This is an optimization exercise on Yosys and OpenROAD, whose aim is small area and a short achievable clock period, not a production implementation.
Where RTL was checked, it was by simulation tests only, not by an equivalence proof against the original.
The series may have gaps, and a smaller design here may also do less where the tests do not look.
For runs 2 to 4 and 8, only the layout was checked, not whether the RTL still works.
Power and IR drop assume default switching activity.

Fig. 1: run 1, track usage over the die
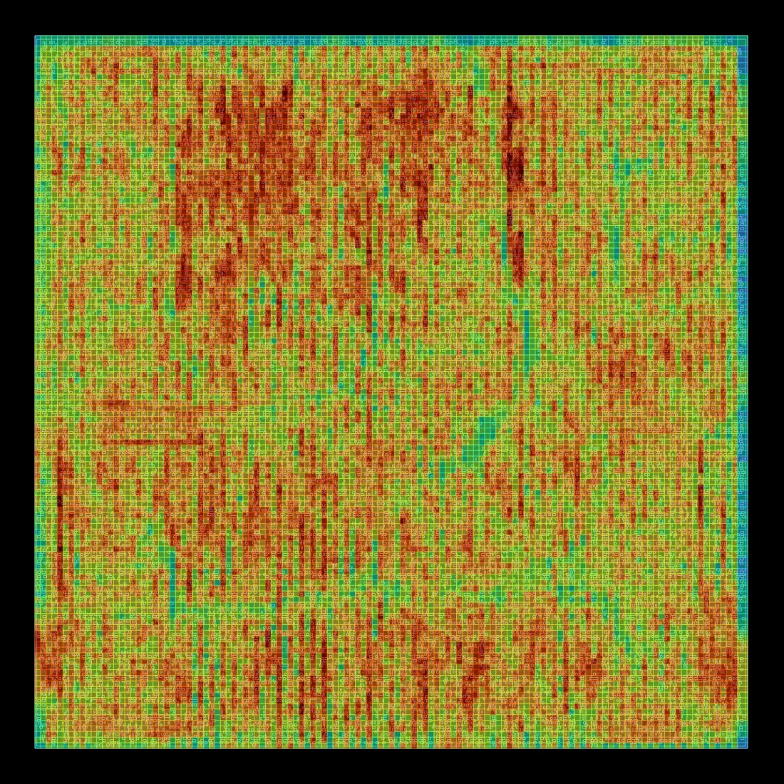
Fig. 2: run 1, routed metal, one color a layer
Drawn at 1 px/um.
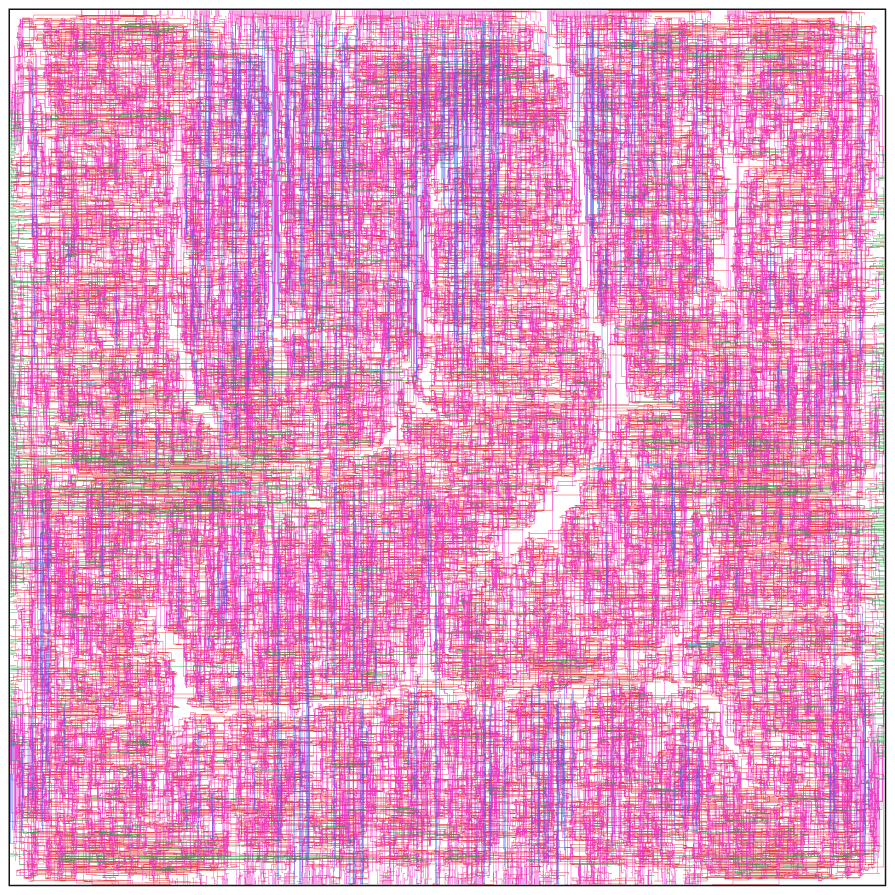
Fig. 3: run 1, clock wiring as the flow saved it
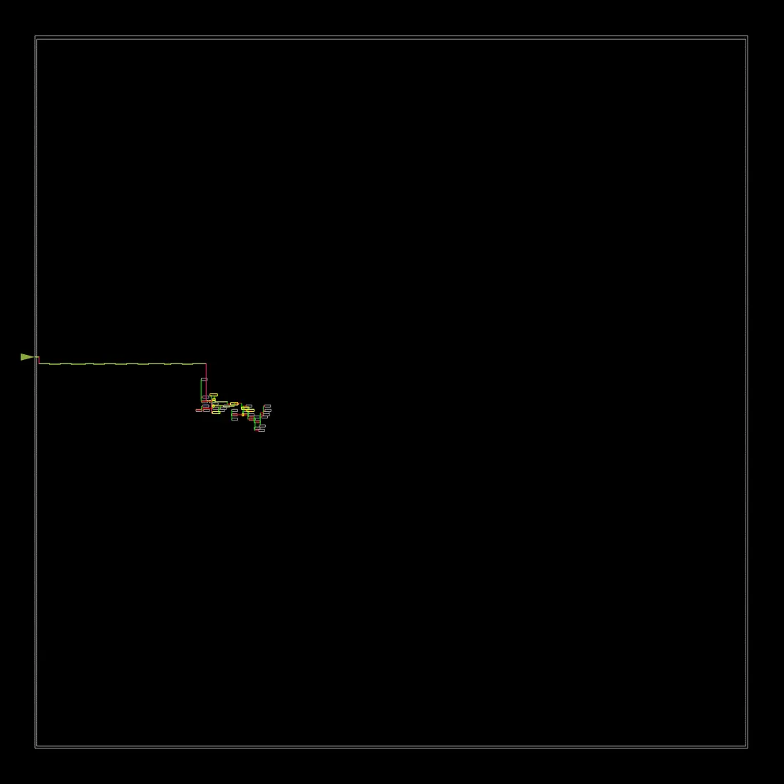
Fig. 4: run 1, wires at chosen ports, followed through buffers
Drawn at 1 px/um.
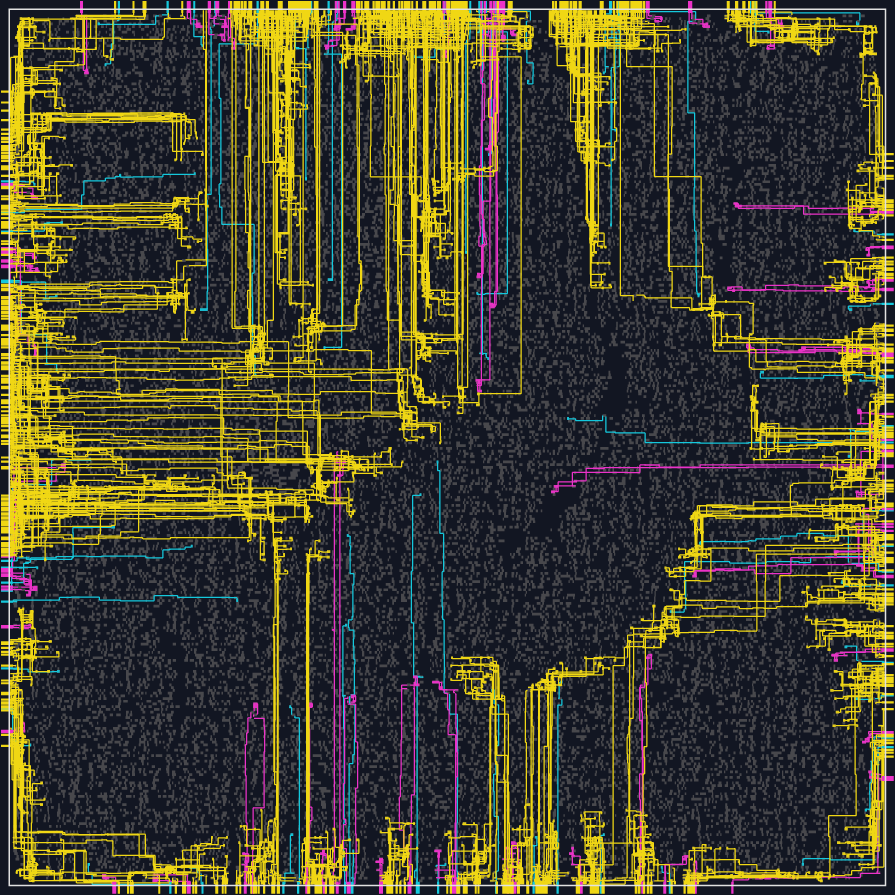
## design.v

```verilog
module packet_identifier #(
    parameter GEN1_PIPEWIDTH = 8 ,	
	parameter GEN2_PIPEWIDTH = 16 ,	
	parameter GEN3_PIPEWIDTH = 32 ,	
	parameter GEN4_PIPEWIDTH = 8 ,	
	parameter GEN5_PIPEWIDTH =8
)(
input [511:0]data_in,
input [63:0]DK,
input valid_pd,
input [2:0]gen,
input linkup,
input clk,
input rst,
input [4:0]numberOfDetectedLanes,
input [127:0]syncHeader,
output [511:0] data_out,
output [63:0]pl_valid,
output [63:0]pl_dlpstart,
output [63:0]pl_dlpend,
output [63:0]pl_tlpstart,
output [63:0]pl_tlpedb,
output [63:0]pl_tlpend,
output w
);
wire hld;
wire sel;
wire [63:0]valid;
wire [511:0]data;
wire [511:0]data_sel1;
wire [511:0]data_sel2;
wire [383:0] bytetype_sel1;
wire [63:0]DK_in;
wire [383:0] bytetype_sel2;
Gen1_2_DataPath gen1_2_db(
    .Data_in(data_in),
    .DK(DK),
    .valid(valid),
    .Data_out(data_sel1),
    .clk(clk),
    .rst(rst),
    .dlpstart   (bytetype_sel1[63:0]    ),
    .dlpend     (bytetype_sel1[127:64]  ),
    .tlpstart   (bytetype_sel1[191:128]  ),
    .tlpedb     (bytetype_sel1[255:192] ),
.tlpend         (bytetype_sel1[319:256]  ),
    .valid_d    (bytetype_sel1[383:320  ])
);
Gen3_DataPath gen3_db(
    .Data_in(data_in),
    .syncHeader(syncHeader),
    .valid(valid),
    .clk(clk),
    .Data_out(data_sel2),
    .dlpstart (bytetype_sel2[63:0]   ),
    .dlpend   (bytetype_sel2[127:64] ),
    .tlpstart (bytetype_sel2[191:128]),
    .tlpedb   (bytetype_sel2[255:192]),
    .tlpend   (bytetype_sel2[319:256]),
    .valid_d  (bytetype_sel2[383:320])  ,
    .rst(rst)
);
Gen_ctrl #(
     .GEN1_PIPEWIDTH(GEN1_PIPEWIDTH),	
	 .GEN2_PIPEWIDTH(GEN2_PIPEWIDTH),	
	 .GEN3_PIPEWIDTH(GEN3_PIPEWIDTH),								
	 .GEN4_PIPEWIDTH(GEN4_PIPEWIDTH),	
	 .GEN5_PIPEWIDTH(GEN5_PIPEWIDTH)
) gen_ctrl(
    .valid_pd(valid_pd),
    .gen(gen),
    .linkup(linkup),
    .numberOfDetectedLanes(numberOfDetectedLanes),
    .sel(sel),
    .valid(valid),
    .w(w)
);
Gen_mux gen_mux(
    .data_in1(data_sel1),
    .data_in2(data_sel2),
    .bytetype1(bytetype_sel1),
    .bytetype2(bytetype_sel2),
    .sel(sel),
    .data_out(data_out),
    .ByteType({pl_valid,pl_tlpend,pl_tlpedb,pl_tlpstart,pl_dlpend,pl_dlpstart})
);
endmodule
module Gen_ctrl
 #( 
    parameter GEN1_PIPEWIDTH = 8 ,	
	parameter GEN2_PIPEWIDTH = 16 ,	
	parameter GEN3_PIPEWIDTH = 32 ,								
	parameter GEN4_PIPEWIDTH = 8 ,	
	parameter GEN5_PIPEWIDTH = 8 
)(
    input valid_pd,
    input [2:0]gen,
    input linkup,
    input [4:0]numberOfDetectedLanes,
    output sel,
    output [63:0]valid,
    output w
);
localparam gen1_sel = 3'd1;
localparam gen2_sel = 3'd2;
localparam gen3_sel = 3'd3;
localparam gen4_sel = 3'd4;
localparam gen5_sel = 3'd5;
localparam N = 64;
reg [63:0]valid_reg;
always @*
begin
    case (gen)
    gen1_sel: 
        case (numberOfDetectedLanes)
            5'b00001: valid_reg = {{(64 - (GEN1_PIPEWIDTH/8)*1){1'b0}},{(GEN1_PIPEWIDTH/8)*1{1'b1}}};
            5'b00010: valid_reg = {{(64 - (GEN1_PIPEWIDTH/8)*2){1'b0}},{(GEN1_PIPEWIDTH/8)*2{1'b1}}};
            5'b00100: valid_reg = {{(64 - (GEN1_PIPEWIDTH/8)*4){1'b0}},{(GEN1_PIPEWIDTH/8)*4{1'b1}}};
            5'b01000: valid_reg = {{(64 - (GEN1_PIPEWIDTH/8)*8){1'b0}},{(GEN1_PIPEWIDTH/8)*8{1'b1}}};
            default: valid_reg = {{(64 - (GEN1_PIPEWIDTH/8)*16){1'b0}},{(GEN1_PIPEWIDTH/8)*16{1'b1}}}; 
        endcase 
    gen2_sel:
        case (numberOfDetectedLanes)
            5'b00001: valid_reg = {{(64 - (GEN2_PIPEWIDTH/8)*1){1'b0}},{(GEN2_PIPEWIDTH/8)*1{1'b1}}};
            5'b00010: valid_reg = {{(64 - (GEN2_PIPEWIDTH/8)*2){1'b0}},{(GEN2_PIPEWIDTH/8)*2{1'b1}}};
            5'b00100: valid_reg = {{(64 - (GEN2_PIPEWIDTH/8)*4){1'b0}},{(GEN2_PIPEWIDTH/8)*4{1'b1}}};
            5'b01000: valid_reg = {{(64 - (GEN2_PIPEWIDTH/8)*8){1'b0}},{(GEN2_PIPEWIDTH/8)*8{1'b1}}};
            default: valid_reg = {{(64 - (GEN2_PIPEWIDTH/8)*16){1'b0}},{(GEN2_PIPEWIDTH/8)*16{1'b1}}}; 
        endcase 
    gen3_sel: 
        case (numberOfDetectedLanes)
            5'b00001: valid_reg = {{(64 - (GEN3_PIPEWIDTH/8)*1){1'b0}},{(GEN3_PIPEWIDTH/8)*1{1'b1}}};
            5'b00010: valid_reg = {{(64 - (GEN3_PIPEWIDTH/8)*2){1'b0}},{(GEN3_PIPEWIDTH/8)*2{1'b1}}};
            5'b00100: valid_reg = {{(64 - (GEN3_PIPEWIDTH/8)*4){1'b0}},{(GEN3_PIPEWIDTH/8)*4{1'b1}}};
            5'b01000: valid_reg = {{(64 - (GEN3_PIPEWIDTH/8)*8){1'b0}},{(GEN3_PIPEWIDTH/8)*8{1'b1}}};
            default: valid_reg = {{(64 - (GEN3_PIPEWIDTH/8)*16){1'b0}},{(GEN3_PIPEWIDTH/8)*16{1'b1}}}; 
        endcase 
    gen4_sel: 
        case (numberOfDetectedLanes)
            5'b00001: valid_reg = {{(64 - (GEN4_PIPEWIDTH/8)*1){1'b0}},{(GEN4_PIPEWIDTH/8)*1{1'b1}}};
            5'b00010: valid_reg = {{(64 - (GEN4_PIPEWIDTH/8)*2){1'b0}},{(GEN4_PIPEWIDTH/8)*2{1'b1}}};
            5'b00100: valid_reg = {{(64 - (GEN4_PIPEWIDTH/8)*4){1'b0}},{(GEN4_PIPEWIDTH/8)*4{1'b1}}};
            5'b01000: valid_reg = {{(64 - (GEN4_PIPEWIDTH/8)*8){1'b0}},{(GEN4_PIPEWIDTH/8)*8{1'b1}}};
            default: valid_reg = {{(64 - (GEN4_PIPEWIDTH/8)*16){1'b0}},{(GEN4_PIPEWIDTH/8)*16{1'b1}}}; 
        endcase 
    gen5_sel: 
        case (numberOfDetectedLanes)
            5'b00001: valid_reg = {{(64 - (GEN5_PIPEWIDTH/8)*1){1'b0}},{(GEN5_PIPEWIDTH/8)*1{1'b1}}};
            5'b00010: valid_reg = {{(64 - (GEN5_PIPEWIDTH/8)*2){1'b0}},{(GEN5_PIPEWIDTH/8)*2{1'b1}}};
            5'b00100: valid_reg = {{(64 - (GEN5_PIPEWIDTH/8)*4){1'b0}},{(GEN5_PIPEWIDTH/8)*4{1'b1}}};
            5'b01000: valid_reg = {{(64 - (GEN5_PIPEWIDTH/8)*8){1'b0}},{(GEN5_PIPEWIDTH/8)*8{1'b1}}};
            default: valid_reg = {{(64 - (GEN5_PIPEWIDTH/8)*16){1'b0}},{(GEN5_PIPEWIDTH/8)*16{1'b1}}}; 
        endcase 
    default:
    valid_reg = 64'b0;
    endcase
end
assign sel =(gen == gen1_sel | gen == gen2_sel)? 1'b0:1'b1;
assign w = valid_pd & linkup;
assign valid = valid_reg;  
endmodule
module Gen1_2_DataPath(
    input [511:0]Data_in,
    input [63:0]DK,
    input [63:0]valid,
    output [511:0]Data_out,
    input clk,
    input rst,
    output [63:0]dlpstart ,
    output [63:0]dlpend   ,
    output [63:0]tlpstart ,
    output [63:0]tlpedb   ,
    output [63:0]tlpend   ,
    output [63:0]valid_d
);
wire [63:0]tlp_or_dllp1;
wire [63:0]tlp_or_dllp2;
localparam N = 64;
wire [1:0]tlp_or_dllp_reg_in;
wire [1:0]tlp_or_dllp_reg_out;
assign Data_out = Data_in;
generate
    genvar i;
    for(i=0;i<64;i = i + 1)
        begin  : generate_checkbytes
          if(i == 0)
          begin
            check_byte CheckByte(
                .data_in(Data_in[8*(i+1)-1:8*i]),
                .tlp_or_dllp_in(tlp_or_dllp_reg_out),
                .valid(valid[i]),
                .DK(DK[i]),
                .byte_type({valid_d[i],tlpstart[i],tlpend[i],dlpend[i],dlpstart[i],tlpedb[i]}),
                .tlp_or_dllp_out({tlp_or_dllp1[0],tlp_or_dllp2[0]})
            );  
          end
          else if (i == N-1) begin
              check_byte CheckByte(
                .data_in(Data_in[8*(i+1)-1:8*i]),
                .tlp_or_dllp_in({tlp_or_dllp1[62],tlp_or_dllp2[62]}),
                .valid(valid[i]),
                .DK(DK[i]),
                .byte_type({valid_d[i],tlpstart[i],tlpend[i],dlpend[i],dlpstart[i],tlpedb[i]}),
                .tlp_or_dllp_out(tlp_or_dllp_reg_in)
            );  
          end
          else 
          begin
             check_byte CheckByte(
                .data_in(Data_in[8*(i+1)-1:8*i]),
                .tlp_or_dllp_in({tlp_or_dllp1[i-1],tlp_or_dllp2[i-1]}),
                .valid(valid[i]),
                .DK(DK[i]),
                .byte_type({valid_d[i],tlpstart[i],tlpend[i],dlpend[i],dlpstart[i],tlpedb[i]}),
                .tlp_or_dllp_out({tlp_or_dllp1[i],tlp_or_dllp2[i]})
            );      
          end  
        end
endgenerate
reg [1:0] data_out_reg;
always @(posedge clk) begin
    if (!rst)
        data_out_reg <= 2'b00;
    else
        data_out_reg <= tlp_or_dllp_reg_in;
end
assign tlp_or_dllp_reg_out = data_out_reg;
endmodule
module Gen3_DataPath(
  input  [511:0]Data_in,
  input  [63:0]valid,
  input  [127:0]syncHeader,
input    clk,
input rst,
  output [511:0]Data_out,
  output [63:0]dlpstart ,
  output [63:0]dlpend   ,
  output [63:0]tlpstart ,
  output [63:0]tlpedb   ,
  output [63:0]tlpend   ,
  output [63:0]valid_d
);
localparam N = 65;
wire [11:0]count_limit[0:64];
wire [11:0]count_byte[0:64]; 
wire [2:0]header_byte[0:64];
assign Data_out = Data_in;
generate
  genvar i;
  for(i=0;i<64;i = i + 1)
      begin  : generate_checkbytes_gen3
        if(i == 0)
        begin
          Gen_3_check_byte CheckByte3(
              .data_in(Data_in[8*(i+1)-1:8*i]),
              .byte_count_in(count_byte[N-1]),
              .byte_header_in(header_byte[N-1]),
              .count_limit_in(count_limit[N-1]),
              .syncHeader(syncHeader[2*(i+1)-1:2*i]),
              .valid(valid[i]),
              .byte_count_out(count_byte[i]),
              .byte_header_out(header_byte[i]),
              .count_limit_out(count_limit[i]),
              .byte_type({valid_d[i],tlpstart[i],tlpend[i],dlpend[i],dlpstart[i],tlpedb[i]}),
              .rst(rst)
          );  
        end
        else if (i == N-2) begin
            Gen_3_check_byte CheckByte3(
              .data_in(Data_in[8*(i+1)-1:8*i]),
              .byte_count_in( count_byte[62]  ),
              .byte_header_in(header_byte[62]),
              .count_limit_in(count_limit[62]),
              .syncHeader    (syncHeader[2*(i+1)-1:2*i]),
              .valid(valid[i]),
              .byte_count_out(count_byte[i]),
              .byte_header_out(header_byte[i]),
              .count_limit_out(count_limit[i]),
              .byte_type({valid_d[i],tlpstart[i],tlpend[i],dlpend[i],dlpstart[i],tlpedb[i]}),
              .rst(rst)  
            );  
        end
        else 
        begin
          Gen_3_check_byte CheckByte3(
            .data_in(Data_in[8*(i+1)-1:8*i]),
            .byte_count_in(count_byte[i-1]),
            .byte_header_in(header_byte[i-1]),
            .count_limit_in(count_limit[i-1]),
            .syncHeader(syncHeader[2*(i+1)-1:2*i]),
            .valid(valid[i]),
            .byte_count_out(count_byte[i]),
            .byte_header_out(header_byte[i]),
            .count_limit_out(count_limit[i]),
            .byte_type({valid_d[i],tlpstart[i],tlpend[i],dlpend[i],dlpstart[i],tlpedb[i]}),
            .rst(rst)  
          );    
        end  
      end
endgenerate
reg [26:0] data_out_reg;
always @(posedge clk) begin
    data_out_reg <= {count_byte[63],header_byte[63],count_limit[63]};
end
assign {count_byte[64],header_byte[64],count_limit[64]} = data_out_reg;
endmodule
module check_byte(
    input   [7:0]data_in,
    input   [1:0]tlp_or_dllp_in, 
    input   valid,
    input   DK,
    output  [5:0]byte_type,
    output  [1:0]tlp_or_dllp_out
);
    localparam STP = 8'b111_11011 ;
    localparam SDP = 8'b010_11100 ;
    localparam END = 8'b111_11101 ;
    localparam EDB = 8'b111_11110 ;
    localparam PAD = 8'b111_10111;
    localparam data       = 6'b100_000;
    localparam  not_valid = 6'b000_000;
    localparam tlpstart   = 6'b010_000;
    localparam tlpend     = 6'b001_000;
    localparam dllpend    = 6'b000_100;
    localparam dllpstart  = 6'b000_010;
    localparam tlpedb     = 6'b000_001;
    localparam tlp = 2'b01;
    localparam dllp = 2'b10;
    localparam not_valid_data = 2'b00 ;
    reg[5:0] type_reg;    
    reg [1:0]tlp_or_dllp_out_reg;
    reg [1:0]tlp_or_dllp_in_reg;
    always @*
    begin
        tlp_or_dllp_out_reg=tlp_or_dllp_in;
        type_reg=not_valid;  
        if(valid)begin
            if(DK)
            begin
              case (data_in)
            SDP:begin
                tlp_or_dllp_out_reg = dllp;
                type_reg = dllpstart;
            end 
            STP:begin
                    tlp_or_dllp_out_reg = tlp;  
                    type_reg = tlpstart;
                end
            END:begin
                if (tlp_or_dllp_in == dllp)
                    begin
                        tlp_or_dllp_out_reg = not_valid_data;
                        type_reg = dllpend;
                    end
                 if (tlp_or_dllp_in == tlp) begin
                    tlp_or_dllp_out_reg = not_valid_data;
                    type_reg = tlpend;     
                 end
                end    
            EDB: begin
                type_reg = tlpedb ;
                tlp_or_dllp_out_reg = not_valid_data;
                end             
            default:type_reg = not_valid; 
              endcase  
            end
            else 
            begin
              if(tlp_or_dllp_in != not_valid_data)begin 
               type_reg=data;
              end 
            end
        end
    end
assign byte_type = type_reg;
assign tlp_or_dllp_out = tlp_or_dllp_out_reg;
endmodule
module Gen_3_check_byte(
    input   [7:0]data_in,
    input   valid,
    input   [11:0]byte_count_in,
    input   [2:0]byte_header_in,
    input   [11:0]count_limit_in,
    input   [1:0]syncHeader,
    input rst,
    output   [5:0]byte_type,
    output   [11:0]byte_count_out,
    output   [2:0]byte_header_out,
    output   [11:0]count_limit_out
);
    localparam STP = 4'b1111 ;
    localparam SDP_byte1 = 8'b1111_0000;
    localparam SDP_byte2 = 8'b0101_0011 ;
    localparam not_header =3'b000;
    localparam sdp1 = 3'b001;
    localparam sdp2 = 3'b010;
    localparam stp1 = 3'b011;
    localparam stp2 = 3'b100;
    localparam stp3 = 3'b101;
    localparam stp4 = 3'b111;
    localparam edb1 = 3'b110;
    localparam data       = 6'b100_000;
    localparam not_valid  = 6'b000_000;
    localparam tlpstart   = 6'b010_000;
    localparam tlpend     = 6'b001_000;
    localparam dllpend    = 6'b000_100;
    localparam dllpstart  = 6'b000_010;
    localparam tlpedb     = 6'b000_001;
reg   [11:0]byte_count_in_reg;
reg   [2:0]byte_header_in_reg;
reg   [11:0]count_limit_in_reg;
reg   [5:0]type_reg;
always @(*) begin
    byte_count_in_reg = byte_count_in;
    byte_header_in_reg = byte_header_in;
    count_limit_in_reg = count_limit_in;
    type_reg = not_valid;
    if(!rst)
    begin
        byte_count_in_reg = 0;
        byte_header_in_reg= 0;
        count_limit_in_reg= 0;    
    end
    else
    begin
        if(valid  & (syncHeader == 2'b10))
        begin
           if(data_in == SDP_byte1 & byte_header_in == 2'b00)
        begin
            byte_header_in_reg = sdp1;
        end
        else if ((data_in == SDP_byte2) & (byte_header_in == sdp1) ) 
        begin
            count_limit_in_reg = 12'd8;
            byte_count_in_reg = 12'd0;
            type_reg = dllpstart;
            byte_header_in_reg = sdp2;
        end
        if(data_in[3:0] == STP  & byte_header_in == 2'b00)
            begin
                byte_header_in_reg = stp1;
                count_limit_in_reg[3:0] = data_in[7:4];
            end
            else if (byte_header_in == stp1) 
            begin
                byte_header_in_reg = stp2;
                count_limit_in_reg[11:4] = data_in;
            end
            else if (byte_header_in == stp2) 
            begin
                byte_header_in_reg = stp3;
                count_limit_in_reg = count_limit_in_reg << 2;
            end
            else if (byte_header_in == stp3) 
            begin
                byte_count_in_reg = 12'd0;
                type_reg = tlpstart;
                byte_header_in_reg = stp4;
            end
         if((byte_count_in < count_limit_in) && (byte_header_in == stp4))
        begin
            byte_count_in_reg = byte_count_in_reg + 1;
            type_reg = data;
        end
        else if((byte_count_in ==count_limit_in) & (byte_header_in == stp4))
        begin
            count_limit_in_reg = 0;
            byte_count_in_reg = 0;
            byte_header_in_reg = 0;
            if(data_in ==8'b1100_0000)
                type_reg = tlpedb;
            else   
                type_reg = tlpend;
        end 
        if((byte_count_in < count_limit_in) && (byte_header_in == sdp2))
        begin
            byte_count_in_reg = byte_count_in_reg + 1;
            type_reg = data;
        end
        else if((byte_count_in == 8) & (byte_header_in == sdp2))
        begin
            count_limit_in_reg = 0;
            byte_count_in_reg = 0;
            byte_header_in_reg = 0;
            type_reg = dllpend;
        end  
        end
    end
end
assign byte_count_out = byte_count_in_reg;
assign byte_header_out = byte_header_in_reg;
assign count_limit_out = count_limit_in_reg;
assign byte_type = type_reg;
endmodule
module Gen_mux(
    input [511:0]data_in1,
    input [511:0]data_in2,
    input [383:0]bytetype1,
    input [383:0]bytetype2,
    input sel,
    output [511:0]data_out,
    output [383:0] ByteType
);
   assign data_out = sel? data_in2:data_in1;
   assign ByteType = sel? bytetype2:bytetype1;
endmodule
```

## run.sh

```bash
#!/bin/bash
# synth_recipe.tcl (not shown) runs the flow's synth.tcl, then flattens the netlist and writes it again
# the make line also repeats each setting of config.mk as NAME=value (left out here)
make -C /OpenROAD-flow-scripts/flow DESIGN_CONFIG=/design/flow/config.mk WORK_HOME=/design/flow/orfs CLKGATE_MAP_FILE= SYNTH_SCRIPT=/design/flow/synth_recipe.tcl finish
```

## config.mk

```make
export PLATFORM = sky130hd
export DESIGN_NAME = packet_identifier
export DESIGN_NICKNAME = packet_identifier
export VERILOG_FILES = /design/flow/design.v
export SDC_FILE = /design/flow/constraint.sdc
export NUM_CORES = 4
export LEC_CHECK = 0
export CAP_MARGIN = 20
export CELL_PAD_IN_SITES_DETAIL_PLACEMENT = 2
export CELL_PAD_IN_SITES_GLOBAL_PLACEMENT = 2
export CORE_MARGIN = 2
export CORE_UTILIZATION = 25
export PLACE_DENSITY = 0.4
export SLEW_MARGIN = 20
```

## constraint.sdc

```tcl
create_clock -name core_clock -period 500.0 [get_ports {clk}]
set_input_delay 100.0000 -clock core_clock [delete_from_list [all_inputs] [get_ports {clk}]]
set_output_delay 100.0000 -clock core_clock [all_outputs]
set_load 0.01 [all_outputs]
```

==> flow_metrics.py, run 1 <==
metrics = {
    "critical_path": {
        "r2r_start": "gen3_db.data_out_reg[22]$_SDFF_PN0_",
        "critical_path.endpoint": "pl_tlpend[63]",
    },
    "power_and_ir_drop": {
        "power_density_nw_per_um2": 1.008,
        "power-top-group": "combinational logic",
        "sw_frac_of_total": 0.6699,
    },
    "cells_and_area": {
        "clk_share": 0.0006899,
        "seq_area_frac": 0.002808,
        "multi_input_gates": 23630,
        "syn2layout_area_growth_pct": 9.045,
    },
    "placed_design": {
        "pre_cts_ws_ps": 20040,
        "portBuffers": 1612,
    },
    "synthesis": {
        "syn_area_um2": 189600,
        "synth-main-ff-cell": "dfxtp_1",
        "ys_ff_latch": 29,
        "async_reset_ff_frac": 0,
    },
    "detailed_routing": {
        "routed_via_density": 6.186,
        "drc": 0,
    },
    "die": {
        "n_tap_cell": 10110,
        "dieHeight_um": 874.9,
        "rows": 319,
    },
    "sta": {
        "hold_viol_final": 0,
    },
    "hold_path": {
        "hold_path_class": "flip-flop to flip-flop",
        "min_to": "gen1_2_db.data_out_reg[0]$_SDFF_PN0_",
    },
    "cts": {
        "worstSkewPairLatency_ps": 280,
        "cts_tree": "yes",
    },
    "outcome": {
        "run_status": "complete, no violations",
    },
}
About Fig. 1:
WL/cell: 34.04 um
met2 Usage GRT: 0.5289
GR Util met1: 0.4135
GR peak layer: met2

About Fig. 2:
[M4] blue | wire length: 57.9 mm
[M3] green | wire length: 40.9 mm
[M5] cyan | wire length: 127 um
[M1] red | wire length: 573 mm
[M2] magenta | wire length: 593 mm

About Fig. 3:
skew final: 6.338 ps
number of CTS-inserted buffers: 5
num sequential: 29

About Fig. 4:
[`data_in`] yellow | bits: 512 | direction: input | edge: 155 left, 150 top, 104 bottom, 103 right | end cells: 1943 | buffers: 1170 | wire: 125 mm
[`pl_dlpstart`] cyan | bits: 64 | direction: output | edge: 22 top, 16 bottom, 14 right, 12 left | end cells: 64 | buffers: 67 | wire: 9750 um
[`syncHeader`] magenta | bits: 128 | direction: input | edge: 38 top, 37 bottom, 31 right, 22 left | end cells: 126 | buffers: 128 | wire: 12500 um

## Run 2: files that changed since run 1, shown whole
==> design.v <==
module packet_identifier #(
    parameter GEN1_PIPEWIDTH = 8,
    parameter GEN2_PIPEWIDTH = 16,
    parameter GEN3_PIPEWIDTH = 32,
    parameter GEN4_PIPEWIDTH = 8,
    parameter GEN5_PIPEWIDTH = 8
)(
    input  [511:0] data_in,
    input  [63:0]  DK,
    input          valid_pd,
    input  [2:0]   gen,
    input          linkup,
    input          clk,
    input          rst,
    input  [4:0]   numberOfDetectedLanes,
    input  [127:0] syncHeader,
    output [511:0] data_out,
    output [63:0]  pl_valid,
    output [63:0]  pl_dlpstart,
    output [63:0]  pl_dlpend,
    output [63:0]  pl_tlpstart,
    output [63:0]  pl_tlpedb,
    output [63:0]  pl_tlpend,
    output         w
);
assign data_out = data_in;
assign w = valid_pd & linkup;
wire m12 = (gen == 3'd1) | (gen == 3'd2);
reg [2:0] lb;    
reg       bnz;   
reg [2:0] ln;    
always @* begin
    bnz = 1'b1;
    case (gen)
        3'd1: lb = 3'd0;
        3'd2: lb = 3'd1;
        3'd3: lb = 3'd2;
        3'd4: lb = 3'd0;
        3'd5: lb = 3'd0;
        default: begin lb = 3'd0; bnz = 1'b0; end
    endcase
    case (numberOfDetectedLanes)
        5'b00001: ln = 3'd0;
        5'b00010: ln = 3'd1;
        5'b00100: ln = 3'd2;
        5'b01000: ln = 3'd3;
        default:  ln = 3'd4;
    endcase
end
wire [2:0] lv = lb + ln;   
wire [6:0] vseg;
assign vseg[0] = bnz;
assign vseg[1] = bnz & (lv >= 3'd1);
assign vseg[2] = bnz & (lv >= 3'd2);
assign vseg[3] = bnz & (lv >= 3'd3);
assign vseg[4] = bnz & (lv >= 3'd4);
assign vseg[5] = bnz & (lv >= 3'd5);
assign vseg[6] = bnz & (lv >= 3'd6);
reg       pt_q, pd_q, s1_q, hd_q;
reg [6:0] c_q;
reg [5:0] hx_q;
reg        pt, pd, s1, hd;
reg [6:0]  c;
reg [63:0] b1ev;
reg [63:0] o_tlpstart, o_dlpstart, o_tlpend, o_tlpedb, o_dlpend, o_valid;
reg [7:0]  d;
reg        q, p, k, dt;
reg        hiF, isFB, isFD, isFE, is5C, isF0, is53, isxF, isC0;
reg        idle, kFB, k5C, kFD, kFE, stp, sdp1, sdp2, b1, tst, dec, fin;
reg [7:0]  bor;
reg [6:0]  cd;
reg [2:0]  seg;
integer i, b;
always @* begin
    pt = pt_q;
    pd = pd_q;
    s1 = s1_q;
    hd = hd_q;
    c  = c_q;
    for (i = 0; i < 64; i = i + 1) begin
        seg = (i == 0) ? 3'd0 : (i < 2) ? 3'd1 : (i < 4) ? 3'd2 : (i < 8) ? 3'd3 :
              (i < 16) ? 3'd4 : (i < 32) ? 3'd5 : 3'd6;
        d  = data_in[8*i +: 8];
        q  = vseg[seg] & m12;
        p  = vseg[seg] & ~m12 & syncHeader[2*i+1] & ~syncHeader[2*i];
        k  = q & DK[i];
        dt = q & ~DK[i];
        hiF  = &d[7:4];
        isFB = hiF & (d[3:0] == 4'hB);
        isFD = hiF & (d[3:0] == 4'hD);
        isFE = hiF & (d[3:0] == 4'hE);
        isF0 = hiF & (d[3:0] == 4'h0);
        is5C = (d == 8'h5C);
        is53 = (d == 8'h53);
        isxF = &d[3:0];
        isC0 = (d == 8'hC0);
        idle = ~(pt | pd | s1 | hd);
        kFB = k & isFB;
        k5C = k & is5C;
        kFD = k & isFD;
        kFE = k & isFE;
        stp  = p & idle & isxF;
        sdp1 = p & idle & isF0;
        sdp2 = p & s1 & is53;
        b1   = p & hd & c[1] & c[0];
        tst  = p & hd & ~c[1] & c[0];
        dec  = p & (hd | pt | pd);
        bor[0] = dec;
        for (b = 0; b < 7; b = b + 1)
            bor[b+1] = bor[b] & ~c[b];
        fin = bor[7];
        o_tlpstart[i] = kFB | tst;
        o_dlpstart[i] = k5C | sdp2;
        o_tlpend[i]   = (kFD & pt) | (fin & pt & ~isC0);
        o_tlpedb[i]   = kFE | (fin & pt & isC0);
        o_dlpend[i]   = (kFD & pd) | (fin & pd);
        o_valid[i]    = (dt & (pt | pd)) | (dec & ~hd & ~fin);
        b1ev[i] = b1;
        cd = c ^ bor[6:0];
        c[0] = cd[0] & ~sdp2;
        c[1] = cd[1] & ~sdp2;
        c[2] = cd[2] & ~(stp & ~d[4]) & ~sdp2;
        c[3] = cd[3] & ~(stp & ~d[5]);
        c[4] = cd[4] & ~(stp & ~d[6]) & ~sdp2;
        c[5] = cd[5] & ~(stp & ~d[7]) & ~sdp2;
        c[6] = cd[6] & ~(b1 & ~(|d[5:0])) & ~sdp2;
        pt = kFB | (pt & ~(k5C | kFD | kFE) & ~fin) | tst;
        pd = k5C | (pd & ~(kFB | kFD | kFE) & ~fin) | sdp2;
        s1 = sdp1 | (s1 & ~sdp2);
        hd = stp | (hd & ~tst);
    end
end
assign pl_tlpstart = o_tlpstart;
assign pl_dlpstart = o_dlpstart;
assign pl_tlpend   = o_tlpend;
assign pl_tlpedb   = o_tlpedb;
assign pl_dlpend   = o_dlpend;
assign pl_valid    = o_valid;
reg [5:0] hsel;
reg       later;
integer kk;
always @* begin
    hsel = 6'd0;
    later = 1'b0;
    for (kk = 63; kk >= 0; kk = kk - 1) begin
        hsel = hsel | ({6{b1ev[kk] & ~later}} & data_in[8*kk +: 6]);
        later = later | b1ev[kk];
    end
end
wire anyb1 = later;
wire [5:0] hx_pre = anyb1 ? ((hsel == 6'd0) ? 6'd0 : hsel - 6'd1) : hx_q;
wire       norm = pt & ~c[6] & (hx_pre != 6'd0);
always @(posedge clk) begin
    if (!rst) begin
        pt_q <= 1'b0;
        pd_q <= 1'b0;
        s1_q <= 1'b0;
        hd_q <= 1'b0;
        c_q  <= 7'h7F;
        hx_q <= 6'd0;
    end else begin
        pt_q <= pt;
        pd_q <= pd;
        s1_q <= s1;
        hd_q <= hd;
        c_q  <= {c[6] | norm, c[5:0]};
        hx_q <= norm ? hx_pre - 6'd1 : hx_pre;
    end
end
endmodule
==> run 2 against run 1 <==
The flow now stops in 3_2_place_iop. Synthesized cell count fell by 75%. Synthesized area is 77% lower.
==> flow_metrics.py, run 2 <==
metrics = {
    "synthesis": {
        "synth_top_family_by_area": "simple AND/OR/NAND/NOR gates",
        "muxShareOfSynthArea": 0.01028,
        "synth_edf_count": 0,
        "synth_most_common_cell": "nor2_1",
        "ys_warn_count": 1,
        "yosysTopAreaCell": "ha_1",
        "seq_area_frac_synth": 0.007763,
        "syn_inst": 6762,
        "synth_nets": 7931,
        "yosys-top-cells-count": "nor2_1, nand2_1, buf_4",
        "ys_ff_latch": 17,
        "async_reset_ff_frac": 0,
        "syn_area_um2": 43840,
        "synthAdderAreaFrac": 0.1295,
        "syn_area_per_cell_um2": 6.483,
        "ys_types": 154,
        "synth_top_area_frac": 0.1290,
        "synth_area_leaders": "ha_1, buf_4, nor2_1",
        "synthSimpleGateAreaFrac": 0.4254,
        "synthXorXnorAreaFrac": 0.01558,
        "synth-compound-area-share": 0.2831,
        "synth-main-ff-cell": "dfxtp_1",
    },
    "die": {
        "die_width_um": 422.7,
        "rows": 153,
        "dieHeight_um": 422.7,
        "start_util": 0.2519,
    },
    "outcome": {
        "run_status": "did not finish",
        "error": "[ERROR PPL-0024] Number of IO pins (1613) exceeds maximum number of available positions (1530). Increase the die perimeter from 1690.98um to 2193.68um.",
        "haltStage": "3_2_place_iop",
    },
}
==> run 3, diff against run 2 <==
--- a/config.mk
+++ b/config.mk
@@ -7,2 +7,3 @@
 export LEC_CHECK = 0
+export ABC_AREA = 1
 export CAP_MARGIN = 20
@@ -10,4 +11,4 @@
 export CELL_PAD_IN_SITES_GLOBAL_PLACEMENT = 2
-export CORE_MARGIN = 2
-export CORE_UTILIZATION = 25
+export CORE_AREA = 4 4 1046 156
+export DIE_AREA = 0 0 1050 160
 export PLACE_DENSITY = 0.4
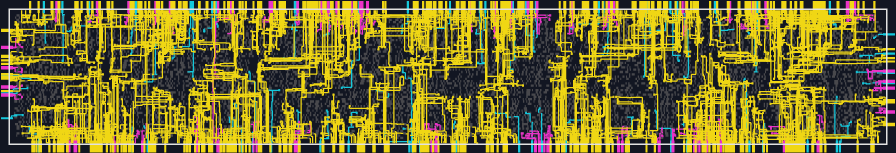
Fig. 5. Wires at chosen ports, followed through buffers (run 3).
[`pl_dlpstart`] cyan | bits: 64 | direction: output | edge: 31 top, 26 bottom, 4 right, 3 left | end cells: 64 | buffers: 64 | wire: 3400 um
[`syncHeader`] magenta | bits: 128 | direction: input | edge: 61 top, 51 bottom, 8 left, 8 right | end cells: 126 | buffers: 128 | wire: 3510 um
[`data_in`] yellow | bits: 512 | direction: input | edge: 251 top, 242 bottom, 11 left, 8 right | end cells: 1554 | buffers: 1024 | wire: 62.5 mm

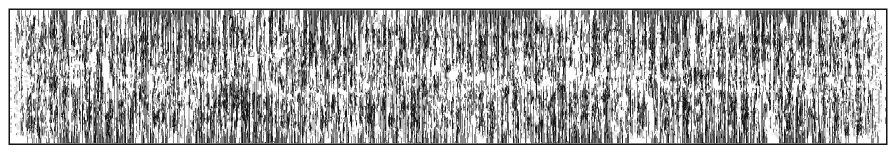
Fig. 6. Met2 routing (run 3).
share of all routed wire: 45%
wire length on this layer: 112 mm
longest straight run: 85.3 um

==> run 3 against run 2 <==
Now clean on timing, DRC and antenna. Synthesized area shrank 3.3%. Synthesized cell count grew 11%.
==> flow_metrics.py, run 3 <==
metrics = {
    "outcome": {
        "run_status": "complete, no violations",
    },
    "synthesis": {
        "yosys-top-cells-count": "inv_1, nand2_1, nor2_1",
        "async_reset_ff_frac": 0,
        "muxShareOfSynthArea": 0,
        "synthXorXnorAreaFrac": 0.0004132,
        "ys_types": 68,
        "synth_area_leaders": "ha_1, inv_1, nand2_1",
        "synth_edf_count": 0,
        "ys_warn_count": 1,
        "synthSimpleGateAreaFrac": 0.5362,
        "syn_area_um2": 42390,
        "synth_most_common_cell": "inv_1",
        "syn_inst": 7534,
        "synth-main-ff-cell": "dfxtp_1",
    },
    "cts": {
        "numCtsBuffers": 3,
        "cts_tree": "yes",
    },
    "power_and_ir_drop": {
        "power_density_nw_per_um2": 2.423,
        "sw_frac_of_total": 0.6564,
    },
    "detailed_routing": {
        "drc": 0,
        "routed_via_density": 5.074,
    },
    "cells_and_area": {
        "clk_share": 0.001436,
        "syn2layout_area_growth_pct": 35.64,
        "multi_input_gates": 5576,
    },
    "critical_path": {
        "r2r_start": "pt_q$_SDFF_PN0_",
        "critical_path.endpoint": "pl_dlpend[63]",
    },
    "hold_path": {
        "hold_path_class": "flip-flop to flip-flop",
        "min_to": "hx_q[0]$_SDFF_PN0_",
    },
    "global_routing": {
        "use_met1": 0.4079,
        "grt_use_met2": 0.4603,
    },
    "die": {
        "rows": 55,
        "dieHeight_um": 160,
        "start_util": 0.2721,
    },
    "placed_design": {
        "pre_cts_ws_ps": 158260,
    },
}
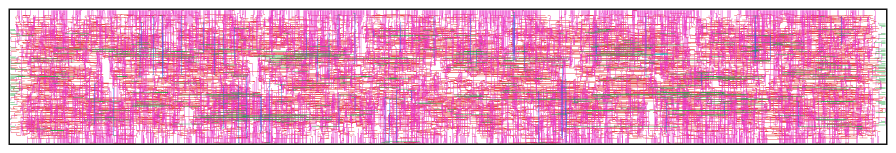
Fig. 7. Routed metal, one color a layer (run 3).
[M5] cyan | wire length: 13.8 um
[M1] red | wire length: 124 mm
[M2] magenta | wire length: 112 mm
[M3] green | wire length: 11000 um
[M4] blue | wire length: 2470 um

==> run 4, diff against run 3 <==
==> flow/run.sh (new file) <==
#!/bin/bash
# Own layout flow: the standard flow (standard.sh) with
#  - the standard flow's synthesis script, but an area-oriented ABC mapping script (flow/area.abc),
#    no full-adder extraction and no buffers on pass-through wires;
#  - sky130_fd_sc_hd__buf_1 as the buffer on every input and output port.
# Each tool's output goes to the ORFS logs under orfs/logs; make's output to flow_make.log.
set -euo pipefail
W=$(pwd)
# the ORFS synthesis script, with the ABC arguments re-pointed at our script
sed -e 's|^source \$::env(SCRIPTS_DIR)/synth_preamble.tcl$|&\nset abc_args [list -script '"$W"'/flow/area.abc {*}$lib_args {*}$lib_dont_use_args]|' \
    "$FLOW_HOME/scripts/synth.tcl" > "$W/synth_own_orfs.tcl"
grep -q "flow/area.abc" "$W/synth_own_orfs.tcl"
# The standard flow's synthesis wrapper, sourcing the patched script
sed -e "s|source \$::env(SCRIPTS_DIR)/synth.tcl|source $W/synth_own_orfs.tcl|" \
    "$W/synth_recipe.tcl" > "$W/synth_own.tcl"
grep -q "synth_own_orfs.tcl" "$W/synth_own.tcl"
bash "$W/standard.sh" \
    SYNTH_SCRIPT="$W/synth_own.tcl" \
    SYNTH_INSBUF=0 \
    ADDER_MAP_FILE= \
    "BUFFER_PORTS_ARGS=-buffer_cell sky130_fd_sc_hd__buf_1" \
    finish > "$W/flow_make.log" 2>&1
test -s "$W/out/final.def"
==> flow/area.abc (new file) <==
strash
&get -n
&st
&syn2
&dch -f
&nf -R 1000
&put
==> standard.sh (new file) <==
#!/bin/bash
# synth_recipe.tcl (not shown) runs the flow's synth.tcl, then flattens the netlist and writes it again
# the make line also repeats each setting of config.mk as NAME=value (left out here)
make -C /OpenROAD-flow-scripts/flow DESIGN_CONFIG=/design/flow/config.mk WORK_HOME=/design/flow/orfs CLKGATE_MAP_FILE= SYNTH_SCRIPT=/design/flow/synth_recipe.tcl "${@:-finish}"
removed: run.sh
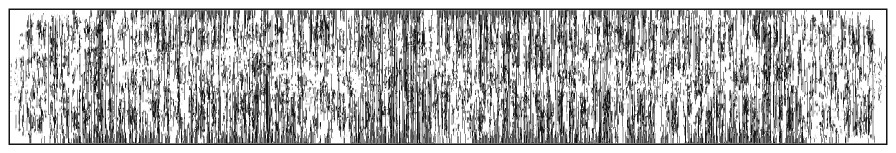
Fig. 8. Met2 routing (run 4).
longest straight run: 124 um
main direction: vertical

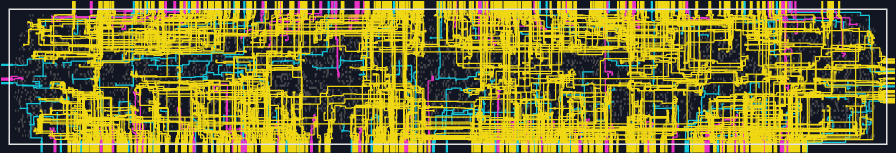
Fig. 9. Wires at chosen ports, followed through buffers (run 4).
[`pl_dlpstart`] cyan | bits: 64 | direction: output | edge: 33 bottom, 26 top, 3 right, 2 left | end cells: 64 | buffers: 76 | wire: 7490 um
[`syncHeader`] magenta | bits: 128 | direction: input | edge: 67 bottom, 59 top, 2 left | end cells: 134 | buffers: 128 | wire: 5410 um
[`data_in`] yellow | bits: 512 | direction: input | edge: 279 bottom, 220 top, 13 right | end cells: 1203 | buffers: 1054 | wire: 82.5 mm

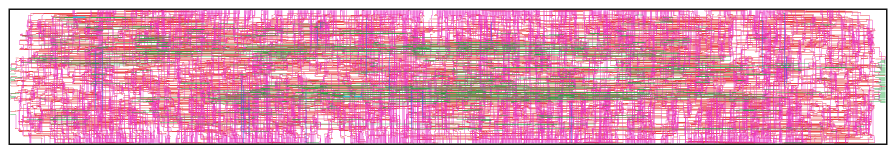
Fig. 10. Routed metal, one color a layer (run 4).
[M3] green | wire length: 25.0 mm
[M1] red | wire length: 146 mm
[M2] magenta | wire length: 101 mm
[M4] blue | wire length: 860 um
[M5] cyan | wire length: 28.5 um

==> run 4 against run 3 <==
Global-route usage grew 2.5 points. Combinational power grew 6%. Power increased by 6.5%. Sequential share of layout area increased by 0.35 points. Die area did not move. Synthesized cell count fell by 37%. Setup slack gained 16000 ps. Synthesized area down 38%. Final area shrank 37%. Utilization fell by 14 points. Largest power group unchanged. Highest routed layer unchanged.
==> flow_metrics.py, run 4 <==
metrics = {
    "synthesis": {
        "seq_area_frac_synth": 0.01285,
        "muxShareOfSynthArea": 0.0003779,
        "synth_edf_count": 0,
        "synth_area_leaders": "nor2_1, nand2_1, nor3_1",
        "ys_types": 63,
        "ys_warn_count": 1,
        "synthAdderAreaFrac": 0,
        "syn_area_per_cell_um2": 5.564,
        "yosysTopAreaCell": "nor2_1",
        "synth_nets": 5477,
        "synth-compound-area-share": 0.2420,
        "synth-main-ff-cell": "dfxtp_1",
        "ys_ff_latch": 17,
    },
    "cts": {
        "numCtsBuffers": 3,
        "cts_tree": "yes",
    },
    "cells_and_area": {
        "clk_share": 0.002288,
        "seq_area_frac": 0.009431,
        "syn2layout_area_growth_pct": 36.22,
    },
    "global_routing": {
        "grt_use_met2": 0.4039,
    },
    "die": {
        "n_tap_cell": 2137,
        "dieHeight_um": 160,
    },
    "detailed_routing": {
        "routed_via_density": 5.390,
    },
    "sta": {
        "finalClockSkew_ps": 3.852,
    },
    "placed_design": {
        "portBuffers": 1580,
        "pre_cts_ws_ps": 175940,
    },
    "power_and_ir_drop": {
        "power_density_nw_per_um2": 4.112,
        "power-top-group": "combinational logic",
    },
    "outcome": {
        "run_status": "complete, no violations",
    },
}
==> run 5, diff against run 4 <==
--- a/design.v
+++ b/design.v
@@ -58,6 +58,6 @@
 assign vseg[6] = bnz & (lv >= 3'd6);
-reg       pt_q, pd_q, s1_q, hd_q;
+reg       act_q, ty_q, hd_q, s1_q;
 reg [6:0] c_q;
 reg [5:0] hx_q;
-reg        pt, pd, s1, hd;
+reg        act, ty, hd, s1, e0, e1;
 reg [6:0]  c;
@@ -68,4 +68,4 @@
 reg        hiF, isFB, isFD, isFE, is5C, isF0, is53, isxF, isC0;
-reg        idle, kFB, k5C, kFD, kFE, stp, sdp1, sdp2, b1, tst, dec, fin;
-reg [7:0]  bor;
+reg        kFB, k5C, kFD, kFE, stp, sdp1, sdp2, b1, tst, dec, fin, c2, zs;
+reg [6:0]  bor;
 reg [6:0]  cd;
@@ -74,7 +74,9 @@
 always @* begin
-    pt = pt_q;
-    pd = pd_q;
-    s1 = s1_q;
-    hd = hd_q;
-    c  = c_q;
+    act = act_q;
+    ty  = ty_q;
+    hd  = hd_q;
+    s1  = s1_q;
+    c   = c_q;
+    e0  = (c_q == 7'd0);
+    e1  = (c_q == 7'd1);
     for (i = 0; i < 64; i = i + 1) begin
@@ -96,3 +98,2 @@
         isC0 = (d == 8'hC0);
-        idle = ~(pt | pd | s1 | hd);
         kFB = k & isFB;
@@ -101,20 +102,23 @@
         kFE = k & isFE;
-        stp  = p & idle & isxF;
-        sdp1 = p & idle & isF0;
+        stp  = p & ~act & ~s1 & isxF;
+        sdp1 = p & ~act & ~s1 & isF0;
         sdp2 = p & s1 & is53;
-        b1   = p & hd & c[1] & c[0];
-        tst  = p & hd & ~c[1] & c[0];
-        dec  = p & (hd | pt | pd);
-        bor[0] = dec;
-        for (b = 0; b < 7; b = b + 1)
-            bor[b+1] = bor[b] & ~c[b];
-        fin = bor[7];
+        dec  = p & act;
+        fin  = dec & e0;
+        b1   = dec & hd & c[1] & c[0];
+        tst  = dec & hd & ~c[1] & c[0];
+        c2   = (c == 7'd2);
         o_tlpstart[i] = kFB | tst;
         o_dlpstart[i] = k5C | sdp2;
-        o_tlpend[i]   = (kFD & pt) | (fin & pt & ~isC0);
-        o_tlpedb[i]   = kFE | (fin & pt & isC0);
-        o_dlpend[i]   = (kFD & pd) | (fin & pd);
-        o_valid[i]    = (dt & (pt | pd)) | (dec & ~hd & ~fin);
+        o_tlpend[i]   = (kFD & act & ty) | (fin & ty & ~isC0);
+        o_tlpedb[i]   = kFE | (fin & ty & isC0);
+        o_dlpend[i]   = (kFD & act & ~ty) | (fin & ~ty);
+        o_valid[i]    = (dt & act) | (dec & ~hd & ~fin);
         b1ev[i] = b1;
-        cd = c ^ bor[6:0];
+        zs = 1'b1;
+        for (b = 0; b < 7; b = b + 1) begin
+            bor[b] = dec & zs;
+            zs = zs & ~c[b];
+        end
+        cd = c ^ bor;
         c[0] = cd[0] & ~sdp2;
@@ -126,6 +130,8 @@
         c[6] = cd[6] & ~(b1 & ~(|d[5:0])) & ~sdp2;
-        pt = kFB | (pt & ~(k5C | kFD | kFE) & ~fin) | tst;
-        pd = k5C | (pd & ~(kFB | kFD | kFE) & ~fin) | sdp2;
-        s1 = sdp1 | (s1 & ~sdp2);
-        hd = stp | (hd & ~tst);
+        e0  = dec ? e1 : e0;
+        e1  = dec ? c2 : e1;
+        act = kFB | k5C | stp | sdp2 | (act & ~fin & ~kFD & ~kFE);
+        ty  = kFB | stp | (ty & ~k5C & ~sdp2);
+        hd  = stp | (hd & ~tst);
+        s1  = sdp1 | (s1 & ~sdp2);
     end
@@ -151,18 +157,18 @@
 wire [5:0] hx_pre = anyb1 ? ((hsel == 6'd0) ? 6'd0 : hsel - 6'd1) : hx_q;
-wire       norm = pt & ~c[6] & (hx_pre != 6'd0);
+wire       norm = act & ~hd & ty & ~c[6] & (hx_pre != 6'd0);
 always @(posedge clk) begin
     if (!rst) begin
-        pt_q <= 1'b0;
-        pd_q <= 1'b0;
-        s1_q <= 1'b0;
-        hd_q <= 1'b0;
-        c_q  <= 7'h7F;
-        hx_q <= 6'd0;
+        act_q <= 1'b0;
+        ty_q  <= 1'b0;
+        hd_q  <= 1'b0;
+        s1_q  <= 1'b0;
+        c_q   <= 7'h7F;
+        hx_q  <= 6'd0;
     end else begin
-        pt_q <= pt;
-        pd_q <= pd;
-        s1_q <= s1;
-        hd_q <= hd;
-        c_q  <= {c[6] | norm, c[5:0]};
-        hx_q <= norm ? hx_pre - 6'd1 : hx_pre;
+        act_q <= act;
+        ty_q  <= ty;
+        hd_q  <= hd;
+        s1_q  <= s1;
+        c_q   <= {c[6] | norm, c[5:0]};
+        hx_q  <= norm ? hx_pre - 6'd1 : hx_pre;
     end
--- a/flow/run.sh
+++ b/flow/run.sh
@@ -19,2 +19,3 @@
     SYNTH_INSBUF=0 \
+    SETUP_SLACK_MARGIN=250 \
     ADDER_MAP_FILE= \
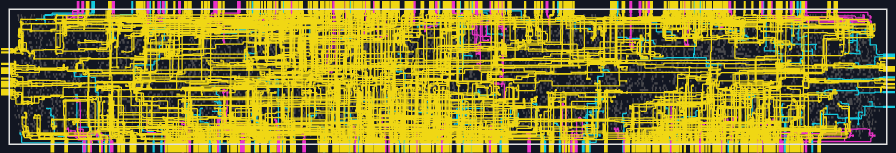
Fig. 11. Wires at chosen ports, followed through buffers (run 5).
[`pl_dlpstart`] cyan | bits: 64 | direction: output | edge: 33 bottom, 26 top, 5 right | end cells: 64 | buffers: 68 | wire: 5680 um
[`syncHeader`] magenta | bits: 128 | direction: input | edge: 68 top, 60 bottom | end cells: 141 | buffers: 128 | wire: 5300 um
[`data_in`] yellow | bits: 512 | direction: input | edge: 275 bottom, 216 top, 14 left, 7 right | end cells: 1272 | buffers: 1091 | wire: 103 mm

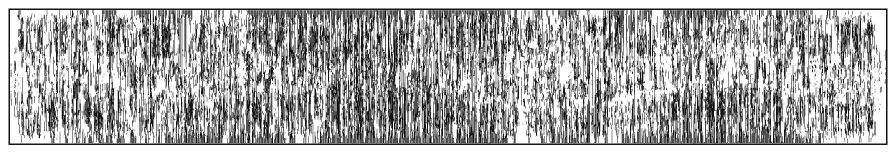
Fig. 12. Met2 routing (run 5).
wire length on this layer: 113 mm
nets with wire on the layer: 7298

==> run 5 against run 4 <==
Still clean on timing, DRC and antenna. Register-to-register slack gained 78000 ps. Power fell by 48%. Sequential cell count did not move. Clock-buffer cell count up 1. Clock power is 7% lower. Non-clock buffer count increased by 275. Utilization increased by 5.1 points. Final area grew 22%. Hold slack worse by 51 ps. Combinational power is 49% lower.
==> flow_metrics.py, run 5 <==
metrics = {
    "sta": {
        "finalClockSkew_ps": 4.548,
        "hold_viol_final": 0,
    },
    "die": {
        "start_util": 0.1858,
        "die_width_um": 1050,
        "n_tap_cell": 2137,
        "rows": 55,
    },
    "cts": {
        "worstSkewPairLatency_ps": 260,
        "numCtsBuffers": 3,
        "cts_tree": "yes",
    },
    "synthesis": {
        "synth_nets": 5908,
        "syn_area_um2": 28940,
        "synth-compound-area-share": 0.2646,
        "syn_inst": 5192,
        "synth_top_family_by_area": "simple AND/OR/NAND/NOR gates",
        "synthSimpleGateAreaFrac": 0.6063,
        "synth-main-ff-cell": "dfxtp_1",
        "ys_types": 69,
        "yosysTopAreaCell": "nor2_1",
        "synthAdderAreaFrac": 0,
        "ys_ff_latch": 17,
        "seq_area_frac_synth": 0.01176,
        "muxShareOfSynthArea": 0.01297,
    },
    "placed_design": {
        "pre_cts_ws_ps": 230990,
        "portBuffers": 1580,
    },
    "outcome": {
        "run_status": "complete, no violations",
    },
    "detailed_routing": {
        "wl_per_cell_um": 32.92,
        "routed_via_density": 5.635,
    },
    "cells_and_area": {
        "clk_share": 0.001793,
        "seq_area_frac": 0.007740,
        "multi_input_gates": 5011,
        "n_sequential_cell": 17,
    },
    "global_routing": {
        "use_met1": 0.5447,
        "grt_use_met2": 0.4395,
    },
    "hold_path": {
        "hold_path_class": "flip-flop to flip-flop",
    },
    "power_and_ir_drop": {
        "power_density_nw_per_um2": 1.756,
        "power-top-group": "combinational logic",
    },
}
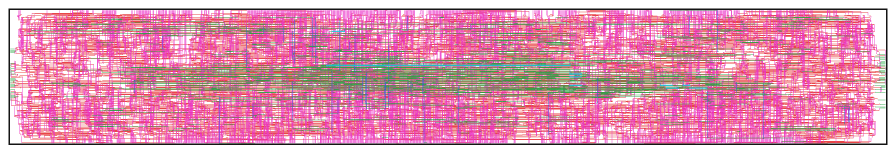
Fig. 13. Routed metal, one color a layer (run 5).
[M2] magenta | wire length: 113 mm
[M3] green | wire length: 31.5 mm
[M4] blue | wire length: 1450 um
[M5] cyan | wire length: 402 um
[M1] red | wire length: 160 mm

==> run 6, diff against run 5 <==
--- a/flow/run.sh
+++ b/flow/run.sh
@@ -19,3 +19,3 @@
     SYNTH_INSBUF=0 \
-    SETUP_SLACK_MARGIN=250 \
+    SETUP_SLACK_MARGIN=238 \
     ADDER_MAP_FILE= \
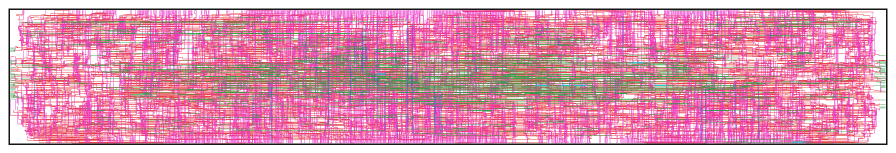
Fig. 14. Routed metal, one color a layer (run 6).
[M1] red | wire length: 159 mm
[M2] magenta | wire length: 109 mm
[M4] blue | wire length: 1760 um
[M3] green | wire length: 32.4 mm
[M5] cyan | wire length: 86.5 um

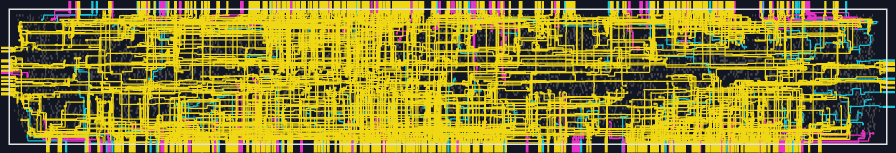
Fig. 15. Wires at chosen ports, followed through buffers (run 6).
[`pl_dlpstart`] cyan | bits: 64 | direction: output | edge: 33 bottom, 27 top, 4 right | end cells: 64 | buffers: 68 | wire: 5870 um
[`data_in`] yellow | bits: 512 | direction: input | edge: 273 bottom, 218 top, 14 left, 7 right | end cells: 1272 | buffers: 1090 | wire: 103 mm
[`syncHeader`] magenta | bits: 128 | direction: input | edge: 66 top, 60 bottom, 2 left | end cells: 141 | buffers: 128 | wire: 5190 um

==> run 6 against run 5 <==
Non-clock buffer count down 178. Critical path depth is 1 lower. Highest routed layer unchanged. Maximum frequency is 3.8% lower. Clock power hardly changed. Utilization shrank 2.5 points.
==> flow_metrics.py, run 6 <==
metrics = {
    "cells_and_area": {
        "syn2layout_area_growth_pct": 38.32,
        "clk_share": 0.001969,
        "multi_input_gates": 5010,
        "seq_area_frac": 0.008502,
    },
    "synthesis": {
        "synthXorXnorAreaFrac": 0.08292,
        "yosysTopAreaCell": "nor2_1",
        "ys_warn_count": 1,
        "yosys-top-cells-count": "nor2_1, nand2_1, nor3_1",
        "synth-main-ff-cell": "dfxtp_1",
        "synthAdderAreaFrac": 0,
        "seq_area_frac_synth": 0.01176,
        "syn_inst": 5192,
        "synth_most_common_cell": "nor2_1",
        "synthSimpleGateAreaFrac": 0.6063,
        "ys_types": 69,
        "synth-compound-area-share": 0.2646,
        "synth_top_area_frac": 0.1274,
        "muxShareOfSynthArea": 0.01297,
    },
    "critical_path": {
        "critical_path.endpoint": "pl_dlpstart[63]",
        "r2r_start": "s1_q$_SDFF_PN0_",
        "slowest_delay_ps": 680,
    },
    "detailed_routing": {
        "wl_per_cell_um": 33.09,
        "drc": 0,
    },
    "hold_path": {
        "min_to": "hx_q[5]$_SDFF_PN0_",
        "hold_path_class": "flip-flop to flip-flop",
    },
    "placed_design": {
        "pre_cts_ws_ps": 231100,
        "portBuffers": 1580,
        "place_inst": 9074,
    },
    "power_and_ir_drop": {
        "power_density_nw_per_um2": 1.732,
        "power-top-group": "combinational logic",
        "sw_frac_of_total": 0.7010,
    },
    "cts": {
        "postCtsSetupBuffers": 7,
        "cts_tree": "yes",
        "numCtsBuffers": 3,
        "worstSkewPairLatency_ps": 250,
    },
    "die": {
        "start_util": 0.1858,
        "rows": 55,
        "die_width_um": 1050,
        "dieHeight_um": 160,
        "n_tap_cell": 2137,
    },
    "global_routing": {
        "grt_max_degree": 34,
        "use_met1": 0.5398,
    },
    "sta": {
        "hold_viol_final": 0,
        "setup_slack_ps": 241900,
        "finalClockSkew_ps": 2.177,
    },
    "outcome": {
        "run_status": "complete, no violations",
    },
}
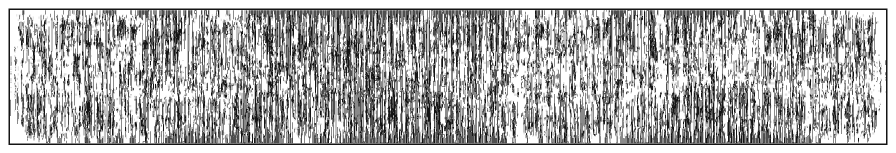
Fig. 16. Met2 routing (run 6).
nets with wire on the layer: 7073
share of all routed wire: 36%

==> run 7, diff against run 6 <==
--- a/flow/run.sh
+++ b/flow/run.sh
@@ -19,3 +19,2 @@
     SYNTH_INSBUF=0 \
-    SETUP_SLACK_MARGIN=238 \
     ADDER_MAP_FILE= \
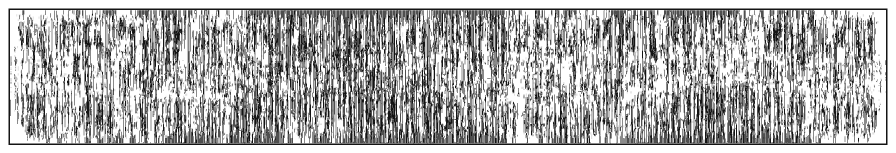
Fig. 17. Met2 routing (run 7).
share of all routed wire: 36%
nets with wire on the layer: 7040

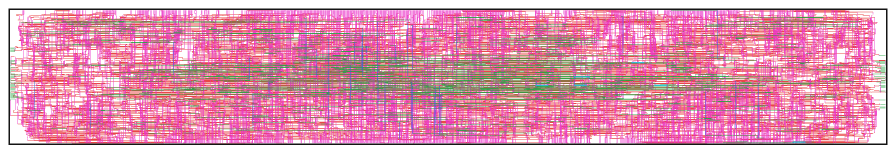
Fig. 18. Routed metal, one color a layer (run 7).
[M5] cyan | wire length: 86.5 um
[M4] blue | wire length: 1560 um
[M3] green | wire length: 31.0 mm
[M1] red | wire length: 160 mm
[M2] magenta | wire length: 108 mm

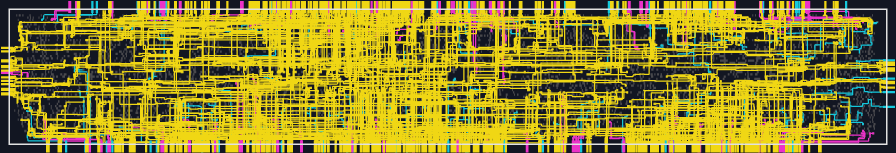
Fig. 19. Wires at chosen ports, followed through buffers (run 7).
[`data_in`] yellow | bits: 512 | direction: input | edge: 273 bottom, 218 top, 14 left, 7 right | end cells: 1272 | buffers: 1090 | wire: 103 mm
[`pl_dlpstart`] cyan | bits: 64 | direction: output | edge: 33 bottom, 27 top, 4 right | end cells: 64 | buffers: 68 | wire: 5790 um
[`syncHeader`] magenta | bits: 128 | direction: input | edge: 66 top, 60 bottom, 2 left | end cells: 141 | buffers: 128 | wire: 5170 um

==> run 7 against run 6 <==
Register-to-register slack worse by 12000 ps. Utilization down 0.55 points. Non-clock buffer count decreased by 33. Critical path type unchanged. Sequential power barely moved. Wire length down 0.38%. Sequential cell count unchanged.
==> flow_metrics.py, run 7 <==
metrics = {
    "hold_path": {
        "hold_path_class": "flip-flop to flip-flop",
        "min_to": "hx_q[5]$_SDFF_PN0_",
    },
    "synthesis": {
        "ys_types": 69,
        "syn_inst": 5192,
        "synthXorXnorAreaFrac": 0.08292,
        "synth-main-ff-cell": "dfxtp_1",
        "synthSimpleGateAreaFrac": 0.6063,
        "ys_warn_count": 1,
    },
    "outcome": {
        "run_status": "complete, no violations",
    },
    "global_routing": {
        "use_met1": 0.5408,
        "grt_max_degree": 34,
    },
    "cells_and_area": {
        "n_sequential_cell": 17,
        "multi_input_gates": 5010,
    },
    "sta": {
        "hold_viol_final": 0,
        "finalClockSkew_ps": 3.316,
    },
    "power_and_ir_drop": {
        "power_density_nw_per_um2": 1.725,
    },
    "cts": {
        "cts_tree": "yes",
        "numCtsBuffers": 3,
        "postCtsSetupBuffers": 0,
    },
    "die": {
        "start_util": 0.1858,
        "dieHeight_um": 160,
        "rows": 55,
    },
    "placed_design": {
        "pre_cts_ws_ps": 231100,
        "portBuffers": 1580,
    },
    "critical_path": {
        "slowest_delay_ps": 880,
    },
    "detailed_routing": {
        "wl_per_cell_um": 33.09,
    },
}
## Run 8: files that changed since run 7, shown whole
==> design.v <==
module packet_identifier #(
    parameter GEN1_PIPEWIDTH = 8,
    parameter GEN2_PIPEWIDTH = 16,
    parameter GEN3_PIPEWIDTH = 32,
    parameter GEN4_PIPEWIDTH = 8,
    parameter GEN5_PIPEWIDTH = 8
)(
    input  [511:0] data_in,
    input  [63:0]  DK,
    input          valid_pd,
    input  [2:0]   gen,
    input          linkup,
    input          clk,
    input          rst,
    input  [4:0]   numberOfDetectedLanes,
    input  [127:0] syncHeader,
    output [511:0] data_out,
    output [63:0]  pl_valid,
    output [63:0]  pl_dlpstart,
    output [63:0]  pl_dlpend,
    output [63:0]  pl_tlpstart,
    output [63:0]  pl_tlpedb,
    output [63:0]  pl_tlpend,
    output         w
);
assign data_out = data_in;
assign w = valid_pd & linkup;
wire m12 = (gen == 3'd1) | (gen == 3'd2);
reg [2:0] lb;    
reg       bnz;   
reg [2:0] ln;    
always @* begin
    bnz = 1'b1;
    case (gen)
        3'd1: lb = 3'd0;
        3'd2: lb = 3'd1;
        3'd3: lb = 3'd2;
        3'd4: lb = 3'd0;
        3'd5: lb = 3'd0;
        default: begin lb = 3'd0; bnz = 1'b0; end
    endcase
    case (numberOfDetectedLanes)
        5'b00001: ln = 3'd0;
        5'b00010: ln = 3'd1;
        5'b00100: ln = 3'd2;
        5'b01000: ln = 3'd3;
        default:  ln = 3'd4;
    endcase
end
wire [2:0] lv = lb + ln;   
wire [6:0] vseg;
assign vseg[0] = bnz;
assign vseg[1] = bnz & (lv >= 3'd1);
assign vseg[2] = bnz & (lv >= 3'd2);
assign vseg[3] = bnz & (lv >= 3'd3);
assign vseg[4] = bnz & (lv >= 3'd4);
assign vseg[5] = bnz & (lv >= 3'd5);
assign vseg[6] = bnz & (lv >= 3'd6);
reg       act_q, ty_q, hd_q, s1_q;
reg [1:0] lo_q;
reg [4:0] h_q;
reg [5:0] hx_q;
wire [64:0] act, ty, hd, s1, pend, z, o;        
wire [1:0]  lo [0:64];
wire [4:0]  h  [0:64];
wire [63:0] act_n, ty_n, hd_n, s1_n, pend_n, z_n, o_n;   
wire [1:0]  lo_n [0:63];
wire [4:0]  h_n  [0:63];
wire [63:0] b1ev;
assign act[0]  = act_q;
assign ty[0]   = ty_q;
assign hd[0]   = hd_q;
assign s1[0]   = s1_q;
assign lo[0]   = lo_q;
assign h[0]    = h_q;
assign pend[0] = 1'b0;
assign z[0]    = (h_q == 5'd0);
assign o[0]    = (h_q == 5'd1);
genvar i;
generate
    for (i = 0; i < 64; i = i + 1) begin : g_byte
        localparam integer SEG = (i == 0) ? 0 : (i < 2) ? 1 : (i < 4) ? 2 : (i < 8) ? 3 :
                                 (i < 16) ? 4 : (i < 32) ? 5 : 6;
        check_byte cb (
            .d(data_in[8*i +: 8]),
            .q(vseg[SEG] & m12),
            .p(vseg[SEG] & ~m12 & syncHeader[2*i+1] & ~syncHeader[2*i]),
            .dk(DK[i]),
            .act(act[i]), .ty(ty[i]), .hd(hd[i]), .s1(s1[i]),
            .lo(lo[i]), .h(h[i]), .pend(pend[i]), .z(z[i]), .o(o[i]),
            .act_o(act_n[i]), .ty_o(ty_n[i]), .hd_o(hd_n[i]), .s1_o(s1_n[i]),
            .lo_o(lo_n[i]), .h_o(h_n[i]), .pend_o(pend_n[i]), .z_o(z_n[i]), .o_o(o_n[i]),
            .tlpstart(pl_tlpstart[i]), .dlpstart(pl_dlpstart[i]), .tlpend(pl_tlpend[i]),
            .tlpedb(pl_tlpedb[i]), .dlpend(pl_dlpend[i]), .valid(pl_valid[i]),
            .b1(b1ev[i])
        );
        assign act[i+1] = act_n[i];
        assign ty[i+1]  = ty_n[i];
        assign hd[i+1]  = hd_n[i];
        assign s1[i+1]  = s1_n[i];
        assign lo[i+1]  = lo_n[i];
        if (i % 4 == 3) begin : g_sync
            wire [4:0] hm = h_n[i] - 5'd1;
            assign h[i+1]    = pend_n[i] ? hm : h_n[i];
            assign pend[i+1] = 1'b0;
            assign z[i+1]    = pend_n[i] ? (h_n[i] == 5'd1) : (h_n[i] == 5'd0);
            assign o[i+1]    = pend_n[i] ? (h_n[i] == 5'd2) : (h_n[i] == 5'd1);
        end else begin : g_pass
            assign h[i+1]    = h_n[i];
            assign pend[i+1] = pend_n[i];
            assign z[i+1]    = z_n[i];
            assign o[i+1]    = o_n[i];
        end
    end
endgenerate
reg [5:0] hsel;
integer kk;
always @* begin
    hsel = 6'd0;
    for (kk = 0; kk < 64; kk = kk + 1)
        hsel = hsel | ({6{b1ev[kk]}} & data_in[8*kk +: 6]);
end
wire anyb1 = |b1ev;
wire [5:0] hx_pre = anyb1 ? ((hsel == 6'd0) ? 6'd0 : hsel - 6'd1) : hx_q;
wire       norm = act[64] & ~hd[64] & ty[64] & ~h[64][4] & (hx_pre != 6'd0);
always @(posedge clk) begin
    if (!rst) begin
        act_q <= 1'b0;
        ty_q  <= 1'b0;
        hd_q  <= 1'b0;
        s1_q  <= 1'b0;
        lo_q  <= 2'd0;
        h_q   <= 5'd0;
        hx_q  <= 6'd0;
    end else begin
        act_q <= act[64];
        ty_q  <= ty[64];
        hd_q  <= hd[64];
        s1_q  <= s1[64];
        lo_q  <= lo[64];
        h_q   <= {h[64][4] | norm, h[64][3:0]};
        hx_q  <= norm ? hx_pre - 6'd1 : hx_pre;
    end
end
endmodule
module check_byte(
    input  [7:0] d,
    input        q,         
    input        p,         
    input        dk,        
    input        act, ty, hd, s1,
    input  [1:0] lo,
    input  [4:0] h,
    input        pend, z, o,
    output       act_o, ty_o, hd_o, s1_o,
    output [1:0] lo_o,
    output [4:0] h_o,
    output       pend_o, z_o, o_o,
    output       tlpstart, dlpstart, tlpend, tlpedb, dlpend, valid,
    output       b1
);
    wire k  = q & dk;
    wire dt = q & ~dk;
    wire hiF  = &d[7:4];
    wire isFB = hiF & (d[3:0] == 4'hB);
    wire isFD = hiF & (d[3:0] == 4'hD);
    wire isFE = hiF & (d[3:0] == 4'hE);
    wire isF0 = hiF & (d[3:0] == 4'h0);
    wire is5C = (d == 8'h5C);
    wire is53 = (d == 8'h53);
    wire isxF = &d[3:0];
    wire isC0 = (d == 8'hC0);
    wire kFB = k & isFB;
    wire k5C = k & is5C;
    wire kFD = k & isFD;
    wire kFE = k & isFE;
    wire stp  = p & ~act & ~s1 & isxF;    
    wire sdp1 = p & ~act & ~s1 & isF0;    
    wire sdp2 = p & s1 & is53;            
    wire ld   = stp | sdp2;
    wire dec  = p & act;                  
    wire l0   = (lo == 2'd0);
    wire fin  = dec & l0 & z;             
    wire bor  = dec & l0 & ~z;            
    assign b1 = p & hd & (lo == 2'd3);    
    wire tst  = p & hd & (lo == 2'd1);    
    wire hlz  = ~(|d[5:0]);               
    assign lo_o   = stp ? 2'd3 : sdp2 ? 2'd0 : lo - {1'b0, dec};
    assign h_o    = stp ? {1'b1, d[7:4]} : sdp2 ? 5'd2 : b1 ? {~hlz, h[3:0]} : h;
    assign pend_o = ~ld & (pend | bor);
    assign z_o    = ~ld & (b1 ? (hlz & (h[3:0] == 4'd0)) : bor ? o : z);
    assign o_o    = ~ld & (b1 ? (hlz & (h[3:0] == 4'd1)) : ~bor & o);
    assign act_o = kFB | k5C | stp | sdp2 | (act & ~fin & ~kFD & ~kFE);
    assign ty_o  = kFB | stp | (ty & ~k5C & ~sdp2);
    assign hd_o  = stp | (hd & ~tst);
    assign s1_o  = sdp1 | (s1 & ~sdp2);
    assign tlpstart = kFB | tst;
    assign dlpstart = k5C | sdp2;
    assign tlpend   = (kFD & act & ty) | (fin & ty & ~isC0);
    assign tlpedb   = kFE | (fin & ty & isC0);
    assign dlpend   = (kFD & act & ~ty) | (fin & ~ty);
    assign valid    = (dt & act) | (dec & ~hd & ~fin);
endmodule
==> flow/run.sh <==
#!/bin/bash
# Own layout flow: the standard flow (standard.sh) with
#  - the standard flow's synthesis script, but an area-oriented ABC mapping script (flow/area.abc),
#    no full-adder extraction and no buffers on pass-through wires;
#  - sky130_fd_sc_hd__buf_1 as the buffer on every input and output port.
# Each tool's output goes to the ORFS logs under orfs/logs; make's output to flow_make.log.
set -euo pipefail
W=$(pwd)
# the ORFS synthesis script, with the ABC arguments re-pointed at our script
sed -e 's|^source \$::env(SCRIPTS_DIR)/synth_preamble.tcl$|&\nset abc_args [list -script '"$W"'/flow/area.abc {*}$lib_args {*}$lib_dont_use_args]|' \
    "$FLOW_HOME/scripts/synth.tcl" > "$W/synth_own_orfs.tcl"
grep -q "flow/area.abc" "$W/synth_own_orfs.tcl"
# The standard flow's synthesis wrapper, sourcing the patched script
sed -e "s|source \$::env(SCRIPTS_DIR)/synth.tcl|source $W/synth_own_orfs.tcl|" \
    "$W/synth_recipe.tcl" > "$W/synth_own.tcl"
grep -q "synth_own_orfs.tcl" "$W/synth_own.tcl"
bash "$W/standard.sh" \
    SYNTH_SCRIPT="$W/synth_own.tcl" \
    SYNTH_INSBUF=0 \
    SETUP_SLACK_MARGIN=238 \
    ADDER_MAP_FILE= \
    "BUFFER_PORTS_ARGS=-buffer_cell sky130_fd_sc_hd__buf_1" \
    finish > "$W/flow_make.log" 2>&1
test -s "$W/out/final.def"
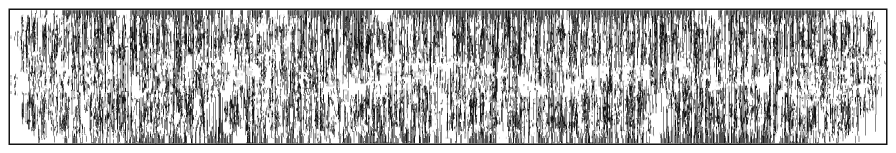
Fig. 20. Met2 routing (run 8).
wire length on this layer: 103 mm
share of all routed wire: 43%

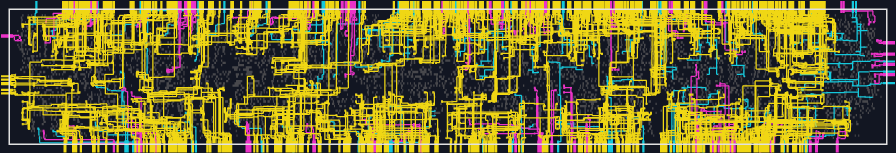
Fig. 21. Wires at chosen ports, followed through buffers (run 8).
[`pl_dlpstart`] cyan | bits: 64 | direction: output | edge: 33 top, 28 bottom, 3 right | end cells: 64 | buffers: 73 | wire: 6410 um
[`data_in`] yellow | bits: 512 | direction: input | edge: 292 top, 214 bottom, 6 left | end cells: 1266 | buffers: 1028 | wire: 63.3 mm
[`syncHeader`] magenta | bits: 128 | direction: input | edge: 62 top, 56 bottom, 8 right, 2 left | end cells: 156 | buffers: 128 | wire: 5400 um

==> run 8 against run 7 <==
Hold slack worse by 12 ps. Setup slack better by 13000 ps. Still clean. Clock-buffer cell count is 1 lower. Critical path depth is 83 higher. Clock skew grew 5.3 ps. Cell count decreased by 0.95%. Non-clock buffer count grew 65. Sequential cell count is the same. Utilization grew 0.60 points. Highest routed layer is now met4. Via count shrank 5.5%.
==> flow_metrics.py, run 8 <==
metrics = {
    "placed_design": {
        "portBuffers": 1580,
        "pre_cts_ws_ps": 223470,
    },
    "cts": {
        "cts_tree": "yes",
        "postCtsSetupBuffers": 44,
    },
    "synthesis": {
        "synthXorXnorAreaFrac": 0.04197,
        "synth-compound-area-share": 0.2964,
        "ys_warn_count": 1,
        "ys_types": 66,
        "synth_top_area_frac": 0.1286,
        "syn_area_per_cell_um2": 5.463,
        "syn_area_um2": 27550,
        "ys_ff_latch": 17,
        "synthAdderAreaFrac": 0,
        "synth_most_common_cell": "nor2_1",
        "synth_top_family_by_area": "simple AND/OR/NAND/NOR gates",
        "synth_nets": 5759,
        "synthSimpleGateAreaFrac": 0.6234,
        "syn_inst": 5043,
        "seq_area_frac_synth": 0.01235,
        "yosysTopAreaCell": "nor2_1",
        "synth_area_leaders": "nor2_1, nand2_1, nor3_1",
    },
    "die": {
        "die_width_um": 1050,
        "rows": 55,
        "n_tap_cell": 2137,
        "start_util": 0.1768,
        "dieHeight_um": 160,
    },
    "sta": {
        "finalClockSkew_ps": 8.605,
        "setup_slack_ps": 241660,
        "tightest_slew_ps": 1022,
    },
    "cells_and_area": {
        "syn2layout_area_growth_pct": 45.62,
        "clk_share": 0.002059,
        "seq_area_frac": 0.008484,
        "multi_input_gates": 4864,
        "n_sequential_cell": 17,
    },
    "global_routing": {
        "grt_max_degree": 31,
        "use_met1": 0.4198,
        "busiest_layer": "met1",
    },
    "hold_path": {
        "min_to": "hx_q[5]$_SDFF_PN0_",
        "hold_path_class": "flip-flop to flip-flop",
    },
    "critical_path": {
        "r2r_start": "s1_q$_SDFF_PN0_",
        "crit_family": "simple AND/OR/NAND/NOR gates",
        "critical_path.endpoint": "pl_tlpend[63]",
        "crit_fanout": 12,
        "slowest_delay_ps": 610,
    },
    "power_and_ir_drop": {
        "power_density_nw_per_um2": 3.806,
    },
    "detailed_routing": {
        "wl_per_cell_um": 26.44,
    },
    "outcome": {
        "run_status": "complete, no violations",
    },
}
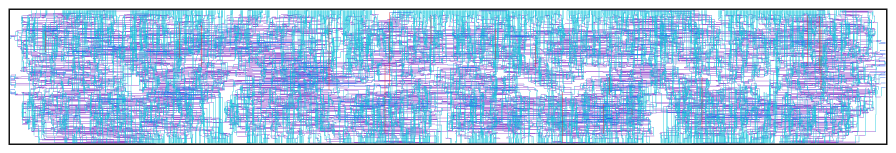
Fig. 22. Routed metal, one color a layer (run 8).
[M1] purple | wire length: 127 mm
[M2] cyan | wire length: 103 mm
[M4] red | wire length: 853 um
[M3] blue | wire length: 7320 um

==> run 9, diff against run 8 <==
--- a/design.v
+++ b/design.v
@@ -176,28 +176,25 @@
     wire kFE = k & isFE;
-    wire stp  = p & ~act & ~s1 & isxF;    
-    wire sdp1 = p & ~act & ~s1 & isF0;    
-    wire sdp2 = p & s1 & is53;            
-    wire ld   = stp | sdp2;
-    wire dec  = p & act;                  
     wire l0   = (lo == 2'd0);
-    wire fin  = dec & l0 & z;             
-    wire bor  = dec & l0 & ~z;            
-    assign b1 = p & hd & (lo == 2'd3);    
-    wire tst  = p & hd & (lo == 2'd1);    
-    wire hlz  = ~(|d[5:0]);               
-    assign lo_o   = stp ? 2'd3 : sdp2 ? 2'd0 : lo - {1'b0, dec};
-    assign h_o    = stp ? {1'b1, d[7:4]} : sdp2 ? 5'd2 : b1 ? {~hlz, h[3:0]} : h;
-    assign pend_o = ~ld & (pend | bor);
-    assign z_o    = ~ld & (b1 ? (hlz & (h[3:0] == 4'd0)) : bor ? o : z);
-    assign o_o    = ~ld & (b1 ? (hlz & (h[3:0] == 4'd1)) : ~bor & o);
-    assign act_o = kFB | k5C | stp | sdp2 | (act & ~fin & ~kFD & ~kFE);
-    assign ty_o  = kFB | stp | (ty & ~k5C & ~sdp2);
-    assign hd_o  = stp | (hd & ~tst);
-    assign s1_o  = sdp1 | (s1 & ~sdp2);
+    wire zb   = p & l0 & z;                
+    wire bor  = p & l0 & ~z;               
+    assign b1 = p & hd & (lo == 2'd3);     
+    wire tst  = p & hd & (lo == 2'd1);     
+    wire hlz  = ~(|d[5:0]);                
+    wire sdp2 = p & s1 & is53;             
+    wire fin  = act & zb;
+    assign act_o  = act ? ~(kFD | kFE | zb) : (kFB | k5C | (p & (s1 ? is53 : isxF)));
+    assign lo_o   = act ? lo - {1'b0, p} : {~s1, ~s1};
+    assign h_o    = act ? (b1 ? {~hlz, h[3:0]} : h) : (s1 ? 5'd2 : {1'b1, d[7:4]});
+    assign pend_o = act & (pend | bor);
+    assign z_o    = act & (b1 ? (hlz & (h[3:0] == 4'd0)) : bor ? o : z);
+    assign o_o    = act & (b1 ? (hlz & (h[3:0] == 4'd1)) : ~bor & o);
+    assign hd_o   = act ? (hd & ~tst) : (p & ~s1 & isxF);
+    assign ty_o   = act ? (kFB | (ty & ~k5C)) : (kFB | (p & ~s1));
+    assign s1_o   = ~act & (s1 ? ~(p & is53) : (p & isF0));
     assign tlpstart = kFB | tst;
     assign dlpstart = k5C | sdp2;
-    assign tlpend   = (kFD & act & ty) | (fin & ty & ~isC0);
+    assign tlpend   = act & ((kFD & ty) | (zb & ty & ~isC0));
     assign tlpedb   = kFE | (fin & ty & isC0);
-    assign dlpend   = (kFD & act & ~ty) | (fin & ~ty);
-    assign valid    = (dt & act) | (dec & ~hd & ~fin);
+    assign dlpend   = act & ((kFD & ~ty) | (zb & ~ty));
+    assign valid    = act & (dt | (p & ~hd & ~zb));
 endmodule
--- a/flow/run.sh
+++ b/flow/run.sh
@@ -19,3 +19,3 @@
     SYNTH_INSBUF=0 \
-    SETUP_SLACK_MARGIN=238 \
+    SETUP_SLACK_MARGIN=245 \
     ADDER_MAP_FILE= \
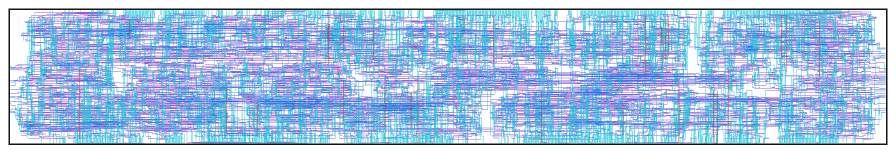
Fig. 23. Routed metal, one color a layer (run 9).
[M4] red | wire length: 1540 um
[M1] purple | wire length: 129 mm
[M3] blue | wire length: 11100 um
[M2] cyan | wire length: 104 mm

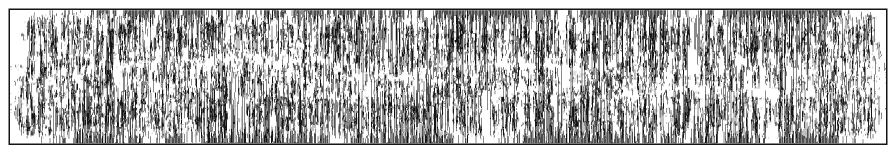
Fig. 24. Met2 routing (run 9).
longest straight run: 115 um
nets with wire on the layer: 6914
wire length on this layer: 104 mm

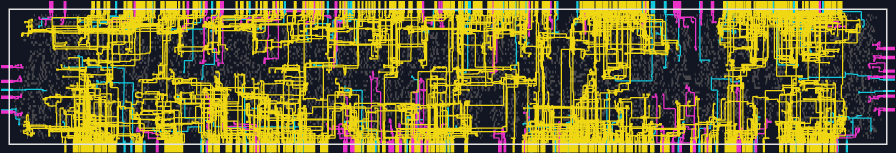
Fig. 25. Wires at chosen ports, followed through buffers (run 9).
[`data_in`] yellow | bits: 512 | direction: input | edge: 264 bottom, 248 top | end cells: 1240 | buffers: 1027 | wire: 64.2 mm
[`syncHeader`] magenta | bits: 128 | direction: input | edge: 56 bottom, 52 top, 12 right, 8 left | end cells: 180 | buffers: 128 | wire: 4820 um
[`pl_dlpstart`] cyan | bits: 64 | direction: output | edge: 32 top, 28 bottom, 2 left, 2 right | end cells: 64 | buffers: 65 | wire: 4460 um

==> run 9 against run 8 <==
Sequential cell count did not move. Global-route usage is 0.75 points higher. Power shrank 60%. Still clean on timing, DRC and antenna. Critical path type unchanged. Hold slack worse by 15 ps. Highest routed layer unchanged. Critical path depth shrank 61. Sequential share of layout area hardly changed.
==> flow_metrics.py, run 9 <==
metrics = {
    "outcome": {
        "run_status": "complete, no violations",
    },
    "cells_and_area": {
        "multi_input_gates": 4867,
        "n_sequential_cell": 17,
        "seq_area_frac": 0.008496,
        "syn2layout_area_growth_pct": 43.35,
        "clk_share": 0.001968,
    },
    "cts": {
        "worstSkewPairLatency_ps": 270,
        "numCtsBuffers": 3,
        "postCtsSetupBuffers": 12,
    },
    "power_and_ir_drop": {
        "power_density_nw_per_um2": 1.542,
        "sw_frac_of_total": 0.6782,
        "power-top-group": "combinational logic",
    },
    "synthesis": {
        "synth_area_leaders": "nand2_1, nor2_1, nor3_1",
        "async_reset_ff_frac": 0,
        "synthSimpleGateAreaFrac": 0.5799,
        "synth_nets": 5758,
        "synth_top_area_frac": 0.1134,
        "synth-main-ff-cell": "dfxtp_1",
        "synth-compound-area-share": 0.3320,
        "syn_inst": 5042,
        "synth_top_family_by_area": "simple AND/OR/NAND/NOR gates",
        "synthAdderAreaFrac": 0,
        "synth_edf_count": 0,
        "ys_ff_latch": 17,
        "seq_area_frac_synth": 0.01218,
        "synth_most_common_cell": "nand2_1",
        "syn_area_um2": 27940,
        "synthXorXnorAreaFrac": 0.03980,
    },
    "critical_path": {
        "crit_fanout": 27,
        "slowest_delay_ps": 650,
        "r2r_start": "act_q$_SDFF_PN0_",
        "critical_path.endpoint": "pl_tlpend[63]",
    },
    "die": {
        "n_tap_cell": 2137,
        "die_width_um": 1050,
        "start_util": 0.1794,
        "dieHeight_um": 160,
        "rows": 55,
    },
    "detailed_routing": {
        "routed_via_density": 5.497,
        "drc": 0,
        "wl_per_cell_um": 27.39,
    },
    "hold_path": {
        "hold_path_class": "flip-flop to flip-flop",
        "min_to": "hx_q[5]$_SDFF_PN0_",
    },
    "sta": {
        "setup_slack_ps": 248500,
        "hold_viol_final": 0,
        "finalClockSkew_ps": 1.776,
    },
    "global_routing": {
        "grt_use_met2": 0.4098,
        "busiest_layer": "met1",
    },
    "placed_design": {
        "pre_cts_ws_ps": 232400,
        "portBuffers": 1580,
    },
}
==> run 10, diff against run 9 <==
--- a/flow/run.sh
+++ b/flow/run.sh
@@ -19,3 +19,3 @@
     SYNTH_INSBUF=0 \
-    SETUP_SLACK_MARGIN=245 \
+    SETUP_SLACK_MARGIN=252 \
     ADDER_MAP_FILE= \
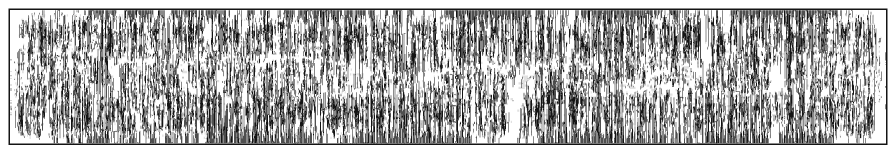
Fig. 26. Met2 routing (run 10).
main direction: vertical
wire length on this layer: 109 mm
longest straight run: 88.1 um

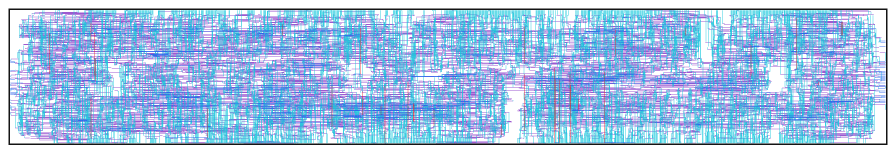
Fig. 27. Routed metal, one color a layer (run 10).
[M3] blue | wire length: 10400 um
[M4] red | wire length: 1310 um
[M1] purple | wire length: 133 mm
[M2] cyan | wire length: 109 mm

==> run 10 against run 9 <==
Combinational power up 17%. Largest power group unchanged. Via count grew 3.1%. Hold slack gained 15 ps. Synthesized area stayed put. Clock-buffer cell count shrank 1. Still clean on timing, DRC and antenna. Clock power shrank 5%. Non-clock buffer count is 218 higher. Register-to-register slack better by 5500 ps. Wire length rose by 3.5%. Maximum frequency rose by 2.2%.
==> flow_metrics.py, run 10 <==
metrics = {
    "critical_path": {
        "r2r_start": "act_q$_SDFF_PN0_",
        "slowest_delay_ps": 590,
        "crit_fanout": 23,
        "critical_path.endpoint": "pl_valid[63]",
    },
    "synthesis": {
        "yosys-top-cells-count": "nand2_1, nor2_1, nor3_1",
        "synth_nets": 5758,
        "ys_types": 69,
        "ys_ff_latch": 17,
        "syn_area_um2": 27940,
        "syn_area_per_cell_um2": 5.542,
        "synthXorXnorAreaFrac": 0.03980,
        "synth-main-ff-cell": "dfxtp_1",
        "synth-compound-area-share": 0.3320,
        "async_reset_ff_frac": 0,
        "ys_warn_count": 1,
        "synth_top_area_frac": 0.1134,
        "synth_area_leaders": "nand2_1, nor2_1, nor3_1",
        "synthAdderAreaFrac": 0,
        "synth_edf_count": 0,
        "seq_area_frac_synth": 0.01218,
        "synth_top_family_by_area": "simple AND/OR/NAND/NOR gates",
    },
    "power_and_ir_drop": {
        "power-top-group": "combinational logic",
        "power_density_nw_per_um2": 1.617,
    },
    "global_routing": {
        "use_met1": 0.4410,
        "grt_max_degree": 24,
    },
    "sta": {
        "setup_slack_ps": 253800,
        "tightest_slew_ps": 1163,
        "hold_viol_final": 0,
    },
    "detailed_routing": {
        "wl_per_cell_um": 27.65,
        "drc": 0,
    },
    "cells_and_area": {
        "n_sequential_cell": 17,
        "syn2layout_area_growth_pct": 58.79,
    },
    "die": {
        "start_util": 0.1794,
        "die_width_um": 1050,
        "dieHeight_um": 160,
        "rows": 55,
        "n_tap_cell": 2137,
    },
    "cts": {
        "worstSkewPairLatency_ps": 260,
        "numCtsBuffers": 3,
        "postCtsSetupBuffers": 190,
    },
    "hold_path": {
        "hold_path_class": "flip-flop to flip-flop",
        "min_to": "hx_q[5]$_SDFF_PN0_",
    },
    "placed_design": {
        "place_inst": 8828,
    },
    "outcome": {
        "run_status": "complete, no violations",
    },
}
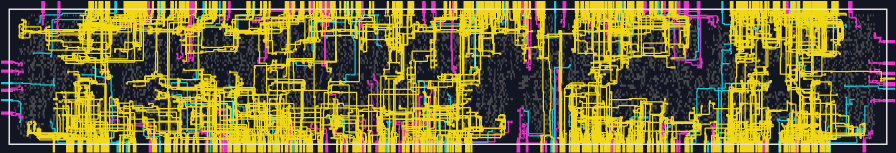
Fig. 28. Wires at chosen ports, followed through buffers (run 10).
[`syncHeader`] magenta | bits: 128 | direction: input | edge: 60 top, 50 bottom, 10 right, 8 left | end cells: 180 | buffers: 128 | wire: 5180 um
[`data_in`] yellow | bits: 512 | direction: input | edge: 268 bottom, 243 top, 1 right | end cells: 1240 | buffers: 1025 | wire: 63.0 mm
[`pl_dlpstart`] cyan | bits: 64 | direction: output | edge: 31 bottom, 30 top, 2 left, 1 right | end cells: 64 | buffers: 66 | wire: 4600 um

==> run 11, diff against run 10 <==
--- a/flow/run.sh
+++ b/flow/run.sh
@@ -19,3 +19,3 @@
     SYNTH_INSBUF=0 \
-    SETUP_SLACK_MARGIN=252 \
+    SETUP_SLACK_MARGIN=238 \
     ADDER_MAP_FILE= \
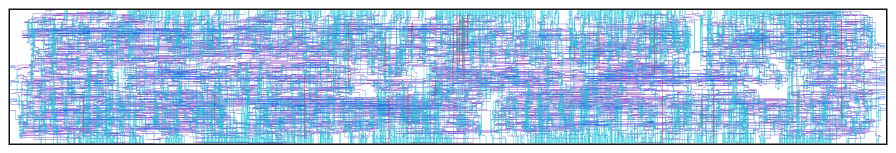
Fig. 29. Routed metal, one color a layer (run 11).
[M3] blue | wire length: 10300 um
[M2] cyan | wire length: 103 mm
[M4] red | wire length: 1360 um
[M1] purple | wire length: 128 mm

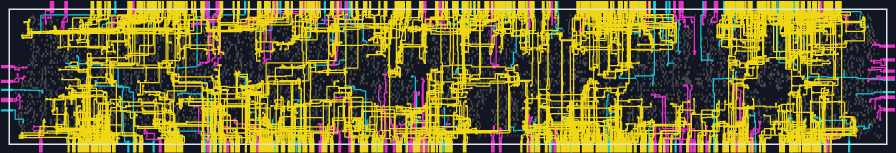
Fig. 30. Wires at chosen ports, followed through buffers (run 11).
[`syncHeader`] magenta | bits: 128 | direction: input | edge: 58 bottom, 52 top, 12 right, 6 left | end cells: 180 | buffers: 128 | wire: 4710 um
[`data_in`] yellow | bits: 512 | direction: input | edge: 260 bottom, 252 top | end cells: 1240 | buffers: 1028 | wire: 63.7 mm
[`pl_dlpstart`] cyan | bits: 64 | direction: output | edge: 31 top, 29 bottom, 2 left, 2 right | end cells: 64 | buffers: 64 | wire: 4290 um

==> run 11 against run 10 <==
Clock power is 8% higher. Cell count decreased by 3.3%. Via count down 4.0%. Register-to-register slack worse by 11000 ps. Critical path depth down 4.
==> flow_metrics.py, run 11 <==
metrics = {
    "outcome": {
        "run_status": "complete, no violations",
    },
    "power_and_ir_drop": {
        "sw_frac_of_total": 0.6914,
    },
    "synthesis": {
        "async_reset_ff_frac": 0,
        "synth-compound-area-share": 0.3320,
        "synth_top_area_frac": 0.1134,
        "synthAdderAreaFrac": 0,
        "yosys-top-cells-count": "nand2_1, nor2_1, nor3_1",
        "synthSimpleGateAreaFrac": 0.5799,
        "seq_area_frac_synth": 0.01218,
        "muxShareOfSynthArea": 0.01446,
        "yosysTopAreaCell": "nand2_1",
        "synth_edf_count": 0,
        "synth-main-ff-cell": "dfxtp_1",
        "synth_area_leaders": "nand2_1, nor2_1, nor3_1",
    },
    "detailed_routing": {
        "wl_per_cell_um": 27.29,
    },
    "cells_and_area": {
        "seq_area_frac": 0.008881,
        "clk_share": 0.002090,
        "multi_input_gates": 4865,
        "n_sequential_cell": 17,
    },
    "global_routing": {
        "use_met1": 0.4239,
        "grt_max_degree": 28,
    },
    "placed_design": {
        "portBuffers": 1580,
        "pre_cts_ws_ps": 232850,
        "place_inst": 8870,
    },
    "die": {
        "n_tap_cell": 2137,
        "start_util": 0.1794,
        "dieHeight_um": 160,
    },
    "critical_path": {
        "crit_family": "simple AND/OR/NAND/NOR gates",
        "critical_path.endpoint": "pl_valid[63]",
        "crit_fanout": 27,
    },
    "cts": {
        "worstSkewPairLatency_ps": 280,
        "numCtsBuffers": 3,
    },
    "sta": {
        "hold_viol_final": 0,
        "tightest_slew_ps": 1001,
        "setup_slack_ps": 242830,
    },
    "hold_path": {
        "min_to": "hx_q[5]$_SDFF_PN0_",
    },
}
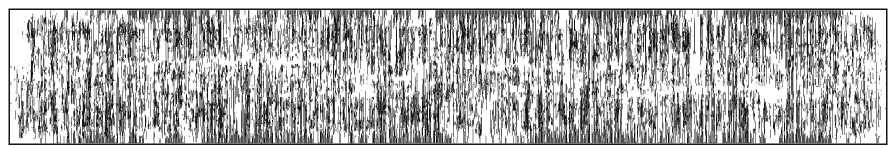
Fig. 31. Met2 routing (run 11).
share of all routed wire: 42%
nets with wire on the layer: 6815
main direction: vertical
longest straight run: 109 um

==> run 12, diff against run 11 <==
--- a/design.v
+++ b/design.v
@@ -62,6 +62,6 @@
 reg [5:0] hx_q;
-wire [64:0] act, ty, hd, s1, pend, z, o;        
+wire [64:0] act, ty, hd, s1, pend, z;           
 wire [1:0]  lo [0:64];
 wire [4:0]  h  [0:64];
-wire [63:0] act_n, ty_n, hd_n, s1_n, pend_n, z_n, o_n;   
+wire [63:0] act_n, ty_n, hd_n, s1_n, pend_n, z_n;   
 wire [1:0]  lo_n [0:63];
@@ -77,3 +77,2 @@
 assign z[0]    = (h_q == 5'd0);
-assign o[0]    = (h_q == 5'd1);
 genvar i;
@@ -89,5 +88,5 @@
             .act(act[i]), .ty(ty[i]), .hd(hd[i]), .s1(s1[i]),
-            .lo(lo[i]), .h(h[i]), .pend(pend[i]), .z(z[i]), .o(o[i]),
+            .lo(lo[i]), .h(h[i]), .pend(pend[i]), .z(z[i]),
             .act_o(act_n[i]), .ty_o(ty_n[i]), .hd_o(hd_n[i]), .s1_o(s1_n[i]),
-            .lo_o(lo_n[i]), .h_o(h_n[i]), .pend_o(pend_n[i]), .z_o(z_n[i]), .o_o(o_n[i]),
+            .lo_o(lo_n[i]), .h_o(h_n[i]), .pend_o(pend_n[i]), .z_o(z_n[i]),
             .tlpstart(pl_tlpstart[i]), .dlpstart(pl_dlpstart[i]), .tlpend(pl_tlpend[i]),
@@ -106,3 +105,2 @@
             assign z[i+1]    = pend_n[i] ? (h_n[i] == 5'd1) : (h_n[i] == 5'd0);
-            assign o[i+1]    = pend_n[i] ? (h_n[i] == 5'd2) : (h_n[i] == 5'd1);
         end else begin : g_pass
@@ -111,3 +109,2 @@
             assign z[i+1]    = z_n[i];
-            assign o[i+1]    = o_n[i];
         end
@@ -153,3 +150,3 @@
     input  [4:0] h,
-    input        pend, z, o,
+    input        pend, z,
     output       act_o, ty_o, hd_o, s1_o,
@@ -157,3 +154,3 @@
     output [4:0] h_o,
-    output       pend_o, z_o, o_o,
+    output       pend_o, z_o,
     output       tlpstart, dlpstart, tlpend, tlpedb, dlpend, valid,
@@ -188,4 +185,3 @@
     assign pend_o = act & (pend | bor);
-    assign z_o    = act & (b1 ? (hlz & (h[3:0] == 4'd0)) : bor ? o : z);
-    assign o_o    = act & (b1 ? (hlz & (h[3:0] == 4'd1)) : ~bor & o);
+    assign z_o    = act & (b1 ? (hlz & (h[3:0] == 4'd0)) : z);
     assign hd_o   = act ? (hd & ~tst) : (p & ~s1 & isxF);
--- a/config.mk
+++ b/config.mk
@@ -11,4 +11,4 @@
 export CELL_PAD_IN_SITES_GLOBAL_PLACEMENT = 2
-export CORE_AREA = 4 4 1046 156
-export DIE_AREA = 0 0 1050 160
+export CORE_AREA = 4 4 1116 116
+export DIE_AREA = 0 0 1120 120
 export PLACE_DENSITY = 0.4
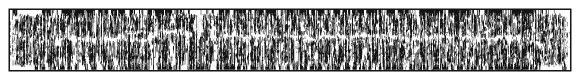
Fig. 32. Met2 routing (run 12).
Drawn at 0.5 px/um.
main direction: vertical
longest straight run: 87.7 um
nets with wire on the layer: 6642
wire length on this layer: 87.3 mm
share of all routed wire: 46%

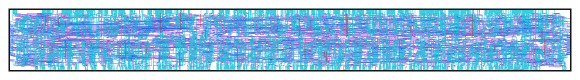
Fig. 33. Routed metal, one color a layer (run 12).
Drawn at 0.5 px/um.
[M2] cyan | wire length: 87.3 mm
[M4] red | wire length: 711 um
[M1] purple | wire length: 96.5 mm
[M3] blue | wire length: 6690 um

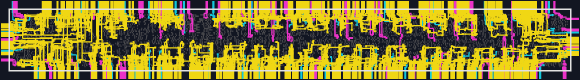
Fig. 34. Wires at chosen ports, followed through buffers (run 12).
Drawn at 0.5 px/um.
[`syncHeader`] magenta | bits: 128 | direction: input | edge: 83 top, 36 bottom, 5 right, 4 left | end cells: 176 | buffers: 128 | wire: 4230 um
[`data_in`] yellow | bits: 512 | direction: input | edge: 252 bottom, 237 top, 14 left, 9 right | end cells: 1253 | buffers: 1024 | wire: 43.9 mm
[`pl_dlpstart`] cyan | bits: 64 | direction: output | edge: 31 bottom, 28 top, 3 right, 2 left | end cells: 64 | buffers: 64 | wire: 2640 um

==> run 12 against run 11 <==
Largest power group unchanged. Clock-buffer cell count did not move. Cell count decreased by 8.2%. Register-to-register slack improved by 320 ps. Synthesized area fell by 4.1%. Non-clock buffer count fell by 37. Sequential share of layout area grew 0.056 points. First-iteration DRC count down 16%. Clock power decreased by 12%. Via count down 6.0%. Synthesized cell count fell by 4.5%. Critical path depth up 17.
==> flow_metrics.py, run 12 <==
metrics = {
    "die": {
        "n_tap_cell": 1680,
        "die_width_um": 1120,
        "rows": 40,
    },
    "sta": {
        "finalClockSkew_ps": 2.541,
        "tightest_slew_ps": 1039,
        "setup_slack_ps": 242890,
    },
    "cells_and_area": {
        "seq_area_frac": 0.009440,
        "clk_share": 0.002221,
        "n_sequential_cell": 17,
        "syn2layout_area_growth_pct": 34.53,
    },
    "synthesis": {
        "syn_area_per_cell_um2": 5.566,
        "synth_most_common_cell": "nand2_1",
        "seq_area_frac_synth": 0.01270,
        "muxShareOfSynthArea": 0.007984,
        "syn_area_um2": 26800,
        "synth_nets": 5531,
        "synthAdderAreaFrac": 0.0007470,
        "synth_top_family_by_area": "simple AND/OR/NAND/NOR gates",
    },
    "detailed_routing": {
        "drc": 0,
        "wl_per_cell_um": 23.44,
    },
    "placed_design": {
        "pre_cts_ws_ps": 234440,
    },
    "global_routing": {
        "use_met1": 0.3890,
    },
    "critical_path": {
        "crit_family": "simple AND/OR/NAND/NOR gates",
        "crit_fanout": 23,
    },
    "hold_path": {
        "min_to": "hx_q[5]$_SDFF_PN0_",
    },
    "power_and_ir_drop": {
        "power_density_nw_per_um2": 1.538,
    },
    "cts": {
        "worstSkewPairLatency_ps": 250,
    },
    "outcome": {
        "run_status": "complete, no violations",
    },
}
==> run 13, diff against run 12 <==
--- a/config.mk
+++ b/config.mk
@@ -11,4 +11,4 @@
 export CELL_PAD_IN_SITES_GLOBAL_PLACEMENT = 2
-export CORE_AREA = 4 4 1116 116
-export DIE_AREA = 0 0 1120 120
+export CORE_AREA = 4 4 1046 156
+export DIE_AREA = 0 0 1050 160
 export PLACE_DENSITY = 0.4
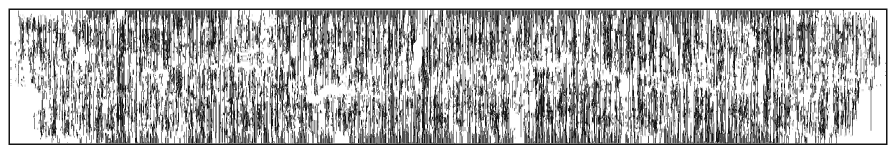
Fig. 35. Met2 routing (run 13).
wire length on this layer: 103 mm
main direction: vertical

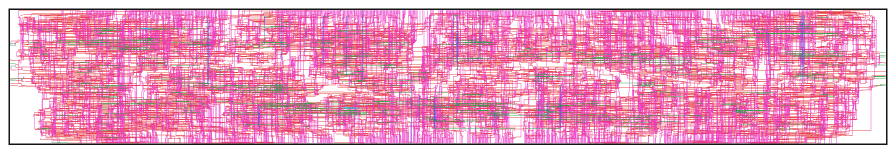
Fig. 36. Routed metal, one color a layer (run 13).
[M5] cyan | wire length: 23.9 um
[M2] magenta | wire length: 103 mm
[M1] red | wire length: 129 mm
[M4] blue | wire length: 1340 um
[M3] green | wire length: 10500 um

==> run 13 against run 12 <==
Global-route usage increased by 0.97 points. Largest power group unchanged. Still clean on timing, DRC and antenna. Sequential power barely moved. Combinational power increased by 7.5%.
==> flow_metrics.py, run 13 <==
metrics = {
    "synthesis": {
        "ys_warn_count": 1,
        "syn_area_per_cell_um2": 5.566,
        "syn_area_um2": 26800,
        "seq_area_frac_synth": 0.01270,
        "synth-compound-area-share": 0.3330,
        "synth-main-ff-cell": "dfxtp_1",
        "ys_types": 71,
        "yosysTopAreaCell": "nand2_1",
        "yosys-top-cells-count": "nand2_1, nor2_1, nor3_1",
        "synth_most_common_cell": "nand2_1",
        "ys_ff_latch": 17,
        "synth_top_area_frac": 0.1156,
        "synthXorXnorAreaFrac": 0.05392,
    },
    "cts": {
        "numCtsBuffers": 3,
    },
    "hold_path": {
        "min_to": "hx_q[5]$_SDFF_PN0_",
        "hold_path_class": "flip-flop to flip-flop",
    },
    "critical_path": {
        "slowest_delay_ps": 630,
        "crit_fanout": 19,
        "r2r_start": "h_q[0]$_SDFF_PN0_",
    },
    "detailed_routing": {
        "routed_via_density": 5.488,
        "wl_per_cell_um": 28.27,
    },
    "cells_and_area": {
        "clk_share": 0.002158,
        "syn2layout_area_growth_pct": 38.48,
        "n_sequential_cell": 17,
    },
    "sta": {
        "hold_viol_final": 0,
    },
    "global_routing": {
        "grt_use_met2": 0.4096,
    },
    "outcome": {
        "run_status": "complete, no violations",
    },
    "power_and_ir_drop": {
        "sw_frac_of_total": 0.6898,
    },
    "placed_design": {
        "pre_cts_ws_ps": 233530,
    },
    "die": {
        "die_width_um": 1050,
    },
}
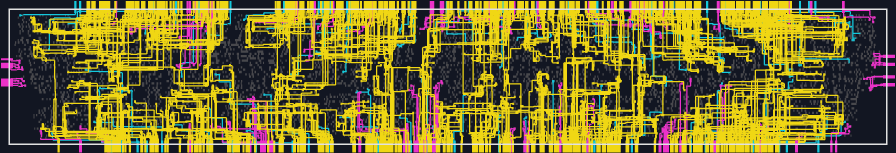
Fig. 37. Wires at chosen ports, followed through buffers (run 13).
[`data_in`] yellow | bits: 512 | direction: input | edge: 273 top, 239 bottom | end cells: 1253 | buffers: 1025 | wire: 67.5 mm
[`syncHeader`] magenta | bits: 128 | direction: input | edge: 60 bottom, 52 top, 8 left, 8 right | end cells: 176 | buffers: 128 | wire: 5730 um
[`pl_dlpstart`] cyan | bits: 64 | direction: output | edge: 34 top, 30 bottom | end cells: 64 | buffers: 65 | wire: 5220 um

==> run 14, diff against run 13 <==
--- a/config.mk
+++ b/config.mk
@@ -9,7 +9,7 @@
 export CAP_MARGIN = 20
-export CELL_PAD_IN_SITES_DETAIL_PLACEMENT = 2
-export CELL_PAD_IN_SITES_GLOBAL_PLACEMENT = 2
+export CELL_PAD_IN_SITES_DETAIL_PLACEMENT = 1
+export CELL_PAD_IN_SITES_GLOBAL_PLACEMENT = 1
 export CORE_AREA = 4 4 1046 156
 export DIE_AREA = 0 0 1050 160
-export PLACE_DENSITY = 0.4
+export PLACE_DENSITY = 0.5
 export SLEW_MARGIN = 20
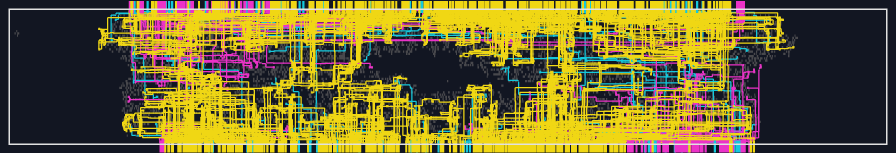
Fig. 38. Wires at chosen ports, followed through buffers (run 14).
[`data_in`] yellow | bits: 512 | direction: input | edge: 269 top, 243 bottom | end cells: 1253 | buffers: 1029 | wire: 75.0 mm
[`syncHeader`] magenta | bits: 128 | direction: input | edge: 64 top, 64 bottom | end cells: 176 | buffers: 128 | wire: 15300 um
[`pl_dlpstart`] cyan | bits: 64 | direction: output | edge: 33 bottom, 31 top | end cells: 64 | buffers: 64 | wire: 8910 um

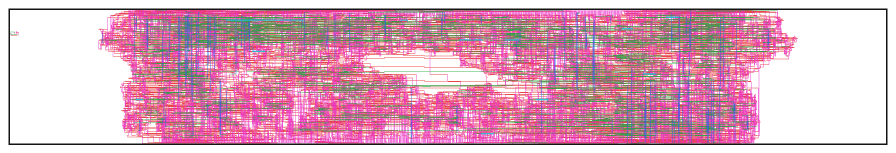
Fig. 39. Routed metal, one color a layer (run 14).
[M2] magenta | wire length: 98.4 mm
[M4] blue | wire length: 4980 um
[M5] cyan | wire length: 225 um
[M1] red | wire length: 133 mm
[M3] green | wire length: 37.3 mm

==> run 14 against run 13 <==
Highest routed layer unchanged. Largest cell class unchanged. Register-to-register slack worse by 1100 ps. Synthesized cell count stayed put. Power is 0.75% lower. Wire length is 12% higher. Clock skew is 2.0 ps lower. Non-clock buffer count is 15 lower. Sequential power is 2% higher. Utilization hardly changed. Synthesized area stayed put.
==> flow_metrics.py, run 14 <==
metrics = {
    "placed_design": {
        "pre_cts_ws_ps": 233110,
        "portBuffers": 1580,
    },
    "synthesis": {
        "yosysTopAreaCell": "nand2_1",
        "synthXorXnorAreaFrac": 0.05392,
        "syn_area_um2": 26800,
        "ys_warn_count": 1,
        "seq_area_frac_synth": 0.01270,
        "synth-main-ff-cell": "dfxtp_1",
        "syn_inst": 4815,
        "syn_area_per_cell_um2": 5.566,
        "synthSimpleGateAreaFrac": 0.5711,
        "synth_most_common_cell": "nand2_1",
    },
    "critical_path": {
        "crit_family": "simple AND/OR/NAND/NOR gates",
        "crit_fanout": 18,
        "r2r_start": "h_q[0]$_SDFF_PN0_",
        "critical_path.endpoint": "pl_tlpstart[63]",
    },
    "die": {
        "rows": 55,
        "die_width_um": 1050,
    },
    "outcome": {
        "run_status": "complete, no violations",
    },
    "detailed_routing": {
        "routed_via_density": 5.831,
    },
    "sta": {
        "hold_viol_final": 0,
        "setup_slack_ps": 241550,
    },
    "global_routing": {
        "grt_max_degree": 31,
    },
    "cts": {
        "numCtsBuffers": 3,
        "postCtsSetupBuffers": 0,
    },
    "power_and_ir_drop": {
        "power_density_nw_per_um2": 1.588,
        "power-top-group": "combinational logic",
    },
}
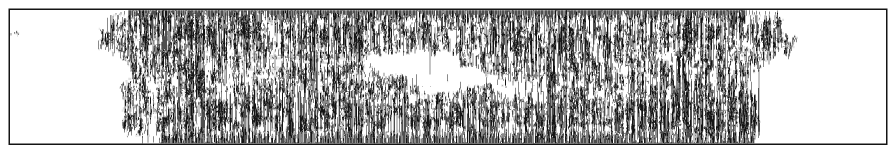
Fig. 40. Met2 routing (run 14).
longest straight run: 87.9 um
main direction: vertical

==> run 15, diff against run 14 <==
--- a/design.v
+++ b/design.v
@@ -68,2 +68,3 @@
 wire [4:0]  h_n  [0:63];
+wire [4:0]  h_a  [0:63];
 wire [63:0] b1ev;
@@ -90,3 +91,3 @@
             .act_o(act_n[i]), .ty_o(ty_n[i]), .hd_o(hd_n[i]), .s1_o(s1_n[i]),
-            .lo_o(lo_n[i]), .h_o(h_n[i]), .pend_o(pend_n[i]), .z_o(z_n[i]),
+            .lo_o(lo_n[i]), .h_o(h_n[i]), .h_a(h_a[i]), .pend_o(pend_n[i]), .z_o(z_n[i]),
             .tlpstart(pl_tlpstart[i]), .dlpstart(pl_dlpstart[i]), .tlpend(pl_tlpend[i]),
@@ -104,3 +105,3 @@
             assign pend[i+1] = 1'b0;
-            assign z[i+1]    = pend_n[i] ? (h_n[i] == 5'd1) : (h_n[i] == 5'd0);
+            assign z[i+1]    = act[i] & (pend_n[i] ? (h_a[i] == 5'd1) : (h_a[i] == 5'd0));
         end else begin : g_pass
@@ -154,2 +155,3 @@
     output [4:0] h_o,
+    output [4:0] h_a,       
     output       pend_o, z_o,
@@ -183,3 +185,4 @@
     assign lo_o   = act ? lo - {1'b0, p} : {~s1, ~s1};
-    assign h_o    = act ? (b1 ? {~hlz, h[3:0]} : h) : (s1 ? 5'd2 : {1'b1, d[7:4]});
+    assign h_a    = b1 ? {~hlz, h[3:0]} : h;
+    assign h_o    = act ? h_a : (s1 ? 5'd2 : {1'b1, d[7:4]});
     assign pend_o = act & (pend | bor);
--- a/config.mk
+++ b/config.mk
@@ -9,7 +9,8 @@
 export CAP_MARGIN = 20
-export CELL_PAD_IN_SITES_DETAIL_PLACEMENT = 1
-export CELL_PAD_IN_SITES_GLOBAL_PLACEMENT = 1
-export CORE_AREA = 4 4 1046 156
-export DIE_AREA = 0 0 1050 160
-export PLACE_DENSITY = 0.5
+export CELL_PAD_IN_SITES_DETAIL_PLACEMENT = 2
+export CELL_PAD_IN_SITES_GLOBAL_PLACEMENT = 2
+export CORE_AREA = 4 4 1116 116
+export DIE_AREA = 0 0 1120 120
+export PLACE_DENSITY = 0.4
 export SLEW_MARGIN = 20
+export TNS_END_PERCENT = 0
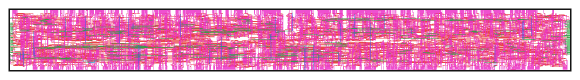
Fig. 41. Routed metal, one color a layer (run 15).
Drawn at 0.5 px/um.
[M5] cyan | wire length: 10.1 um
[M4] blue | wire length: 1180 um
[M1] red | wire length: 94.0 mm
[M3] green | wire length: 8140 um
[M2] magenta | wire length: 86.6 mm

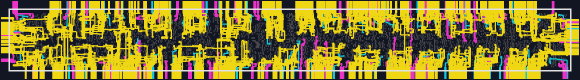
Fig. 42. Wires at chosen ports, followed through buffers (run 15).
Drawn at 0.5 px/um.
[`pl_dlpstart`] cyan | bits: 64 | direction: output | edge: 30 top, 29 bottom, 3 right, 2 left | end cells: 64 | buffers: 64 | wire: 2620 um
[`syncHeader`] magenta | bits: 128 | direction: input | edge: 63 bottom, 57 top, 4 left, 4 right | end cells: 175 | buffers: 128 | wire: 3700 um
[`data_in`] yellow | bits: 512 | direction: input | edge: 241 bottom, 237 top, 18 left, 16 right | end cells: 1250 | buffers: 1024 | wire: 44.1 mm

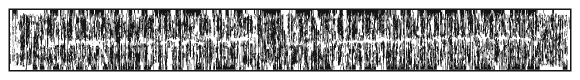
Fig. 43. Met2 routing (run 15).
Drawn at 0.5 px/um.
nets with wire on the layer: 6682
longest straight run: 97.6 um

==> run 15 against run 14 <==
Clock power fell by 4%. Combinational power fell by 9.8%. Power fell by 9.4%. Sequential share of layout area barely moved.
==> flow_metrics.py, run 15 <==
metrics = {
    "outcome": {
        "run_status": "complete, no violations",
    },
    "synthesis": {
        "synth-compound-area-share": 0.3289,
        "yosysTopAreaCell": "nand2_1",
        "synthAdderAreaFrac": 0.0007473,
        "ys_warn_count": 1,
        "synthSimpleGateAreaFrac": 0.5738,
        "yosys-top-cells-count": "nand2_1, nor2_1, nor3_1",
        "synth_area_leaders": "nand2_1, nor2_1, nor3_1",
        "synth-main-ff-cell": "dfxtp_1",
        "ys_types": 65,
        "synth_top_family_by_area": "simple AND/OR/NAND/NOR gates",
        "synthXorXnorAreaFrac": 0.04839,
        "muxShareOfSynthArea": 0.01228,
        "synth_most_common_cell": "nand2_1",
        "syn_area_um2": 26790,
        "seq_area_frac_synth": 0.01270,
    },
    "cts": {
        "worstSkewPairLatency_ps": 250,
        "numCtsBuffers": 3,
        "cts_tree": "yes",
    },
    "cells_and_area": {
        "syn2layout_area_growth_pct": 33.84,
        "clk_share": 0.002233,
        "n_sequential_cell": 17,
        "multi_input_gates": 4666,
        "seq_area_frac": 0.009492,
    },
    "hold_path": {
        "min_to": "hx_q[1]$_SDFF_PN0_",
    },
    "power_and_ir_drop": {
        "sw_frac_of_total": 0.6799,
    },
    "die": {
        "die_width_um": 1120,
        "start_util": 0.2215,
        "dieHeight_um": 120,
        "n_tap_cell": 1680,
    },
    "global_routing": {
        "grt_use_met2": 0.4369,
    },
    "placed_design": {
        "place_inst": 8195,
    },
    "sta": {
        "tightest_slew_ps": 997.2,
        "finalClockSkew_ps": 2.648,
    },
    "critical_path": {
        "critical_path.endpoint": "pl_tlpend[63]",
        "crit_fanout": 24,
    },
}
==> run 16, diff against run 15 <==
--- a/flow/run.sh
+++ b/flow/run.sh
@@ -19,3 +19,3 @@
     SYNTH_INSBUF=0 \
-    SETUP_SLACK_MARGIN=238 \
+    SETUP_SLACK_MARGIN=246 \
     ADDER_MAP_FILE= \
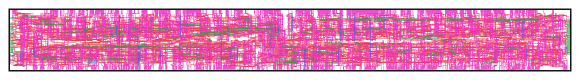
Fig. 44. Routed metal, one color a layer (run 16).
Drawn at 0.5 px/um.
[M3] green | wire length: 8050 um
[M2] magenta | wire length: 87.3 mm
[M1] red | wire length: 94.3 mm
[M4] blue | wire length: 1300 um
[M5] cyan | wire length: 10.1 um

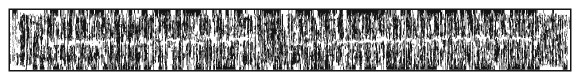
Fig. 45. Met2 routing (run 16).
Drawn at 0.5 px/um.
share of all routed wire: 46%
wire length on this layer: 87.3 mm
main direction: vertical
longest straight run: 78.5 um
nets with wire on the layer: 6707

==> run 16 against run 15 <==
Sequential power hardly changed. Sequential share of layout area hardly changed. Maximum frequency is 2.7% higher. Power is 4.2% higher. Combinational power is 4.6% higher. Clock-buffer cell count stayed put. Non-clock buffer count is 19 higher. Cell count is 0.24% higher. Sequential cell count stayed put. Wire length is 0.51% higher. Largest cell class unchanged. Highest routed layer unchanged.
==> flow_metrics.py, run 16 <==
metrics = {
    "outcome": {
        "run_status": "complete, no violations",
    },
    "detailed_routing": {
        "routed_via_density": 5.610,
        "wl_per_cell_um": 23.22,
        "drc": 0,
        "wl_met2_um": 87260,
    },
    "critical_path": {
        "r2r_start": "h_q[0]$_SDFF_PN0_",
        "critical_path.endpoint": "pl_valid[63]",
        "slowest_delay_ps": 680,
        "crit_family": "simple AND/OR/NAND/NOR gates",
        "crit_fanout": 24,
        "cp_num_buf_inv": 24,
        "crit_start": "gen[2]",
    },
    "global_routing": {
        "busiest_layer": "met2",
        "grt_use_met2": 0.4396,
        "grt_max_degree": 33,
        "grt_overflow_total": 0,
        "use_met1": 0.3833,
    },
    "synthesis": {
        "synth-main-ff-cell": "dfxtp_1",
        "yosys-top-cells-count": "nand2_1, nor2_1, nor3_1",
        "synth_most_common_cell": "nand2_1",
        "synth_edf_count": 0,
        "seq_area_frac_synth": 0.01270,
        "synth_area_leaders": "nand2_1, nor2_1, nor3_1",
        "syn_area_per_cell_um2": 5.524,
        "ys_warn_count": 1,
        "synth_top_area_frac": 0.1222,
        "ys_types": 65,
        "async_reset_ff_frac": 0,
        "yosysTopAreaCell": "nand2_1",
        "ys_ff_latch": 17,
        "synthXorXnorAreaFrac": 0.04839,
        "synth_top_family_by_area": "simple AND/OR/NAND/NOR gates",
        "synth_nets": 5565,
        "synth-compound-area-share": 0.3289,
    },
    "cells_and_area": {
        "design_area_um2": 36880,
        "fillCellCount": 15810,
        "clk_share": 0.002172,
        "multi_input_gates": 4667,
        "n_sequential_cell": 17,
        "seq_area_frac": 0.009229,
        "syn2layout_area_growth_pct": 37.66,
    },
    "cts": {
        "cts_tree": "yes",
        "postCtsSetupBuffers": 8,
        "numCtsBuffers": 3,
    },
    "die": {
        "dieHeight_um": 120,
        "start_util": 0.2215,
        "n_tap_cell": 1680,
        "die_width_um": 1120,
    },
    "sta": {
        "hold_viol_final": 0,
        "tightest_slew_ps": 997.8,
        "setup_slack_ps": 250260,
    },
    "placed_design": {
        "place_inst": 8195,
        "pre_cts_ws_ps": 237990,
    },
    "hold_path": {
        "hold_path_class": "flip-flop to flip-flop",
    },
    "power_and_ir_drop": {
        "sw_frac_of_total": 0.6734,
        "power_density_nw_per_um2": 1.508,
    },
}
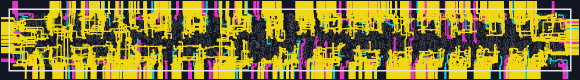
Fig. 46. Wires at chosen ports, followed through buffers (run 16).
Drawn at 0.5 px/um.
[`pl_dlpstart`] cyan | bits: 64 | direction: output | edge: 30 top, 29 bottom, 3 right, 2 left | end cells: 64 | buffers: 64 | wire: 2620 um
[`syncHeader`] magenta | bits: 128 | direction: input | edge: 63 bottom, 57 top, 4 left, 4 right | end cells: 175 | buffers: 128 | wire: 3730 um
[`data_in`] yellow | bits: 512 | direction: input | edge: 241 bottom, 237 top, 18 left, 16 right | end cells: 1250 | buffers: 1024 | wire: 44.1 mm

==> run 17, diff against run 16 <==
--- a/flow/run.sh
+++ b/flow/run.sh
@@ -19,3 +19,3 @@
     SYNTH_INSBUF=0 \
-    SETUP_SLACK_MARGIN=246 \
+    SETUP_SLACK_MARGIN=238 \
     ADDER_MAP_FILE= \
--- a/config.mk
+++ b/config.mk
@@ -11,4 +11,4 @@
 export CELL_PAD_IN_SITES_GLOBAL_PLACEMENT = 2
-export CORE_AREA = 4 4 1116 116
-export DIE_AREA = 0 0 1120 120
+export CORE_AREA = 4 4 1196 96
+export DIE_AREA = 0 0 1200 100
 export PLACE_DENSITY = 0.4
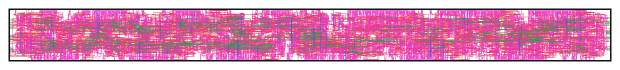
Fig. 47. Routed metal, one color a layer (run 17).
Drawn at 0.5 px/um.
[M3] green | wire length: 13700 um
[M2] magenta | wire length: 88.5 mm
[M5] cyan | wire length: 12.9 um
[M1] red | wire length: 100 mm
[M4] blue | wire length: 1470 um

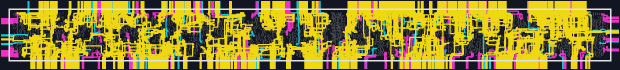
Fig. 48. Wires at chosen ports, followed through buffers (run 17).
Drawn at 0.5 px/um.
[`data_in`] yellow | bits: 512 | direction: input | edge: 281 top, 228 bottom, 2 right, 1 left | end cells: 1250 | buffers: 1024 | wire: 49.9 mm
[`syncHeader`] magenta | bits: 128 | direction: input | edge: 65 bottom, 45 top, 10 left, 8 right | end cells: 175 | buffers: 128 | wire: 3920 um
[`pl_dlpstart`] cyan | bits: 64 | direction: output | edge: 30 bottom, 30 top, 2 left, 2 right | end cells: 64 | buffers: 64 | wire: 3000 um

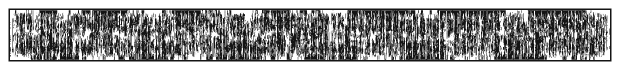
Fig. 49. Met2 routing (run 17).
Drawn at 0.5 px/um.
wire length on this layer: 88.5 mm
longest straight run: 65.3 um

==> run 17 against run 16 <==
Still clean. Setup slack got worse by 8100 ps. Clock power shrank 2%. Clock-buffer cell count grew 1. Critical path depth rose by 4. Clock skew grew 0.83 ps. Sequential power rose by 7%. Non-clock buffer count is 29 lower. First-iteration DRC count grew 47%. Utilization up 2.8 points.
==> flow_metrics.py, run 17 <==
metrics = {
    "outcome": {
        "run_status": "complete, no violations",
    },
    "detailed_routing": {
        "drc": 0,
        "routed_via_density": 5.971,
        "wl_met2_um": 88470,
        "wl_per_cell_um": 25.45,
    },
    "cts": {
        "numCtsBuffers": 3,
        "cts_tree": "yes",
        "worstSkewPairLatency_ps": 250,
        "postCtsSetupBuffers": 0,
        "post_cts_resized": 13,
    },
    "die": {
        "dieHeight_um": 100,
        "n_tap_cell": 1505,
        "start_util": 0.2504,
        "die_width_um": 1200,
        "rows": 33,
    },
    "cells_and_area": {
        "syn2layout_area_growth_pct": 32.99,
        "seq_area_frac": 0.009553,
        "fillCellCount": 14250,
        "multi_input_gates": 4666,
        "clk_share": 0.002213,
        "n_sequential_cell": 17,
        "design_area_um2": 35630,
    },
    "sta": {
        "hold_viol_final": 0,
        "setup_slack_ps": 242150,
        "tightest_slew_ps": 1097,
        "finalClockSkew_ps": 2.000,
    },
    "global_routing": {
        "grt_max_degree": 26,
        "busiest_layer": "met2",
        "use_met1": 0.4799,
        "grt_overflow_total": 0,
        "grt_use_met2": 0.4987,
    },
    "placed_design": {
        "place_inst": 8012,
        "portBuffers": 1580,
        "pre_cts_ws_ps": 235760,
    },
    "synthesis": {
        "synthSimpleGateAreaFrac": 0.5738,
        "synth-compound-area-share": 0.3289,
        "synth_area_leaders": "nand2_1, nor2_1, nor3_1",
        "ys_ff_latch": 17,
        "synth-main-ff-cell": "dfxtp_1",
        "syn_area_per_cell_um2": 5.524,
        "synth_top_area_frac": 0.1222,
        "syn_area_um2": 26790,
        "syn_inst": 4849,
        "synth_edf_count": 0,
        "synth_most_common_cell": "nand2_1",
        "synth_top_family_by_area": "simple AND/OR/NAND/NOR gates",
        "ys_types": 65,
        "synthXorXnorAreaFrac": 0.04839,
        "yosysTopAreaCell": "nand2_1",
        "ys_warn_count": 1,
        "async_reset_ff_frac": 0,
        "synthAdderAreaFrac": 0.0007473,
    },
    "critical_path": {
        "crit_fanout": 24,
        "cp_num_buf_inv": 26,
        "r2r_start": "h_q[0]$_SDFF_PN0_",
        "crit_start": "gen[1]",
    },
    "hold_path": {
        "min_to": "hx_q[1]$_SDFF_PN0_",
        "hold_path_class": "flip-flop to flip-flop",
    },
    "power_and_ir_drop": {
        "sw_frac_of_total": 0.6911,
    },
}
==> run 18, diff against run 17 <==
--- a/flow/run.sh
+++ b/flow/run.sh
@@ -4,3 +4,5 @@
 #    no full-adder extraction and no buffers on pass-through wires;
-#  - sky130_fd_sc_hd__buf_1 as the buffer on every input and output port.
+#  - sky130_fd_sc_hd__buf_1 as the buffer on every input and output port;
+#  - timing repair aiming at 250 ns of setup slack (SETUP_SLACK_MARGIN), which
+#    shortens the input-to-output paths through the byte chain.
 # Each tool's output goes to the ORFS logs under orfs/logs; make's output to flow_make.log.
@@ -19,3 +21,3 @@
     SYNTH_INSBUF=0 \
-    SETUP_SLACK_MARGIN=238 \
+    SETUP_SLACK_MARGIN=250 \
     ADDER_MAP_FILE= \
==> flow/area.abc (replaced) <==
strash
&get -n
&st
&dch -f
&nf -R 1000 -a
&put
&get -n
&st
&dch -f
&nf -R 1000 -a
&put
--- a/config.mk
+++ b/config.mk
@@ -11,4 +11,4 @@
 export CELL_PAD_IN_SITES_GLOBAL_PLACEMENT = 2
-export CORE_AREA = 4 4 1196 96
-export DIE_AREA = 0 0 1200 100
+export CORE_AREA = 4 4 1116 116
+export DIE_AREA = 0 0 1120 120
 export PLACE_DENSITY = 0.4
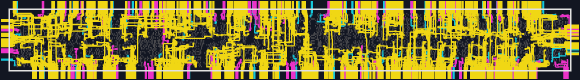
Fig. 50. Wires at chosen ports, followed through buffers (run 18).
Drawn at 0.5 px/um.
[`syncHeader`] magenta | bits: 128 | direction: input | edge: 60 top, 58 bottom, 6 left, 4 right | end cells: 178 | buffers: 128 | wire: 3460 um
[`data_in`] yellow | bits: 512 | direction: input | edge: 258 bottom, 228 top, 14 right, 12 left | end cells: 1181 | buffers: 1024 | wire: 47.8 mm
[`pl_dlpstart`] cyan | bits: 64 | direction: output | edge: 33 top, 26 bottom, 3 right, 2 left | end cells: 64 | buffers: 66 | wire: 2910 um

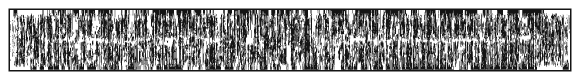
Fig. 51. Met2 routing (run 18).
Drawn at 0.5 px/um.
wire length on this layer: 90.2 mm
longest straight run: 95.5 um
nets with wire on the layer: 6724

==> run 18 against run 17 <==
Hold slack worse by 13 ps. Clock-buffer cell count shrank 1. Wire length decreased by 5.5%. First-iteration DRC count decreased by 25%. Utilization fell by 1.2 points. Power grew 34%. Global-route usage decreased by 5.4 points. Clock skew rose by 2.2 ps. Final area increased by 8.8%. Critical path depth up 10. Critical path type unchanged.
==> flow_metrics.py, run 18 <==
metrics = {
    "synthesis": {
        "ys_ff_latch": 17,
        "yosysTopAreaCell": "nand2_1",
        "synth_top_area_frac": 0.1095,
        "synthSimpleGateAreaFrac": 0.5846,
        "synth_top_family_by_area": "simple AND/OR/NAND/NOR gates",
        "muxShareOfSynthArea": 0.006596,
        "ys_types": 63,
        "synth_most_common_cell": "nand2_1",
        "syn_area_per_cell_um2": 5.603,
        "synth-compound-area-share": 0.3236,
        "syn_inst": 4638,
        "yosys-top-cells-count": "nand2_1, nor2_1, nor3_1",
        "synthAdderAreaFrac": 0,
        "async_reset_ff_frac": 0,
        "syn_area_um2": 25990,
        "synthXorXnorAreaFrac": 0.05055,
        "ys_warn_count": 1,
        "synth_nets": 5354,
    },
    "global_routing": {
        "grt_max_degree": 28,
        "grt_overflow_total": 0,
        "grt_use_met2": 0.4507,
        "busiest_layer": "met2",
        "use_met1": 0.3785,
    },
    "detailed_routing": {
        "routed_via_density": 5.605,
        "wl_per_cell_um": 23.66,
        "drc": 0,
        "wl_met2_um": 90190,
    },
    "hold_path": {
        "min_to": "hx_q[2]$_SDFF_PN0_",
        "hold_path_class": "flip-flop to flip-flop",
    },
    "sta": {
        "tightest_slew_ps": 1003,
        "hold_viol_final": 0,
        "setup_slack_ps": 252970,
        "finalClockSkew_ps": 4.230,
    },
    "power_and_ir_drop": {
        "sw_frac_of_total": 0.6528,
        "power-top-group": "combinational logic",
        "power_density_nw_per_um2": 1.921,
    },
    "critical_path": {
        "slowest_delay_ps": 560,
        "critical_path.endpoint": "pl_tlpend[63]",
        "crit_start": "gen[2]",
        "cp_num_buf_inv": 33,
    },
    "cts": {
        "numCtsBuffers": 3,
        "cts_tree": "yes",
        "postCtsSetupBuffers": 58,
    },
    "die": {
        "start_util": 0.2148,
        "dieHeight_um": 120,
        "die_width_um": 1120,
        "n_tap_cell": 1680,
    },
    "cells_and_area": {
        "clk_share": 0.002130,
        "fillCellCount": 15600,
        "design_area_um2": 38780,
        "syn2layout_area_growth_pct": 49.21,
        "n_sequential_cell": 17,
    },
    "outcome": {
        "run_status": "complete, no violations",
    },
    "placed_design": {
        "pre_cts_ws_ps": 234560,
        "portBuffers": 1580,
        "place_inst": 7956,
    },
}
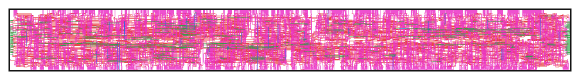
Fig. 52. Routed metal, one color a layer (run 18).
Drawn at 0.5 px/um.
[M4] blue | wire length: 834 um
[M3] green | wire length: 7110 um
[M5] cyan | wire length: 13.8 um
[M2] magenta | wire length: 90.2 mm
[M1] red | wire length: 94.6 mm

-- what the ideal ports hide --
The flow's constraints put no driver on any port. The routed layouts listed below were extracted and timed again, unchanged, in two steps. Step 1 assumes that a clkbuf_16 drives the clock port and a buf_2 every other input. Step 2 moves the port delays by t, midway between the first and last clock arrival at a register: inputs arrive t later, outputs are due t later. That takes back most of the time a late clock gives input paths. a / b / c = no drivers / after step 1 / after step 2; a / b = the first two.
run | t (ns) | slack for setup (ns) | worst setup path at the end | worst register clock-pin slew, ns
run 1 | 0.347 | 21.629 / 21.606 / 21.606 | input to output | 0.05 / 0.05
run 3 | 0.289 | 157.184 / 157.133 / 157.133 | input to output | 0.06 / 0.06
run 4 | 0.297 | 172.747 / 172.699 / 172.699 | input to output | 0.06 / 0.06
run 5 | 0.293 | 251.794 / 251.682 / 251.682 | input to output | 0.06 / 0.06
run 6 | 0.294 | 241.904 / 241.833 / 241.833 | input to output | 0.06 / 0.06
run 7 | 0.295 | 228.704 / 228.635 / 228.635 | input to output | 0.06 / 0.06
run 8 | 0.327 | 241.659 / 241.599 / 241.599 | input to output | 0.06 / 0.06
run 9 | 0.319 | 248.497 / 248.425 / 248.425 | input to output | 0.06 / 0.06
run 10 | 0.307 | 253.803 / 253.738 / 253.738 | input to output | 0.06 / 0.06
run 11 | 0.321 | 242.831 / 242.750 / 242.750 | input to output | 0.07 / 0.07
run 12 | 0.280 | 242.890 / 242.843 / 242.843 | input to output | 0.06 / 0.06
run 13 | 0.286 | 242.700 / 242.628 / 242.628 | input to output | 0.06 / 0.06
run 14 | 0.305 | 241.554 / 241.495 / 241.495 | input to output | 0.06 / 0.06
run 15 | 0.285 | 243.454 / 243.430 / 243.430 | input to output | 0.05 / 0.05
run 16 | 0.284 | 250.257 / 250.221 / 250.221 | input to output | 0.05 / 0.05
run 17 | 0.274 | 242.150 / 242.095 / 242.095 | input to output | 0.05 / 0.05
run 18 | 0.280 | 252.965 / 252.938 / 252.938 | input to output | 0.06 / 0.06
After both steps every run listed still meets setup and hold. For run 5, which loses most, drivers alone change the setup slack by -0.112 ns; drivers and shift together by -0.112 ns.
